What follows belongs to an exercise in optimizing a design on an open flow for small area; a production flow would make more cautious choices.
Only simulation tests tie the RTL to the original design; equivalence was not proved.
Some runs may be left out. An edit can pass the tests and still lose a function that they never use.
Power and IR drop assume default switching activity.

<file path="run.sh">
#!/bin/bash
# synth_recipe.tcl (not shown) runs the flow's synth.tcl, then flattens the netlist and writes it again
# the make line also repeats each setting of config.mk as NAME=value (left out here)
make -C /OpenROAD-flow-scripts/flow DESIGN_CONFIG=/design/flow/config.mk WORK_HOME=/design/flow/orfs CLKGATE_MAP_FILE= SYNTH_SCRIPT=/design/flow/synth_recipe.tcl finish
</file>
<file path="config.mk">
export PLATFORM = sky130hd
export DESIGN_NAME = LAB_3
export DESIGN_NICKNAME = LAB_3
export VERILOG_FILES = /design/flow/design.v
export SDC_FILE = /design/flow/constraint.sdc
export NUM_CORES = 4
export LEC_CHECK = 0
export CAP_MARGIN = 20
export CORE_MARGIN = 2
export CORE_UTILIZATION = 40
export SETUP_SLACK_MARGIN = 0.3
export SLEW_MARGIN = 20
</file>
<file path="constraint.sdc">
create_clock -name core_clock -period 6.0 [get_ports {Clk}]
set_input_delay 1.2000 -clock core_clock [delete_from_list [all_inputs] [get_ports {Clk}]]
set_output_delay 1.2000 -clock core_clock [all_outputs]
set_load 0.01 [all_outputs]
</file>
<file path="design.v">
module L3Decoder (Y31, Y30, Y29, Y28, Y27, Y26, Y25, Y24, Y23, Y22, Y21, Y20, Y19, Y18, Y17, Y16, Y15, Y14, Y13, Y12, Y11, Y10, Y9, Y8, Y7, Y6, Y5, Y4, Y3, Y2, Y1, Y0, s, en); 
	output reg Y31, Y30, Y29, Y28, Y27, Y26, Y25, Y24, Y23, Y22, Y21, Y20, Y19, Y18, Y17, Y16, Y15, Y14, Y13, Y12, Y11, Y10, Y9, Y8, Y7, Y6, Y5, Y4, Y3, Y2, Y1, Y0; 
	input [4:0] s;
	input en; 
	always @(s or en)   begin 
		if (en == 1'b1) 
			case ( s ) 
				5'd0 : {Y31,Y30,Y29,Y28,Y27,Y26,Y25,Y24,Y23,Y22,Y21,Y20,Y19,Y18,Y17,Y16,Y15,Y14,Y13,Y12,Y11,Y10,Y9,Y8,Y7,Y6,Y5,Y4,Y3,Y2,Y1,Y0} = 32'h00000001;
				5'd1 : {Y31,Y30,Y29,Y28,Y27,Y26,Y25,Y24,Y23,Y22,Y21,Y20,Y19,Y18,Y17,Y16,Y15,Y14,Y13,Y12,Y11,Y10,Y9,Y8,Y7,Y6,Y5,Y4,Y3,Y2,Y1,Y0} = 32'h00000002;
				5'd2 : {Y31,Y30,Y29,Y28,Y27,Y26,Y25,Y24,Y23,Y22,Y21,Y20,Y19,Y18,Y17,Y16,Y15,Y14,Y13,Y12,Y11,Y10,Y9,Y8,Y7,Y6,Y5,Y4,Y3,Y2,Y1,Y0} = 32'h00000004;
				5'd3 : {Y31,Y30,Y29,Y28,Y27,Y26,Y25,Y24,Y23,Y22,Y21,Y20,Y19,Y18,Y17,Y16,Y15,Y14,Y13,Y12,Y11,Y10,Y9,Y8,Y7,Y6,Y5,Y4,Y3,Y2,Y1,Y0} = 32'h00000008; 
				5'd4 : {Y31,Y30,Y29,Y28,Y27,Y26,Y25,Y24,Y23,Y22,Y21,Y20,Y19,Y18,Y17,Y16,Y15,Y14,Y13,Y12,Y11,Y10,Y9,Y8,Y7,Y6,Y5,Y4,Y3,Y2,Y1,Y0} = 32'h00000010;
				5'd5 : {Y31,Y30,Y29,Y28,Y27,Y26,Y25,Y24,Y23,Y22,Y21,Y20,Y19,Y18,Y17,Y16,Y15,Y14,Y13,Y12,Y11,Y10,Y9,Y8,Y7,Y6,Y5,Y4,Y3,Y2,Y1,Y0} = 32'h00000020;
				5'd6 : {Y31,Y30,Y29,Y28,Y27,Y26,Y25,Y24,Y23,Y22,Y21,Y20,Y19,Y18,Y17,Y16,Y15,Y14,Y13,Y12,Y11,Y10,Y9,Y8,Y7,Y6,Y5,Y4,Y3,Y2,Y1,Y0} = 32'h00000040;
				5'd7 : {Y31,Y30,Y29,Y28,Y27,Y26,Y25,Y24,Y23,Y22,Y21,Y20,Y19,Y18,Y17,Y16,Y15,Y14,Y13,Y12,Y11,Y10,Y9,Y8,Y7,Y6,Y5,Y4,Y3,Y2,Y1,Y0} = 32'h00000080;
				5'd8 : {Y31,Y30,Y29,Y28,Y27,Y26,Y25,Y24,Y23,Y22,Y21,Y20,Y19,Y18,Y17,Y16,Y15,Y14,Y13,Y12,Y11,Y10,Y9,Y8,Y7,Y6,Y5,Y4,Y3,Y2,Y1,Y0} = 32'h00000100;
				5'd9 : {Y31,Y30,Y29,Y28,Y27,Y26,Y25,Y24,Y23,Y22,Y21,Y20,Y19,Y18,Y17,Y16,Y15,Y14,Y13,Y12,Y11,Y10,Y9,Y8,Y7,Y6,Y5,Y4,Y3,Y2,Y1,Y0} = 32'h00000200;
				5'd10: {Y31,Y30,Y29,Y28,Y27,Y26,Y25,Y24,Y23,Y22,Y21,Y20,Y19,Y18,Y17,Y16,Y15,Y14,Y13,Y12,Y11,Y10,Y9,Y8,Y7,Y6,Y5,Y4,Y3,Y2,Y1,Y0} = 32'h00000400;
				5'd11: {Y31,Y30,Y29,Y28,Y27,Y26,Y25,Y24,Y23,Y22,Y21,Y20,Y19,Y18,Y17,Y16,Y15,Y14,Y13,Y12,Y11,Y10,Y9,Y8,Y7,Y6,Y5,Y4,Y3,Y2,Y1,Y0} = 32'h00000800;
				5'd12: {Y31,Y30,Y29,Y28,Y27,Y26,Y25,Y24,Y23,Y22,Y21,Y20,Y19,Y18,Y17,Y16,Y15,Y14,Y13,Y12,Y11,Y10,Y9,Y8,Y7,Y6,Y5,Y4,Y3,Y2,Y1,Y0} = 32'h00001000;
				5'd13: {Y31,Y30,Y29,Y28,Y27,Y26,Y25,Y24,Y23,Y22,Y21,Y20,Y19,Y18,Y17,Y16,Y15,Y14,Y13,Y12,Y11,Y10,Y9,Y8,Y7,Y6,Y5,Y4,Y3,Y2,Y1,Y0} = 32'h00002000;
				5'd14: {Y31,Y30,Y29,Y28,Y27,Y26,Y25,Y24,Y23,Y22,Y21,Y20,Y19,Y18,Y17,Y16,Y15,Y14,Y13,Y12,Y11,Y10,Y9,Y8,Y7,Y6,Y5,Y4,Y3,Y2,Y1,Y0} = 32'h00004000;
				5'd15: {Y31,Y30,Y29,Y28,Y27,Y26,Y25,Y24,Y23,Y22,Y21,Y20,Y19,Y18,Y17,Y16,Y15,Y14,Y13,Y12,Y11,Y10,Y9,Y8,Y7,Y6,Y5,Y4,Y3,Y2,Y1,Y0} = 32'h00008000;
				5'd16: {Y31,Y30,Y29,Y28,Y27,Y26,Y25,Y24,Y23,Y22,Y21,Y20,Y19,Y18,Y17,Y16,Y15,Y14,Y13,Y12,Y11,Y10,Y9,Y8,Y7,Y6,Y5,Y4,Y3,Y2,Y1,Y0} = 32'h00010000;
				5'd17: {Y31,Y30,Y29,Y28,Y27,Y26,Y25,Y24,Y23,Y22,Y21,Y20,Y19,Y18,Y17,Y16,Y15,Y14,Y13,Y12,Y11,Y10,Y9,Y8,Y7,Y6,Y5,Y4,Y3,Y2,Y1,Y0} = 32'h00020000;
				5'd18: {Y31,Y30,Y29,Y28,Y27,Y26,Y25,Y24,Y23,Y22,Y21,Y20,Y19,Y18,Y17,Y16,Y15,Y14,Y13,Y12,Y11,Y10,Y9,Y8,Y7,Y6,Y5,Y4,Y3,Y2,Y1,Y0} = 32'h00040000;
				5'd19: {Y31,Y30,Y29,Y28,Y27,Y26,Y25,Y24,Y23,Y22,Y21,Y20,Y19,Y18,Y17,Y16,Y15,Y14,Y13,Y12,Y11,Y10,Y9,Y8,Y7,Y6,Y5,Y4,Y3,Y2,Y1,Y0} = 32'h00080000;
				5'd20: {Y31,Y30,Y29,Y28,Y27,Y26,Y25,Y24,Y23,Y22,Y21,Y20,Y19,Y18,Y17,Y16,Y15,Y14,Y13,Y12,Y11,Y10,Y9,Y8,Y7,Y6,Y5,Y4,Y3,Y2,Y1,Y0} = 32'h00100000;
				5'd21: {Y31,Y30,Y29,Y28,Y27,Y26,Y25,Y24,Y23,Y22,Y21,Y20,Y19,Y18,Y17,Y16,Y15,Y14,Y13,Y12,Y11,Y10,Y9,Y8,Y7,Y6,Y5,Y4,Y3,Y2,Y1,Y0} = 32'h00200000;
				5'd22: {Y31,Y30,Y29,Y28,Y27,Y26,Y25,Y24,Y23,Y22,Y21,Y20,Y19,Y18,Y17,Y16,Y15,Y14,Y13,Y12,Y11,Y10,Y9,Y8,Y7,Y6,Y5,Y4,Y3,Y2,Y1,Y0} = 32'h00400000;
				5'd23: {Y31,Y30,Y29,Y28,Y27,Y26,Y25,Y24,Y23,Y22,Y21,Y20,Y19,Y18,Y17,Y16,Y15,Y14,Y13,Y12,Y11,Y10,Y9,Y8,Y7,Y6,Y5,Y4,Y3,Y2,Y1,Y0} = 32'h00800000;
				5'd24: {Y31,Y30,Y29,Y28,Y27,Y26,Y25,Y24,Y23,Y22,Y21,Y20,Y19,Y18,Y17,Y16,Y15,Y14,Y13,Y12,Y11,Y10,Y9,Y8,Y7,Y6,Y5,Y4,Y3,Y2,Y1,Y0} = 32'h01000000;
				5'd25: {Y31,Y30,Y29,Y28,Y27,Y26,Y25,Y24,Y23,Y22,Y21,Y20,Y19,Y18,Y17,Y16,Y15,Y14,Y13,Y12,Y11,Y10,Y9,Y8,Y7,Y6,Y5,Y4,Y3,Y2,Y1,Y0} = 32'h02000000;
				5'd26: {Y31,Y30,Y29,Y28,Y27,Y26,Y25,Y24,Y23,Y22,Y21,Y20,Y19,Y18,Y17,Y16,Y15,Y14,Y13,Y12,Y11,Y10,Y9,Y8,Y7,Y6,Y5,Y4,Y3,Y2,Y1,Y0} = 32'h04000000;
				5'd27: {Y31,Y30,Y29,Y28,Y27,Y26,Y25,Y24,Y23,Y22,Y21,Y20,Y19,Y18,Y17,Y16,Y15,Y14,Y13,Y12,Y11,Y10,Y9,Y8,Y7,Y6,Y5,Y4,Y3,Y2,Y1,Y0} = 32'h08000000;
				5'd28: {Y31,Y30,Y29,Y28,Y27,Y26,Y25,Y24,Y23,Y22,Y21,Y20,Y19,Y18,Y17,Y16,Y15,Y14,Y13,Y12,Y11,Y10,Y9,Y8,Y7,Y6,Y5,Y4,Y3,Y2,Y1,Y0} = 32'h10000000;
				5'd29: {Y31,Y30,Y29,Y28,Y27,Y26,Y25,Y24,Y23,Y22,Y21,Y20,Y19,Y18,Y17,Y16,Y15,Y14,Y13,Y12,Y11,Y10,Y9,Y8,Y7,Y6,Y5,Y4,Y3,Y2,Y1,Y0} = 32'h20000000;
				5'd30: {Y31,Y30,Y29,Y28,Y27,Y26,Y25,Y24,Y23,Y22,Y21,Y20,Y19,Y18,Y17,Y16,Y15,Y14,Y13,Y12,Y11,Y10,Y9,Y8,Y7,Y6,Y5,Y4,Y3,Y2,Y1,Y0} = 32'h40000000;
				5'd31: {Y31,Y30,Y29,Y28,Y27,Y26,Y25,Y24,Y23,Y22,Y21,Y20,Y19,Y18,Y17,Y16,Y15,Y14,Y13,Y12,Y11,Y10,Y9,Y8,Y7,Y6,Y5,Y4,Y3,Y2,Y1,Y0} = 32'h80000000;
				default: {Y31,Y30,Y29,Y28,Y27,Y26,Y25,Y24,Y23,Y22,Y21,Y20,Y19,Y18,Y17,Y16,Y15,Y14,Y13,Y12,Y11,Y10,Y9,Y8,Y7,Y6,Y5,Y4,Y3,Y2,Y1,Y0} = 32'hxxxxxxxx; 
			endcase 
		else {Y31,Y30,Y29,Y28,Y27,Y26,Y25,Y24,Y23,Y22,Y21,Y20,Y19,Y18,Y17,Y16,Y15,Y14,Y13,Y12,Y11,Y10,Y9,Y8,Y7,Y6,Y5,Y4,Y3,Y2,Y1,Y0} = 32'h00000000; 
	end 
endmodule
module L3MUX(out, s, i31, i30, i29, i28, i27, i26, i25, i24, i23, i22, i21, i20, i19, i18, i17, i16, i15, i14, i13, i12, i11, i10, i9, i8, i7, i6, i5, i4, i3, i2, i1, i0);
   input [31:0] i0, i1, i2, i3, i4, i5, i6, i7, i8, i9, i10, i11, i12, i13, i14, i15, i16, i17, i18, i19, i20, i21, i22, i23, i24, i25, i26, i27, i28, i29, i30, i31;
   input [4:0] s;
   output reg [31:0] out;
	always @(s or i0 or i1 or i2 or i3 or i4 or i5 or i6 or i7 or i8 or i9 or i10 or i11 or i12 or i13 or i14 or i15 or i16 or i17 or i18 or i19 or i20 or i21 or i22 or i23 or i24 or i25 or i26 or i27 or i28 or i29 or i30 or i31)
	begin
		case (s)
			5'd0  : out = i0;
			5'd1  : out = i1;
			5'd2  : out = i2;
			5'd3  : out = i3;
			5'd4  : out = i4;
			5'd5  : out = i5;
			5'd6  : out = i6;
			5'd7  : out = i7;
			5'd8  : out = i8;
			5'd9  : out = i9;
			5'd10 : out = i10;
			5'd11 : out = i11;
			5'd12 : out = i12;
			5'd13 : out = i13;
			5'd14 : out = i14;
			5'd15 : out = i15;
			5'd16 : out = i16;
			5'd17 : out = i17;
			5'd18 : out = i18;
			5'd19 : out = i19;
			5'd20 : out = i20;
			5'd21 : out = i21;
			5'd22 : out = i22;
			5'd23 : out = i23;
			5'd24 : out = i24;
			5'd25 : out = i25;
			5'd26 : out = i26;
			5'd27 : out = i27;
			5'd28 : out = i28;
			5'd29 : out = i29;
			5'd30 : out = i30;
			5'd31 : out = i31; 
			default : out = 32'hxxxxxxx;
		endcase
	end
endmodule
module L3Register (q, data, clk, reset, enable);
	input [31:0] data ;
	input clk, reset, enable; 
	output  reg [31:0] q; 
	always @ ( posedge clk or posedge reset) 
		if (reset==1'b1) begin 
			q <= 32'h00000000; 
		end 
		else if (enable) begin 
			q <= data; 
		end
endmodule
module LAB_3 (rd1,rd2,ra1,ra2,wa,wd,Clk,WE,rst);
	input [31:0] wd;
	input [4:0] ra1,ra2,wa;
	input Clk, WE, rst;
	output [31:0] rd1,rd2;
	wire Y31, Y30, Y29, Y28, Y27, Y26, Y25, Y24, Y23, Y22, Y21, Y20, Y19, Y18, Y17, Y16, Y15, Y14, Y13, Y12, Y11, Y10, Y9, Y8, Y7, Y6, Y5, Y4, Y3, Y2, Y1, Y0; 
	wire [31:0] Q31, Q30, Q29, Q28, Q27, Q26, Q25, Q24, Q23, Q22, Q21, Q20, Q19, Q18, Q17, Q16, Q15, Q14, Q13, Q12, Q11, Q10, Q9, Q8, Q7, Q6, Q5, Q4, Q3, Q2, Q1, Q0; 
	L3Decoder dec(Y31, Y30, Y29, Y28, Y27, Y26, Y25, Y24, Y23, Y22, Y21, Y20, Y19, Y18, Y17, Y16, Y15, Y14, Y13, Y12, Y11, Y10, Y9, Y8, Y7, Y6, Y5, Y4, Y3, Y2, Y1, Y0, 
					  wa,WE);
	assign Q0 = 32'h00000000;
	L3Register r1 (Q1 , wd,Clk,rst,Y1);
	L3Register r2 (Q2 , wd,Clk,rst,Y2);
	L3Register r3 (Q3 , wd,Clk,rst,Y3);
	L3Register r4 (Q4 , wd,Clk,rst,Y4);
	L3Register r5 (Q5 , wd,Clk,rst,Y5);
	L3Register r6 (Q6 , wd,Clk,rst,Y6);
	L3Register r7 (Q7 , wd,Clk,rst,Y7);
	L3Register r8 (Q8 , wd,Clk,rst,Y8);
	L3Register r9 (Q9 , wd,Clk,rst,Y9);
	L3Register r10(Q10, wd,Clk,rst,Y10);
	L3Register r11(Q11, wd,Clk,rst,Y11);
	L3Register r12(Q12, wd,Clk,rst,Y12);
	L3Register r13(Q13, wd,Clk,rst,Y13);
	L3Register r14(Q14, wd,Clk,rst,Y14);
	L3Register r15(Q15, wd,Clk,rst,Y15);
	L3Register r16(Q16, wd,Clk,rst,Y16);
	L3Register r17(Q17, wd,Clk,rst,Y17);
	L3Register r18(Q18, wd,Clk,rst,Y18);
	L3Register r19(Q19, wd,Clk,rst,Y19);
	L3Register r20(Q20, wd,Clk,rst,Y20);
	L3Register r21(Q21, wd,Clk,rst,Y21);
	L3Register r22(Q22, wd,Clk,rst,Y22);
	L3Register r23(Q23, wd,Clk,rst,Y23);
	L3Register r24(Q24, wd,Clk,rst,Y24);
	L3Register r25(Q25, wd,Clk,rst,Y25);
	L3Register r26(Q26, wd,Clk,rst,Y26);
	L3Register r27(Q27, wd,Clk,rst,Y27);
	L3Register r28(Q28, wd,Clk,rst,Y28);
	L3Register r29(Q29, wd,Clk,rst,Y29);
	L3Register r30(Q30, wd,Clk,rst,Y30);
	L3Register r31(Q31, wd,Clk,rst,Y31);
	L3MUX mux1 (rd1, ra1, Q31, Q30, Q29, Q28, Q27, Q26, Q25, Q24, Q23, Q22, Q21, Q20, Q19, Q18, Q17, Q16, Q15, Q14, Q13, Q12, Q11, Q10, Q9, Q8, Q7, Q6, Q5, Q4, Q3, Q2, Q1, Q0);
	L3MUX mux2 (rd2, ra2, Q31, Q30, Q29, Q28, Q27, Q26, Q25, Q24, Q23, Q22, Q21, Q20, Q19, Q18, Q17, Q16, Q15, Q14, Q13, Q12, Q11, Q10, Q9, Q8, Q7, Q6, Q5, Q4, Q3, Q2, Q1, Q0);
endmodule
</file>
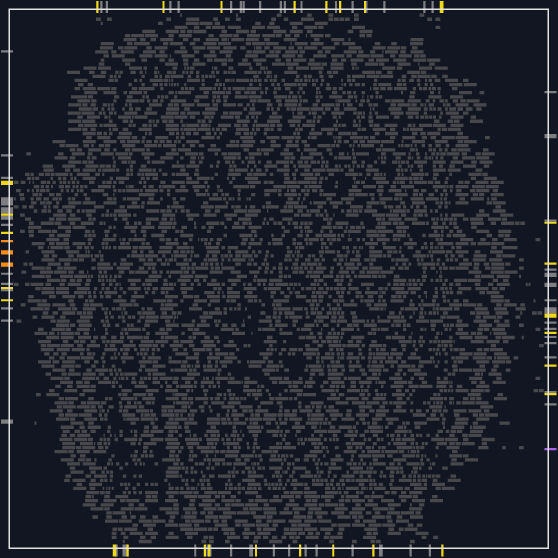
Fig. 1. Pin map (run 1).
(1.5 px per um) Pins as bars across the die edge, other pins in grey.
`rd1` -> yellow  # pins 32, direction output, edge 10 south, 9 north, 7 east, 6 west
`ra1` -> orange  # pins 5, direction input, edge west
`rst` -> purple  # pins 1, direction input, edge east
all pins by edge = 31 west, 29 south, 28 east, 26 north

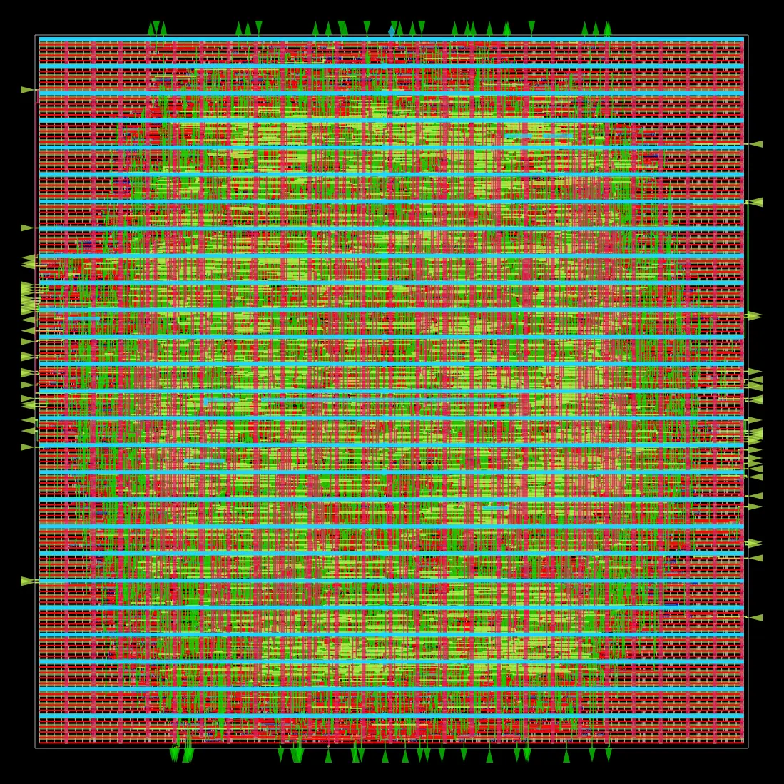
Fig. 2. Full-chip view from the flow's report step (run 1).
Final Util: 0.475
row count: 130
Post-Layout Cell Count: 6066
final wirelength: 256000 um

==> results.txt, run 1 <==
- Die height: between 300 and 400 um
- Dpl hpwl: ~160000 um
- # setup viols final: 0
- Vias in the first global route: 42242
- First-pass iteration count of the detailed router: 10
- Root buf cell: clkbuf_16
- Initial core utilization: 0.402
- Area grow syn2layout: 18.2%
- Biggest consumer: sequential cells
- Hold crit path type: register to register
- Placed cell area: 55200 um^2
- Max transition margin: 0.160
- Core area: 125000 um^2
- Final net count: 4359
- Filler cells: roughly 11000
- Crit-path max FO: 16
- Leakage: between 20 and 30 nW
- Min Clock Period, post-route: about 5.9 ns
- Sw Pwr: 5.79 mW
- CTS tree: yes
- Register share of total power: 0.471
- Clock Skew: 0 ns
- Gr ovfl total: 0
- Worst slew pin tran: roughly 1.3 ns
- Post-synth EDFFs: 0
- Crit-path cells: clkdlybuf4s50_1 -> buf_12 -> nand3b_2 -> nor2_4 -> buf_4 -> a22oi_1 -> nand4_1 -> or4_1 -> clkdlybuf4s50_1
- Main flop type after synthesis: dfrtp_1
- Peak supply drop: approximately 0.00023 V
- CTS clk-pin slew, worst paths: ~0.070 ns
- Fmax: 171 MHz
- Total CTS buffers: between 100 and 150
- Die X-Extent: between 300 and 400 um
- Post-route ant nets: 0
- Mux cell area share after synthesis: 0.243
- Post-Place Setup Slack: ~0.066 ns
- Layout cells sized above 1: 0.384
- Largest family of logic cells by synthesized area: multiplexers
- Compound-Gate Fraction of Synth Area: 0.132
- First-pass GRT wire length: approximately 350000 um
- PnR worst setup slack: between 0.1 and 0.15 ns
- Multi-input logic area: roughly 24000 um^2
- FFs w/ async S/R, synth: 1.00
- Mapped Cells: about 4200
- Final period utilization: 0.976
- Power, Total: ~20 mW
- XOR/XNOR share of the synthesized area: 0
- Setup TNS: 0 ns
- YS warnings: 3
- Final Cell Area: roughly 59000 um^2
- Max stage delay on crit path: slightly above 1 ns
- Critical path's slowest cell: nor2_4
- # DRC: 0
- FF+latch count, synth: 992
- Comb pwr: 3.01 mW
- IO Port Bufs: roughly 110
- CTS Sinks: between 900 and 1000
- Initial antenna violation count: 18
- Placed Cells: between 5000 and 6000
- Clk network pwr share: 0.377
- Register area: 24800 um^2
- P_seq: about 9.3 mW
- Logic gate share of total power: 0.152
- Ports: 114
- Clock Tree Buf Depth: 3
- WL/cell: about 42 um
- DR vias/cell: 7.22
- Via count: around 44000
- WS Path Type: input port to output pin
- Global Route Usage Sum: 0.392
- Mapped cell area: about 50000 um^2
- CP endpoint kind: output pin
- Simple-gate share of the synthesized area: 0.0934
- Crit path top cell by count: clkdlybuf4s50_1
- Post_cts resized: 8
- RSZ-0062 raised after global routing: yes
- Synth Area in Adders: 0
- Outcome: timing/DRC/antenna clean
- Clock latency on the worst-skew pair: 0.73 ns
- Setup bufs post-CTS: 8
- CP required: between 4 and 5 ns
- Worst hold slack: roughly 0.52 ns
- H-tree levels: 3
- Clock-net power: 7.45 mW
- Setup crit start kind: input port
- Initial detailed-routing violation count: roughly 7300
- PD cells: roughly 330 nW/um^2
- Post-synthesis sequential area ratio: 0.494
- Cts hold-fix bufs: 0
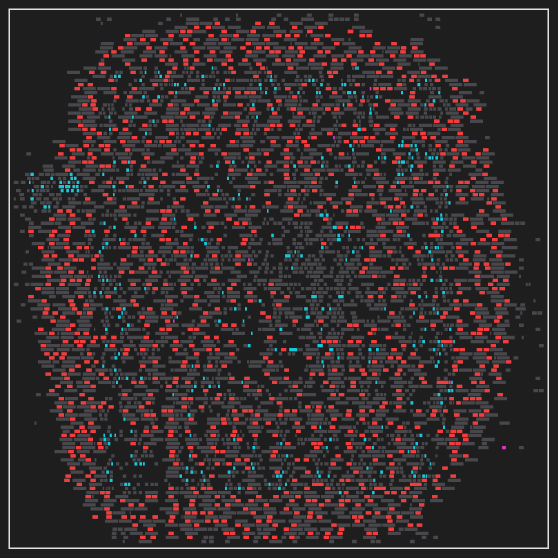
Fig. 3. Gate-type map (run 1).
(1.5 px per um)
NAND gates -> cyan  # cells 322, where spread over the die
multiplexers -> red  # cells 1087, where spread over the die
inverters -> magenta  # cells 6

run 1: area by class of cell:
class                   instances  area share
repair buffers                449      0.0730
multi-input cells            2751       0.407
well taps                    1650      0.0348
flip-flops and latches        992       0.418
diodes                         14    0.000590
clock inverters                61      0.0136
inverters                       6    0.000443
clock buffers                 143      0.0522
run 1: routing by layer:
metal,global-route usage,up-vias,wire [um]
met5,0,-,213
met4,0.244,14,19900
met3,0.142,1144,36700
met2,0.544,3910,103000
met1,0.517,22235,96200
li1,-,16469,-
run 1: cells by family (layout without fill, tap and decap cells):
kind of cell | Yosys count | after routing
flops | 992 | 992
other cells | 0 | 14
simple gates | 798 | 798
compound gates | 866 | 866
mux | 1087 | 1087
buf+inv | 434 | 659
run 1: Yosys cell counts, types with 22 or more instances:
library cell / number / share of area
a222oi_1: 22 / 0.0044
a22o_1: 47 / 0.0082
buf_1: 51 / 0.0038
a21oi_1: 38 / 0.0038
mux2_2: 1009 / 0.23
nand4_1: 121 / 0.015
nor2_1: 92 / 0.0069
clkbuf_1: 281 / 0.021
a22oi_1: 611 / 0.091
nand2_1: 71 / 0.0053
nand3_1: 104 / 0.010
or4_1: 52 / 0.0078
buf_2: 73 / 0.0073
a2111oi_0: 70 / 0.012
dfrtp_1: 992 / 0.49
mux2i_1: 72 / 0.014
and3_1: 223 / 0.028
run 1: worst paths after layout:
check | from | endpoint | slack [ns] | depth (start not counted)
worst min register to register | r4.q[10] | r4.q[10] | 0.52 | 1
max in group asynchronous | rst | r11.q[13] | 3.53 | 4
worst max register to register | r12.q[23] | r12.q[23] | 5.07 | 1
worst min-delay path | r4.q[10] | r4.q[10] | 0.52 | 1
worst max-delay path | ra2[2] | rd2[10] | 0.14 | 9
min in group asynchronous | rst | r9.q[25] | 0.98 | 2
run 1: layout by cell type (no fill, tap or decap), drive strengths merged, types with 71 or more instances in the layout:
master | Yosys | final
a2111oi | 74 | 74
a22oi | 611 | 611
and3 | 224 | 224
buf | 147 | 352
clkbuf | 281 | 143
clkdlybuf4s50 | 0 | 94
dfrtp | 992 | 992
mux2 | 1009 | 1009
mux2i | 72 | 72
nand2 | 71 | 71
nand3 | 104 | 104
nand4 | 121 | 121
nor2 | 98 | 98
run 1: critical path, delay by kind of cell:
family	cells	cell delay, ns
AND/OR/NAND/NOR	4	1.75
AO/OA/AOI/OAI	1	0.11
buffers and inverters	4	1.58
Fig. 4: run 1, routed metal per tile
(1 px per um) 36 x 36 tiles, from dark blue (low) to red (high), scaled to the fullest tile. Values are wire area over tile area, all layers added.
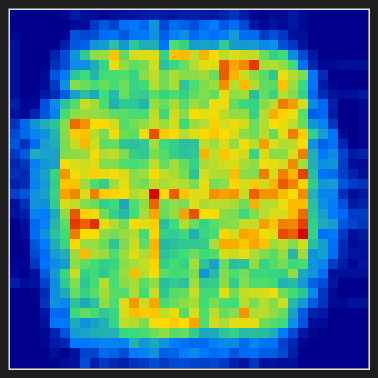

==> run 2, diff against run 1 <==
==> design.v (replaced) <==
module L3Decoder (Y, s, en);
	output [31:0] Y;
	input [4:0] s;
	input en;
	genvar i;
	generate
		for (i = 0; i < 32; i = i + 1) begin : g
			assign Y[i] = en & (s == i);
		end
	endgenerate
endmodule
module L3AOI222 (y_n, s, d);
	output y_n;
	input [2:0] s, d;
	assign y_n = ~|(s & d);
endmodule
module L3MUXBIT (y, s, d);
	output y;
	input [30:0] s, d;
	wire [10:0] t;
	genvar k;
	generate
		for (k = 0; k < 10; k = k + 1) begin : g
			L3AOI222 a (t[k], s[3*k +: 3], d[3*k +: 3]);
		end
	endgenerate
	assign t[10] = ~(s[30] & d[30]);
	assign y = ~&t;
endmodule
module L3MUX (out, sel, q);
	output [31:0] out;
	input [31:1] sel;
	input [32*31-1:0] q;
	genvar b, i;
	generate
		for (b = 0; b < 32; b = b + 1) begin : g
			wire [30:0] d;
			for (i = 0; i < 31; i = i + 1) begin : c
				assign d[i] = q[32*i + b];
			end
			L3MUXBIT m (out[b], sel, d);
		end
	endgenerate
endmodule
module L3Register (d, wd, q, we, nwe);
	output [31:0] d;
	input [31:0] wd, q;
	input we, nwe;
	assign d = ({32{we}} & wd) | ({32{nwe}} & q);
endmodule
module LAB_3 (rd1,rd2,ra1,ra2,wa,wd,Clk,WE,rst);
	input [31:0] wd;
	input [4:0] ra1,ra2,wa;
	input Clk, WE, rst;
	output [31:0] rd1,rd2;
	wire [31:0] wsel, rsel1, rsel2;
	wire [32*31-1:0] Q;
	reg [31:1] valid;
	L3Decoder decw (wsel, wa, WE);
	L3Decoder dec1 (rsel1, ra1, 1'b1);
	L3Decoder dec2 (rsel2, ra2, 1'b1);
	always @(posedge Clk or posedge rst)
		if (rst)
			valid <= 31'h0;
		else
			valid <= valid | wsel[31:1];
	genvar i;
	generate
		for (i = 1; i < 32; i = i + 1) begin : r
			reg [31:0] q;
			wire [31:0] d;
			L3Register wm (d, wd, q, wsel[i], ~wsel[i]);
			always @(posedge Clk)
				q <= d;
			assign Q[32*(i-1) +: 32] = q;
		end
	endgenerate
	L3MUX mux1 (rd1, rsel1[31:1] & valid, Q);
	L3MUX mux2 (rd2, rsel2[31:1] & valid, Q);
endmodule
--- a/config.mk
+++ b/config.mk
@@ -10,3 +10,4 @@
 export CORE_UTILIZATION = 40
 export SETUP_SLACK_MARGIN = 0.3
 export SLEW_MARGIN = 20
+export SYNTH_HIERARCHICAL = 1
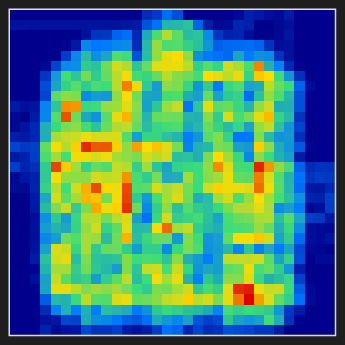
Fig. 5. Routed metal per tile (run 2).
(1 px per um) 32 x 32 tiles, from dark blue (low) to red (high), scaled to the fullest tile. Values are wire area over tile area, all layers added.
densest ninth of the die = centre
tiles over half the peak = 36%
mean over tiles = 0.30
fullest tile = 0.82

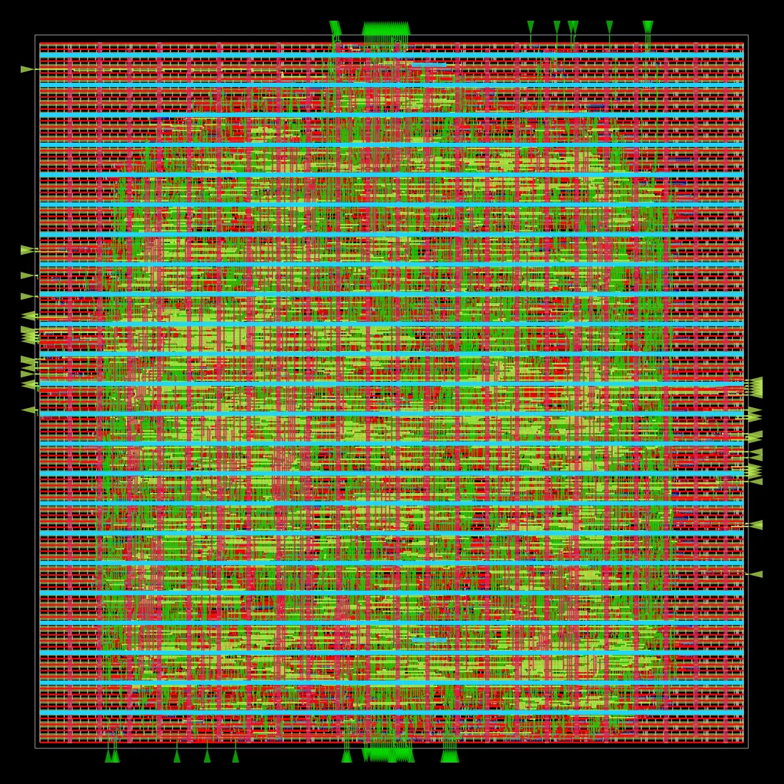
Fig. 6. Full-chip view from the flow's report step (run 2).
row count: 117
final wirelength: 179000 um
die height: 325 um

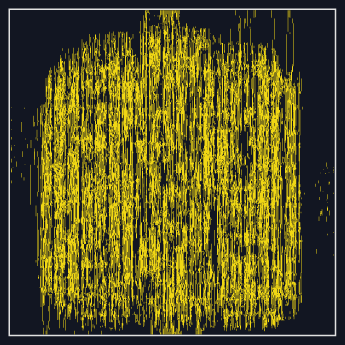
Fig. 7. Metal 2 (run 2).
(1 px per um)
nets with wire on the layer = 3171
wire length on this layer = 75.9 mm
longest straight run = 109 um
main direction = vertical
share of all routed wire = 42%

==> results.txt, run 2 <==
- YS warnings: 7 (+4)
- Gr ovfl total: 0 (unchanged)
- Peak supply drop: 0.000265 V (+15%)
- Setup TNS: 0 ns (unchanged)
- Max transition margin: 0.308 (+0.148)
- Layout cells sized above 1: 0.143 (-0.241)
- Final Cell Area: 47600 um^2 (-20%)
- Ports: 114 (unchanged)
- Reg2reg start: valid[26]
- Cells on worst reg2reg path: 1 (unchanged)
- # setup viols final: 0 (unchanged)
- Crit-path cells: clkdlybuf4s50_1 -> or2_4 -> buf_4 -> nor2_1 -> and2_4 -> a222oi_1 -> nand4_1 -> a2111o_1 -> clkdlybuf4s50_1
- Fmax: 176 MHz (+2.9%)
- Register share of total power: 0.517 (+0.046)
- Max-cap violations: 0
- Logic gate share of total power: 0.105 (-0.047)
- Clock Tree Buf Depth: 3 (unchanged)
- First element of the critical path: ra2[1]
- RSZ-0062 raised after global routing: no
- Area grow syn2layout: 15.7%
- WS Path Type: input port to output pin
- WL/cell: 35.4 um (-16%)
- Cts hold-fix bufs: 0 (unchanged)
- Global Route Usage Sum: 0.319 (-0.0730)
- PnR worst setup slack: 0.308 ns (+0.166 ns)
- Min Clock Period, post-route: 5.69 ns (-0.166 ns)
- Worst reg2reg endpoint: valid[26]
- Clock latency on the worst-skew pair: 0.69 ns (-0.04 ns)
- First-pass iteration count of the detailed router: 14 (+4)
- # DRC: 0 (unchanged)
- Hold crit path type: register to register
- Core area: 102000 um^2 (-19%)
- Final Util: 0.467 (-0.00756)
- CP endpoint kind: output pin
- DR vias/cell: 7.55 (+4.7%)
- Crit path top cell by count: clkdlybuf4s50_1
- Initial antenna violation count: 4 (-14)
- Post-Place Setup Slack: 0.165 ns (+0.0991 ns)
- Sw Pwr: 4.71 mW (-19%)
- Post-route ant nets: 0 (unchanged)
- IO Port Bufs: 113 (unchanged)
- Power, Total: 17.9 mW (-9.3%)
- Most common cell after layout, fill and taps aside: dfxtp_1
- Die X-Extent: 325 um (-9.4%)
- CP arrival: ~4.5 ns
- Final period utilization: 0.949 (-0.0277)
- Crit path capture: rd2[2]
- Setup crit start kind: input port
- Initial core utilization: 0.404 (+0.00209)
- Max stage delay on crit path: 0.65 ns (-0.38 ns)
- Clock Skew: 0 ns (unchanged)
- CTS tree: yes
- H-tree levels: 3 (unchanged)
- CTS Sinks: 1023 (+3.1%)
- Outcome: timing/DRC/antenna clean
- Filler cells: 9236 (-18%)
- Mapped cell area: 41100 um^2 (-18%)
- Placed cell area: 43900 um^2 (-20%)
- Root buf cell: clkbuf_16
- PD cells: 377 nW/um^2 (+13%)
- Mapped Cells: 3361 (-20%)
- Via count: 38135 (-13%)
- CTS clk-pin slew, worst paths: 0.06 ns (about the same)
- Crit-path max FO: 22 (+6)
- Worst slew pin tran: 1.04 ns (-0.219 ns)
- Clk network pwr share: 0.379 (+0.002)
- Dpl hpwl: 107000 um (-34%)
- Final net count: 3643 (-16%)
- Commonest non-fill, non-tap cells in the layout: 992 x dfxtp_1, 930 x a22o_1, 640 x a222oi_1, 167 x buf_4, 131 x nand4_1
- CP required: 4.80 ns (about the same)
- Vias in the first global route: 35660 (-16%)
- Leakage: 19.4 nW (-27%)
- Initial detailed-routing violation count: 9204 (+26%)
- Critical path's slowest cell: a222oi_1
- Total CTS buffers: 103 (-5.5%)
- Largest net degree at the start of global routing: 35
run 2: area by class of cell:
type	instances	area, um^2	area share
well taps	1368	1710	0.0360
multi-input cells	2126	18600	0.391
flip-flops and latches	1023	20600	0.434
clock inverters	32	418	0.00878
clock buffers	158	3120	0.0655
diodes	2	5.00	0.000105
inverters	32	120	0.00252
repair buffers	307	2950	0.0621
run 2: worst min path at each step:
stage,cells past startpoint,endpoint,startpoint
after floorplan,1,valid[10],valid[10]
after global placement,1,valid[4],valid[4]
after detailed placement,1,valid[31],valid[31]
after CTS,1,valid[31],valid[31]
after global routing,1,valid[23],valid[23]
final,1,valid[31],valid[31]
run 2: repair_timing:
action,CTS,global route
pin swaps,6,25
endpoints found under the setup margin,29,56
resized for setup,19,34
buffers inserted,1,6
run 2: stage by stage:
step	std cells	hold slack (ns)
6_report	5048	0.472
5_1_grt	5046	0.496
4_1_cts	5040	0.474
3_5_place_dp	4849	0.458
3_3_place_gp	4849	0.454
2_1_floorplan	3376	0.439
run 2: worst max-delay path: cells and delay by family:
| family | cells | cell delay, ns |
|---|---|---|
| AO/OA/AOI/OAI | 2 | 1.16 |
| AND/OR/NAND/NOR | 4 | 0.94 |
| buffers and inverters | 3 | 1.16 |
run 2: layer usage:
layer | vias to the layer above | routed length (um) | GRT usage
li1 | 15542 | - | -
met1 | 18714 | 68300 | 0.419
met2 | 3220 | 75900 | 0.477
met3 | 655 | 25300 | 0.101
met4 | 4 | 9270 | 0.146
met5 | - | 27 | 0
run 2: power by group through the flow:
| stage | clock (mW) | combinational, mW | sequential, mW |
|---|---|---|---|
| CTS | 6.80 | 1.82 | 9.20 |
| detailed placement | 0 | 1.81 | 9.30 |
| global route | 7.08 | 1.99 | 9.40 |
| finish | 6.79 | 1.87 | 9.26 |
| global placement | 0 | 1.75 | 9.30 |
| floorplan | 0 | 1.26 | 9.03 |
Fig. 8: run 2, gate-type map
(1.5 px per um)
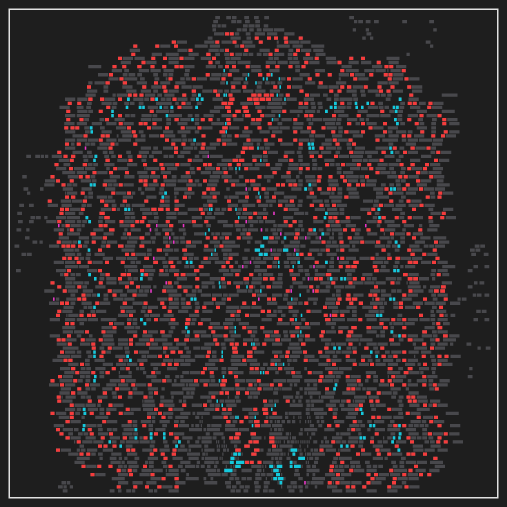

==> run 3, diff against run 2 <==
--- a/design.v
+++ b/design.v
@@ -1,11 +1,11 @@
 module L3Decoder (Y, s, en);
-	output [31:0] Y;
+	output [31:1] Y;
 	input [4:0] s;
-	input en;
+	input [31:1] en;
 	genvar i;
 	generate
-		for (i = 0; i < 32; i = i + 1) begin : g
-			assign Y[i] = en & (s == i);
+		for (i = 1; i < 32; i = i + 1) begin : g
+			assign Y[i] = en[i] & (s == i);
 		end
 	endgenerate
 endmodule
@@ -42,28 +42,38 @@
 		end
 	endgenerate
 endmodule
+module L3WrBit (d, wd, q, we, nwe);
+	output d;
+	input wd, q, we, nwe;
+	assign d = (we & wd) | (nwe & q);
+endmodule
 module L3Register (d, wd, q, we, nwe);
 	output [31:0] d;
 	input [31:0] wd, q;
 	input we, nwe;
-	assign d = ({32{we}} & wd) | ({32{nwe}} & q);
+	genvar b;
+	generate
+		for (b = 0; b < 32; b = b + 1) begin : g
+			L3WrBit wb (d[b], wd[b], q[b], we, nwe);
+		end
+	endgenerate
 endmodule
 module LAB_3 (rd1,rd2,ra1,ra2,wa,wd,Clk,WE,rst);
 	input [31:0] wd;
 	input [4:0] ra1,ra2,wa;
 	input Clk, WE, rst;
 	output [31:0] rd1,rd2;
-	wire [31:0] wsel, rsel1, rsel2;
+	wire [31:1] wsel, rsel1, rsel2;
 	wire [32*31-1:0] Q;
 	reg [31:1] valid;
-	L3Decoder decw (wsel, wa, WE);
-	L3Decoder dec1 (rsel1, ra1, 1'b1);
-	L3Decoder dec2 (rsel2, ra2, 1'b1);
+	L3Decoder decw (wsel, wa, {31{WE}});
+	L3Decoder dec1 (rsel1, ra1, valid);
+	L3Decoder dec2 (rsel2, ra2, valid);
 	always @(posedge Clk or posedge rst)
 		if (rst)
 			valid <= 31'h0;
 		else
-			valid <= valid | wsel[31:1];
+			valid <= valid | wsel;
 	genvar i;
 	generate
 		for (i = 1; i < 32; i = i + 1) begin : r
@@ -75,6 +85,6 @@
 			assign Q[32*(i-1) +: 32] = q;
 		end
 	endgenerate
-	L3MUX mux1 (rd1, rsel1[31:1] & valid, Q);
-	L3MUX mux2 (rd2, rsel2[31:1] & valid, Q);
+	L3MUX mux1 (rd1, rsel1, Q);
+	L3MUX mux2 (rd2, rsel2, Q);
 endmodule
==> flow/run.sh (new file) <==
#!/bin/bash
# Standard ORFS layout with two changes: the port buffers start as the
# smallest buffer (repair_design still sizes them up where needed), and the
# clock tree uses small clock buffers in small clusters, without dummy loads.
set -euo pipefail
export BUFFER_PORTS_ARGS="-buffer_cell sky130_fd_sc_hd__buf_1"
export CTS_ARGS="-sink_clustering_enable -repair_clock_nets -dont_use_dummy_load -buf_list {sky130_fd_sc_hd__clkbuf_4 sky130_fd_sc_hd__clkbuf_8} -sink_clustering_size 16 -sink_clustering_max_diameter 60"
bash standard.sh > standard.log 2>&1
==> standard.sh (new file) <==
#!/bin/bash
# synth_recipe.tcl (not shown) runs the flow's synth.tcl, then flattens the netlist and writes it again
# the make line also repeats each setting of config.mk as NAME=value (left out here)
make -C /OpenROAD-flow-scripts/flow DESIGN_CONFIG=/design/flow/config.mk WORK_HOME=/design/flow/orfs CLKGATE_MAP_FILE= SYNTH_SCRIPT=/design/flow/synth_recipe.tcl "${@:-finish}"
--- a/config.mk
+++ b/config.mk
@@ -8,6 +8,6 @@
 export CAP_MARGIN = 20
 export CORE_MARGIN = 2
 export CORE_UTILIZATION = 40
-export SETUP_SLACK_MARGIN = 0.3
+export SETUP_SLACK_MARGIN = 0.1
 export SLEW_MARGIN = 20
 export SYNTH_HIERARCHICAL = 1
removed: run.sh
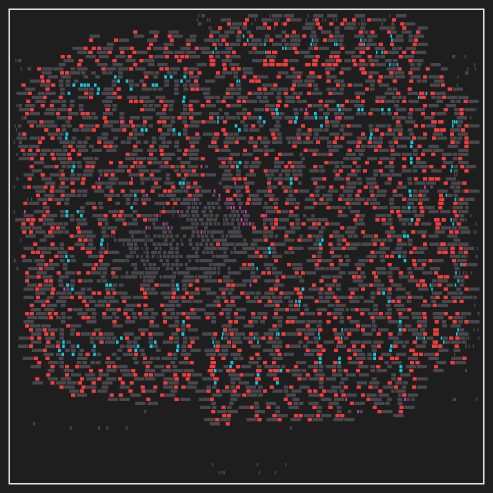
Fig. 9. Gate-type map (run 3).
(1.5 px per um)
fraction of standard cell area in multi-input logic: 0.424
Post-Layout Cell Count: 4677

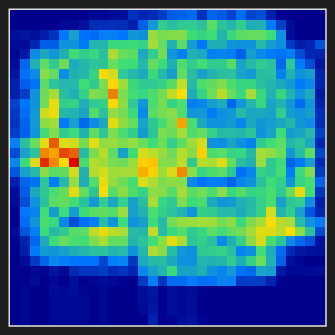
Fig. 10. Routed metal per tile (run 3).
(1 px per um) 32 x 32 tiles, from dark blue (low) to red (high), scaled to the fullest tile. Values are wire area over tile area, all layers added.
mean over tiles = 0.34
emptiest ninth of the die = south-west
densest ninth of the die = centre
fullest tile = 1.0
tiles over half the peak = 27%
nearly empty tiles = 17%

==> results.txt, run 3 <==
- Dpl hpwl: 105000 um (-1.6%)
- Max-cap violations: 0 (unchanged)
- Ranking of synthesized cells by area: dfxtp_1 51%, a22o_1 22%, a222oi_1 17%
- Area grow syn2layout: 10.2%
- CTS tree: yes
- R2R setup slack: about 5.2 ns
- Crit-path cells: buf_1 -> nor2b_1 -> and3_2 -> a222oi_1 -> nand4_1 -> a2111o_1 -> buf_1
- First element of the critical path: ra2[3]
- Synthesized area per cell: roughly 12 um^2
- Post-synthesis sequential area ratio: 0.532
- Top reg by flops: r.q
- Worst reg2reg endpoint: valid[25]
- CTS Sinks: 1023 (unchanged)
- CP endpoint kind: output pin
- Peak supply drop: 0.000194 V (-27%)
- Filler cells: 9031 (-2.2%)
- Vias in the first global route: 34614 (-2.9%)
- Cells on worst reg2reg path: 1 (unchanged)
- Mapped cell area: 38800 um^2 (-5.8%)
- Min Clock Period, post-route: 5.42 ns (-0.272 ns)
- Hold crit path type: register to register
- Die ar.: approximately 100000 um^2
- Crit-path max FO: 32 (+45%)
- Leakage: 17.4 nW (-11%)
- # DRC: 0 (unchanged)
- Post-Place Setup Slack: 0.885 ns (+0.719 ns)
- Ports: 114 (unchanged)
- YS warnings: 7 (unchanged)
- Post-synth top area cell: dfxtp_1
- Root buf cell: clkbuf_8
- Critical path's slowest cell: nand4_1
- Total CTS buffers: 82 (-20%)
- Initial antenna violation count: 25 (+21)
- Final Hold Fails: 0
- Routability-driven placement congestion ratio: around 0.95
- Count of cell types in the netlist: 18
- Initial core utilization: 0.402 (-0.00178)
- FFs w/ async S/R, synth: 0.0303
- Mapped Cells: 3115 (-7.3%)
- Top flop regs: r.q x992, valid x31
- Max transition margin: 0.132 (-0.175)
- FF+latch count, synth: 1023
- DR vias/cell: 8.04 (+6.4%)
- Layout cells sized above 1: 0.0854 (-0.0576)
- RSZ-0062 raised after global routing: no
- Via count: 37602 (-1.4%)
- WL/cell: 39.2 um (+11%)
- Gr ovfl total: 0 (unchanged)
- IO Port Bufs: 113 (unchanged)
- Die X-Extent: 315 um (-2.9%)
- PD cells: 347 nW/um^2 (-8.0%)
- # setup viols final: 0 (unchanged)
- Max stage delay on crit path: 0.61 ns (-0.04 ns)
- Initial detailed-routing violation count: 10448 (+14%)
- First-pass iteration count of the detailed router: 14 (unchanged)
- Worst slew pin tran: 1.30 ns (+0.263 ns)
- Clock Tree Buf Depth: 3 (unchanged)
- Main flop type after synthesis: dfxtp_1
- CP arrival: 4.22 ns (-0.27 ns)
- Worst hold slack: 0.480 ns (+0.00869 ns)
- Reg2reg start: valid[25]
- Final wirelength: 183000 um (+2.6%)
- CP required: 4.80 ns (about the same)
- Fmax: 185 MHz (+5.0%)
- Setup bufs post-CTS: 0 (-1)
- First-pass GRT wire length: 258000 um
- Outcome: timing/DRC/antenna clean
- Post-route ant nets: 0 (unchanged)
- Setup crit start kind: input port
- Clock latency on the worst-skew pair: 0.77 ns (+0.08 ns)
- Cts hold-fix bufs: 0 (unchanged)
- Setup TNS: 0 ns (unchanged)
- Global Route Usage Sum: 0.352 (+0.0333)
- Count of final max-slew check failures: 0
- Commonest non-fill, non-tap cells in the layout: 992 x a22o_1, 992 x dfxtp_1, 640 x a222oi_1, 128 x nand4_1, 100 x buf_1
- Largest net degree at the start of global routing: 35 (unchanged)
- PnR worst setup slack: 0.580 ns (+0.272 ns)
- Final period utilization: 0.903 (-0.0454)
- Post-synth EDFFs: 0
- Final net count: 3446 (-5.4%)
- Final Util: 0.443 (-0.0241)
- Post-synth top cells: 992 x a22o_1, 992 x dfxtp_1, 640 x a222oi_1
- Die height: 315 um (-2.9%)
- Post_cts resized: 0 (-19)
- Crit path capture: rd2[14]
- Core area: 96400 um^2 (-5.4%)
- CTS clk-pin slew, worst paths: 0.08 ns (+0.02 ns)
- Crit path top cell by count: buf_1
- WS Path Type: input port to output pin
- H-tree levels: 3 (unchanged)
- Max reg flops: between 900 and 1000
- Yosys top cell area share: 0.512
- Clock Skew: 0 ns (unchanged)
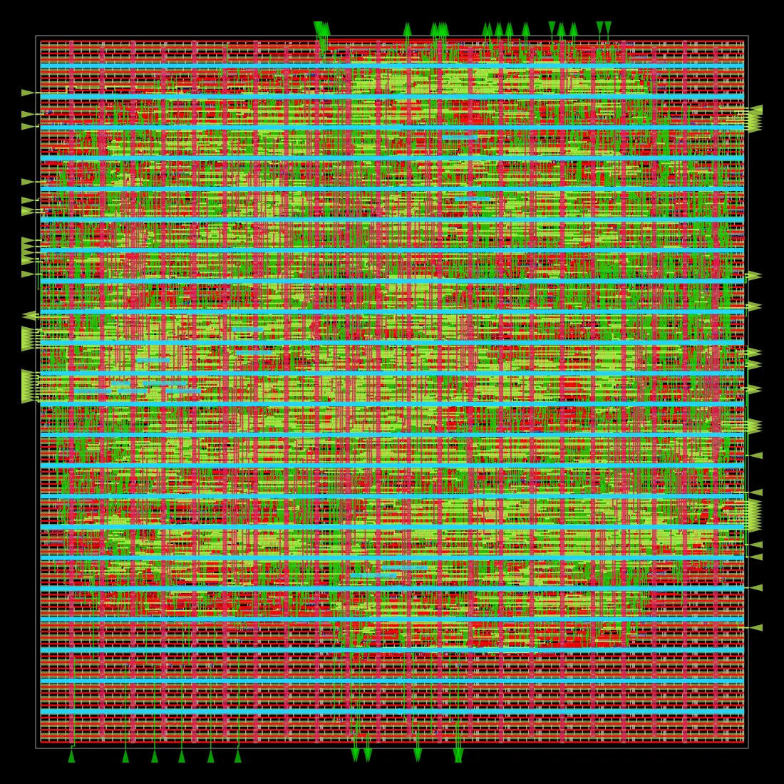
Fig. 11. Full-chip view from the flow's report step (run 3).
Final Cell Area: 42700 um^2
row count: 114

## run 3: changes by cell type in the layout (fill, tap and decap cells not counted), sizes merged, moves of 15 or more
cell,previous run,this run
clkdlybuf4s50,102,0
and3,0,96
nor2,93,6
clkbuf,158,95
and2,62,6
conb,16,0
clkinv,16,1
## run 3: layout make-up
cell class / instances / area (um^2) / area share
Antenna cell: 7 / 17.5 / 0.000410
Sequential cell: 1023 / 20600 / 0.483
Tap cell: 1276 / 1600 / 0.0374
Timing Repair Buffer: 197 / 1090 / 0.0255
Inverter: 32 / 120 / 0.00281
Multi-Input combinational cell: 2060 / 18100 / 0.424
Clock buffer: 82 / 1130 / 0.0264
## run 3: worst min-delay path by stage
stage / startpoint / to / slack, ns / depth (start not counted)
2_1_floorplan: valid[10] / valid[10] / 0.44 / 1
3_3_place_gp: valid[5] / valid[5] / 0.47 / 1
3_5_place_dp: valid[5] / valid[5] / 0.46 / 1
4_1_cts: valid[5] / valid[5] / 0.48 / 1
5_1_grt: valid[2] / valid[2] / 0.51 / 1
6_report: valid[5] / valid[5] / 0.48 / 1
## run 3: stage by stage
stage / power, mW / cells / area (um^2)
floorplan: 10.4 / 3115 / 38800
global placement: 11.2 / 4587 / 41500
detailed placement: 11.3 / 4587 / 41500
CTS: 14.7 / 4669 / 42700
global route: 15.3 / 4674 / 42700
finish: 14.8 / 4677 / 42700
## run 3: layer usage
metal | routed length [um] | share of wire | track usage | vias to the layer above
li1 | - | - | - | 15074
met3 | 30800 | 0.17 | 0.145 | 681
met1 | 70200 | 0.38 | 0.479 | 18256
met2 | 72700 | 0.40 | 0.486 | 3567
met5 | 166 | 0.00091 | 0 | -
met4 | 9540 | 0.052 | 0.153 | 24
## run 3: worst max-delay path: cells and delay by family
| family | cells | cell delay (ns) |
|---|---|---|
| AO/OA/AOI/OAI | 2 | 1.09 |
| AND/OR/NAND/NOR | 3 | 1.37 |
| buffers and inverters | 2 | 0.55 |
## run 3: where the power goes
part	total, mW	internal [mW]	switching (mW)
Combinational	2.00	1.06	0.940
Clock	3.53	1.23	2.31
Sequential	9.27	8.15	1.12
## run 3: kinds of logic after synthesis
logic type,synth area share
flops,0.532
buf+inv,0.00310
simple gates,0.0565
compound gates,0.408
Fig. 12: run 3, metal 2
(1 px per um)
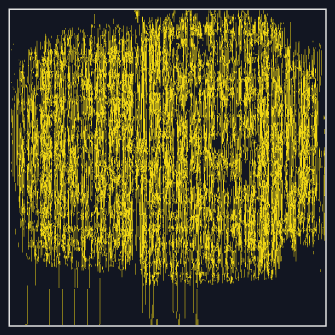

==> run 4, diff against run 3 <==
--- a/design.v
+++ b/design.v
@@ -1,11 +1,24 @@
+module L3Sel (y, en, a, b);
+	output y;
+	input en, a, b;
+	assign y = en & a & b;
+endmodule
 module L3Decoder (Y, s, en);
 	output [31:1] Y;
 	input [4:0] s;
 	input [31:1] en;
+	wire [3:0] lo;
+	wire [7:0] hi;
 	genvar i;
 	generate
+		for (i = 0; i < 4; i = i + 1) begin : l
+			assign lo[i] = (s[1:0] == i);
+		end
+		for (i = 0; i < 8; i = i + 1) begin : h
+			assign hi[i] = (s[4:2] == i);
+		end
 		for (i = 1; i < 32; i = i + 1) begin : g
-			assign Y[i] = en[i] & (s == i);
+			L3Sel sel (Y[i], en[i], lo[i % 4], hi[i / 4]);
 		end
 	endgenerate
 endmodule
--- a/config.mk
+++ b/config.mk
@@ -8,6 +8,7 @@
 export CAP_MARGIN = 20
 export CORE_MARGIN = 2
 export CORE_UTILIZATION = 40
+export PLACE_DENSITY = 0.8
 export SETUP_SLACK_MARGIN = 0.1
 export SLEW_MARGIN = 20
 export SYNTH_HIERARCHICAL = 1
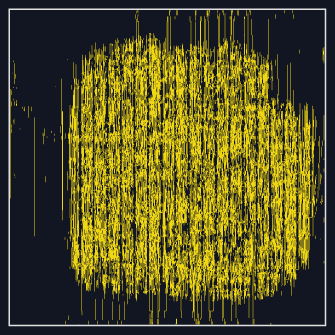
Fig. 13. Metal 2 (run 4).
(1 px per um)
nets with wire on the layer = 3164
longest straight run = 119 um
wire length on this layer = 67.3 mm
main direction = vertical
share of all routed wire = 40%

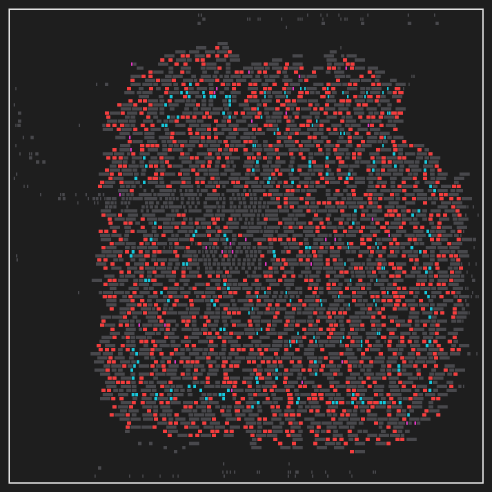
Fig. 14. Gate-type map (run 4).
(1.5 px per um)
inverters -> magenta  # cells 32
NAND gates -> cyan  # cells 192
AND-OR and OR-AND gates -> red  # cells 1056

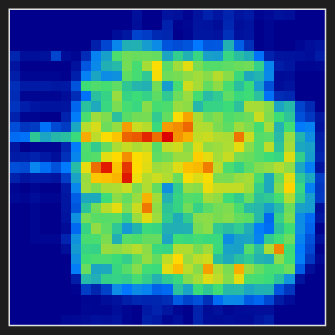
Fig. 15. Routed metal per tile (run 4).
(1 px per um) 31 x 31 tiles, from dark blue (low) to red (high), scaled to the fullest tile. Values are wire area over tile area, all layers added.
tiles over half the peak = 33%
emptiest ninth of the die = north-west
nearly empty tiles = 24%
densest ninth of the die = centre
fullest tile = 1.0

==> results.txt, run 4 <==
- YS warnings: 7 (unchanged)
- Critical path's slowest cell: and3_1
- Post-synth top area cell: dfxtp_1
- First-pass GRT wire length: 243000 um (-6.1%)
- Post_cts resized: 0 (unchanged)
- Mapped Cells: 3103 (-0.39%)
- Max stage delay on crit path: 1.14 ns (+0.53 ns)
- Clock Skew: 0 ns (unchanged)
- Largest net degree at the start of global routing: 35 (unchanged)
- Ports: 114 (unchanged)
- Synthesized area per cell: 12.5 um^2 (+0.10%)
- Mapped cell area: 38600 um^2 (-0.28%)
- DR vias/cell: 8.24 (+2.4%)
- Count of final max-slew check failures: 0 (unchanged)
- Max reg flops: 992 (unchanged)
- Vias in the first global route: 35857 (+3.6%)
- Gr ovfl total: 0 (unchanged)
- Die ar.: 99100 um^2 (-0.28%)
- Core area: 96300 um^2 (-0.15%)
- Initial core utilization: 0.401 (-0.000535)
- # setup viols final: 0 (unchanged)
- Crit-path cells: buf_1 -> nor2b_1 -> and3_1 -> buf_4 -> a222oi_1 -> nand4_1 -> a2111o_1 -> buf_1
- PD cells: 342 nW/um^2 (-1.3%)
- Ranking of synthesized cells by area: dfxtp_1 51%, a22o_1 22%, a222oi_1 17%
- Post-synth EDFFs: 0 (unchanged)
- Dpl hpwl: 99500 um (-5.6%)
- Top flop regs: r.q x992, valid x31
- Layout cells sized above 1: 0.0852 (-0.000233)
- First-pass iteration count of the detailed router: 22 (+8)
- Outcome: timing/DRC/antenna clean
- FF+latch count, synth: 1023 (unchanged)
- Filler cells: 8762 (-3.0%)
- Max-cap violations: 0 (unchanged)
- Worst slew pin tran: 1.27 ns (-0.0267 ns)
- WHS Endpoint: valid[22]
- CTS Sinks: 1023 (unchanged)
- Power, Total: 14.6 mW (-1.2%)
- Main flop type after synthesis: dfxtp_1
- Setup crit start kind: input port
- Min Clock Period, post-route: 5.71 ns (+0.294 ns)
- Leakage: 17.4 nW (+0.44%)
- Worst path bufs/invs: 3 (+1)
- Commonest non-fill, non-tap cells in the layout: 992 x a22o_1, 992 x dfxtp_1, 640 x a222oi_1, 128 x nand4_1, 124 x buf_4
- Max transition margin: 0.150 (+0.0178)
- Die height: 315 um (-0.14%)
- Row count: 114 (unchanged)
- Initial antenna violation count: 17 (-32%)
- CP endpoint kind: output pin
- CP arrival: 4.51 ns (+0.29 ns)
- Die X-Extent: 315 um (-0.14%)
- Min-delay src: valid[22]
- Crit path top cell by count: buf_1
- Area grow syn2layout: 10.6%
- Worst reg2reg endpoint: valid[10]
- Final net count: 3467 (+0.61%)
- Final period utilization: 0.952 (+0.0489)
- Via count: 38678 (+2.9%)
- Setup TNS: 0 ns (unchanged)
- Crit-path max FO: 22 (-31%)
- Yosys top cell area share: 0.514 (+0.00144)
- FFs w/ async S/R, synth: 0.0303 (unchanged)
- CP required: 4.80 ns (about the same)
- Final wirelength: 170000 um (-7.2%)
- Routability-driven placement congestion ratio: 1.03 (+8.3%)
- # DRC: 0 (unchanged)
- Clock Tree Buf Depth: 3 (unchanged)
- Post-route ant nets: 0 (unchanged)
- WS Path Type: input port to output pin
- Count of cell types in the netlist: 17 (-1)
- Root buf cell: clkbuf_8
- Fmax: 175 MHz (-5.1%)
- WL/cell: 36.2 um (-7.6%)
- Total CTS buffers: 75 (-8.5%)
- Cells on worst reg2reg path: 1 (unchanged)
- IO Port Bufs: 113 (unchanged)
- Cts hold-fix bufs: 0 (unchanged)
- Reg2reg start: valid[10]
- Top reg by flops: r.q
- Peak supply drop: 0.000173 V (-11%)
- RSZ-0062 raised after global routing: no
- CTS tree: yes
- CTS clk-pin slew, worst paths: 0.09 ns (about the same)
- Top Family by Delay on Critical Path: simple AND/OR/NAND/NOR gates
- Worst hold path depth: 1 (unchanged)
- Hold crit path type: register to register
- Post-synthesis sequential area ratio: 0.534 (+0.00150)
- Clock latency on the worst-skew pair: 0.72 ns (-0.05 ns)
- R2R setup slack: 5.25 ns (+0.03 ns)
- Final Hold Fails: 0 (unchanged)
- Global Route Usage Sum: 0.323 (-0.0294)
- Initial detailed-routing violation count: 11086 (+6.1%)
- Post-synth top cells: 992 x a22o_1, 992 x dfxtp_1, 640 x a222oi_1
- Setup bufs post-CTS: 0 (unchanged)
- H-tree levels: 3 (unchanged)
## run 4: cell types whose count changed in the layout (fill, tap and decap cells not counted), moves of 7 or more
| cell | delta |
|---|---|
| and3_1 | +13 |
| and3_2 | -13 |
| buf_1 | +13 |
| buf_4 | +41 |
| clkbuf_2 | -13 |
| clkbuf_8 | -7 |
| nor3b_1 | +9 |
| nor3b_2 | -9 |
## run 4: worst max-delay path by stage
| stage | endpoint | startpoint | slack, ns | cells past startpoint |
|---|---|---|---|---|
| detailed placement | rd2[0] | ra2[0] | 0.64 | 8 |
| global placement | rd2[0] | ra2[0] | 0.75 | 8 |
| global route | rd2[25] | ra2[0] | 0.41 | 8 |
| finish | rd2[1] | ra2[0] | 0.29 | 8 |
| floorplan | rd1[0] | ra1[4] | 2.06 | 5 |
| CTS | rd2[0] | ra2[0] | 0.63 | 8 |
## run 4: metal layers
layer / track usage / routed length, um / vias up
met5: 0.00580 / 148 / -
met4: 0.171 / 11800 / 22
met3: 0.153 / 32400 / 917
met2: 0.453 / 67300 / 4224
met1: 0.407 / 58400 / 18423
li1: - / - / 15092
## run 4: logic make-up (layout without fill, tap and decap cells)
group | count (synthesis) | count (layout) | share of synthesized area
buffers and inverters | 32 | 344 | 0.00311
other | 0 | 5 | 0
flip-flops | 1023 | 1023 | 0.534
AND/OR/NAND/NOR | 352 | 352 | 0.0538
AO/OA/AOI/OAI | 1696 | 1696 | 0.409
## run 4: area by class of cell
class / instances / area, um^2 / area share
antenna: 5 / 12.5 / 0.000293
clock buffer: 75 / 1030 / 0.0241
inverter: 32 / 120 / 0.00281
multi-input combinational: 2048 / 18000 / 0.421
sequential: 1023 / 20600 / 0.483
tap: 1276 / 1600 / 0.0373
timing repair buffer: 237 / 1360 / 0.0317
## run 4: power by group
group / switching [mW] / total (mW) / internal [mW]
Combinational: 0.954 / 2.02 / 1.07
Clock: 2.21 / 3.34 / 1.13
Sequential: 1.11 / 9.26 / 8.15
Total: 4.27 / 14.6 / 10.3
## run 4: per-stage QoR
stage	worst slack [ns]	util	instances	area, um^2	hold WS (ns)
6_report	0.286	0.444	4696	42700	0.490
5_1_grt	0.411	0.444	4693	42700	0.499
4_1_cts	0.635	0.444	4691	42700	0.485
2_1_floorplan	2.06	-	3103	38600	0.438
3_3_place_gp	0.754	0.433	4616	41700	0.454
3_5_place_dp	0.641	0.433	4616	41700	0.462
Fig. 16: run 4, where the registers sit
(1 px per um) Other cells in grey.
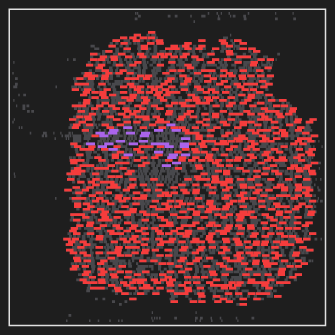

==> run 5, diff against run 4 <==
--- a/config.mk
+++ b/config.mk
@@ -7,7 +7,7 @@
 export LEC_CHECK = 0
 export CAP_MARGIN = 20
 export CORE_MARGIN = 2
-export CORE_UTILIZATION = 40
+export CORE_UTILIZATION = 55
 export PLACE_DENSITY = 0.8
 export SETUP_SLACK_MARGIN = 0.1
 export SLEW_MARGIN = 20
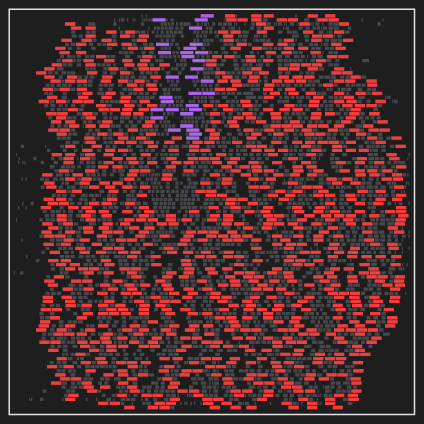
Fig. 17. Where the registers sit (run 5).
(1.5 px per um) Other cells in grey.
`valid` -> purple  # placed flops 31, where north
`r.q` -> red  # placed flops 992, where spread over the die

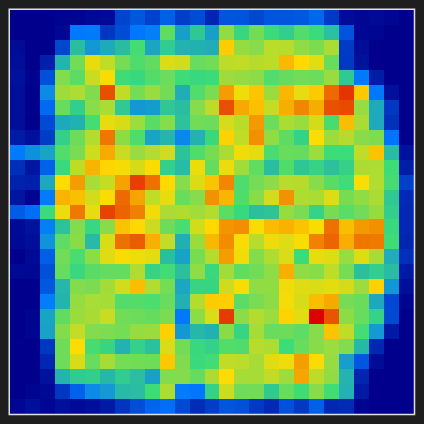
Fig. 18. Routed metal per tile (run 5).
(1.5 px per um) 27 x 27 tiles, from dark blue (low) to red (high), scaled to the fullest tile. Values are wire area over tile area, all layers added.
Global Route Usage Sum: 0.457
WL/cell: 39.5 um
via count: 40068

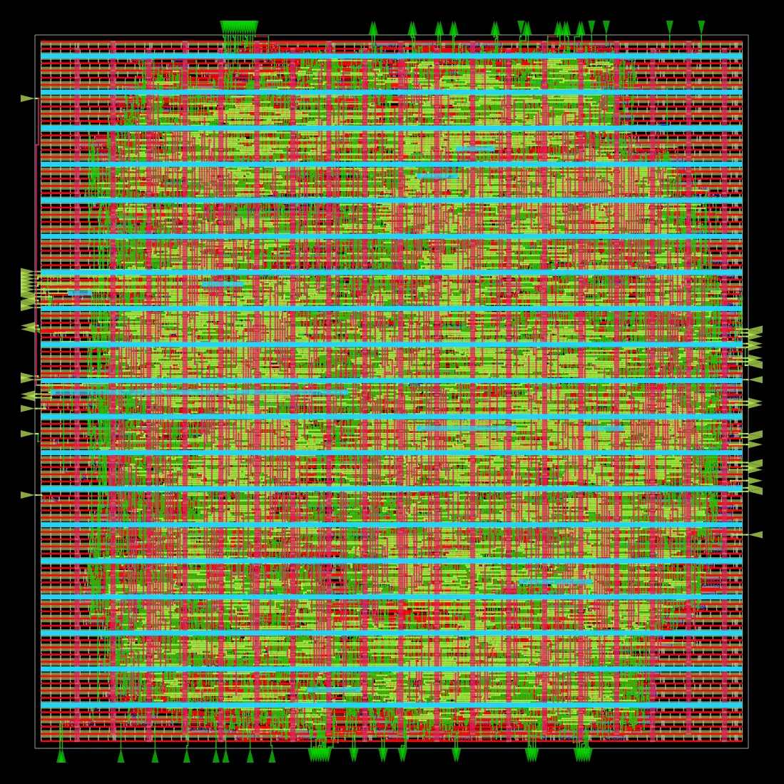
Fig. 19. Full-chip view from the flow's report step (run 5).
row count: 97
die height: 269 um

==> results.txt, run 5 <==
- CP endpoint kind: output pin
- Setup crit start kind: input port
- Commonest non-fill, non-tap cells in the layout: 992 x a22o_1, 992 x dfxtp_1, 640 x a222oi_1, 158 x buf_4, 128 x nand4_1
- Leakage: 17.7 nW (+1.4%)
- Final wirelength: 174000 um (+2.1%)
- CTS clk-pin slew, worst paths: 0.10 ns (about the same)
- DR vias/cell: 9.11 (+11%)
- Final Hold Fails: 0 (unchanged)
- Layout cells sized above 1: 0.0805 (-0.00470)
- H-tree levels: 3 (unchanged)
- Initial core utilization: 0.554 (+0.152)
- Final period utilization: 0.889 (-0.0628)
- Highest Signal Layer: met5
- Min Clock Period, post-route: 5.34 ns (-0.377 ns)
- Gr ovfl total: 0 (unchanged)
- Routability-driven placement congestion ratio: 0.991 (-4.0%)
- Post-synth top area cell: dfxtp_1
- YS warnings: 7 (unchanged)
- Ranking of synthesized cells by area: dfxtp_1 51%, a22o_1 22%, a222oi_1 17%
- Core area: 69800 um^2 (-28%)
- Post-synth top cells: 992 x a22o_1, 992 x dfxtp_1, 640 x a222oi_1
- Die ar.: 72400 um^2 (-27%)
- First-pass GRT wire length: 249000 um (+2.5%)
- Hold crit path type: register to register
- Met3 Routed Length: 32900 um (+1.4%)
- Top flop regs: r.q x992, valid x31
- Die X-Extent: 269 um (-15%)
- Worst slew pin tran: 1.24 ns (-0.0325 ns)
- Met2 wire length: 68200 um (+1.3%)
- Main flop type after synthesis: dfxtp_1
- Final Util: 0.610 (+0.166)
- RSZ-0062 raised after global routing: no
- CP required: 4.80 ns (about the same)
- Crit-path max FO: 18 (-18%)
- Vias in the first global route: 39175 (+9.3%)
- Fmax: 187 MHz (+7.1%)
- Power, Total: 14.7 mW (+0.47%)
- Total CTS buffers: 76 (+1.3%)
- Outcome: timing/DRC/antenna clean
- CP arrival: 4.14 ns (-0.37 ns)
- Yosys top cell area share: 0.514 (unchanged)
- Post_cts resized: 0 (unchanged)
- Peak supply drop: 0.000178 V (+2.9%)
- Post-synthesis sequential area ratio: 0.534 (unchanged)
- PnR worst setup slack: 0.663 ns (+0.377 ns)
- M1 wire length: 56500 um (-3.3%)
- Count of cell types in the netlist: 17 (unchanged)
- Top reg by flops: r.q
- Final net count: 3505 (+1.1%)
- Final Cell Area: 42600 um^2 (-0.37%)
- Initial detailed-routing violation count: 11522 (+3.9%)
- Mapped cell area: 38600 um^2 (unchanged)
- Max reg flops: 992 (unchanged)
- CTS tree: yes
- FF+latch count, synth: 1023 (unchanged)
- Placed cell area: 41500 um^2 (-0.42%)
- # DRC: 0 (unchanged)
- Ports: 114 (unchanged)
- PD cells: 345 nW/um^2 (+0.84%)
- Initial antenna violation count: 12 (-5)
- Mapped Cells: 3103 (unchanged)
- IO Port Bufs: 113 (unchanged)
- Placed Cells: 4317 (-6.5%)
- Root buf cell: clkbuf_8
- Clock Tree Buf Depth: 3 (unchanged)
- Max-cap violations: 0 (unchanged)
- First-pass iteration count of the detailed router: 22 (unchanged)
- Max transition margin: 0.172 (+0.0217)
- Worst hold slack: 0.482 ns (-0.00812 ns)
- Post-Place Setup Slack: 0.927 ns (+0.286 ns)
- Dpl hpwl: 99400 um (-0.10%)
- Largest net degree at the start of global routing: 35 (unchanged)
- Area grow syn2layout: 10.2%
- # setup viols final: 0 (unchanged)
- Count of final max-slew check failures: 0 (unchanged)
- Setup bufs post-CTS: 0 (unchanged)
- Clock Skew: 0 ns (unchanged)
- Clock latency on the worst-skew pair: 0.66 ns (-0.06 ns)
- CTS Sinks: 1023 (unchanged)
- WS Path Type: input port to output pin
- Post-route ant nets: 0 (unchanged)
- Cts hold-fix bufs: 0 (unchanged)
- Post-Layout Cell Count: 4399 (-6.3%)
- Synthesized area per cell: 12.5 um^2 (unchanged)
[run 5: cell types whose count changed in the layout (fill, tap and decap cells not counted), sizes merged]
cell / delta
diode: +1
buf: +37
clkinv: +1
inv: -1
clkbuf: +1
[run 5: area by class of cell]
class / count / area, um^2
Timing Repair Buffer: 274 / 1670
Sequential cell: 1023 / 20600
Antenna cell: 6 / 15.0
Tap cell: 940 / 1180
Multi-Input combinational cell: 2048 / 17900
Inverter: 32 / 120
Fill cell: 5485 / 27200
Clock buffer: 76 / 1050
[run 5: critical path, stage by stage]
cell      delay (ns)
buf_1           0.32
and3b_2         0.29
and3_1          0.57
buf_4           0.44
a222oi_1        0.51
nand4_1         0.20
a2111o_1        0.43
buf_1           0.15
[run 5: power breakdown]
group,total [mW],leakage (nW),switching (mW),internal [mW]
sequential,9.28,8.61,1.13,8.15
combinational,2.04,8.53,0.972,1.07
clock,3.36,0.546,2.22,1.14
total,14.7,17.7,4.32,10.4
[run 5: logic make-up (layout without fill, tap and decap cells)]
| group | after synthesis | count (layout) | synth area share |
|---|---|---|---|
| DFF | 1023 | 1023 | 0.534 |
| buffers and inverters | 32 | 382 | 0.00311 |
| other | 0 | 6 | 0 |
| AOI/OAI and AO/OA | 1696 | 1696 | 0.409 |
| and+or+nand+nor | 352 | 352 | 0.0538 |
[run 5: path summary, 6_finish.rpt]
check,endpoint,cells after the start,from,slack (ns)
worst max-delay path,rd1[7],8,ra1[3],0.66
worst min-delay path,valid[29],1,valid[29],0.48
worst max register to register,valid[8],1,valid[8],5.25
worst min register to register,valid[29],1,valid[29],0.48
max in group asynchronous,valid[7],3,rst,5.12
min in group asynchronous,valid[16],3,rst,0.56
[run 5: Yosys stat by module (local to each module, per instance), excerpt]
module,copies in the design,flops+latches
LAB_3,1,1023
L3MUXBIT,64,0
L3AOI222,640,0
L3Decoder,3,0
L3Sel,93,0
L3WrBit,992,0
[run 5: layer usage]
metal  up-vias  track usage
met4        18        0.329
met1     18809        0.551
li1      15148            -
met2      4689        0.642
met5         -       0.0155
met3      1404        0.207

what the ideal ports hide:
In the flow no input, the clock included, has a driving cell. The finished layouts below were timed again as built, in two steps. Step 1, drivers: a clkbuf_16 drives Clk and a buf_2 each remaining input, both assumed. Step 2 adds t to the input delays and takes it off the output delays; t is the mean of the earliest and latest rising clock arrival at the registers after step 1. Input paths then give back, and output paths get back, about the clock's delay inside the block. a / b / c = ideal ports / drivers / drivers and shift; a / b = the first two.
| run | shift t [ns] | setup WS [ns] | hold slack, ns | worst register clock-pin slew, ns | worst data-port slew with drivers (ns) |
|---|---|---|---|---|---|
| run 1 | 0.795 | 0.142 / 0.113 / 0.113 | 0.520 / 0.520 / 0.520 | 0.07 / 0.07 | 0.16 |
| run 2 | 0.756 | 0.308 / 0.283 / 0.283 | 0.472 / 0.472 / 0.472 | 0.07 / 0.07 | 0.05 |
| run 3 | 0.800 | 0.580 / 0.554 / 0.554 | 0.480 / 0.480 / 0.480 | 0.11 / 0.11 | 0.15 |
| run 4 | 0.796 | 0.286 / 0.252 / 0.252 | 0.490 / 0.490 / 0.490 | 0.11 / 0.11 | 0.15 |
| run 5 | 0.758 | 0.663 / 0.629 / 0.629 | 0.482 / 0.482 / 0.482 | 0.11 / 0.11 | 0.15 |
After both steps every run listed still meets setup and hold.
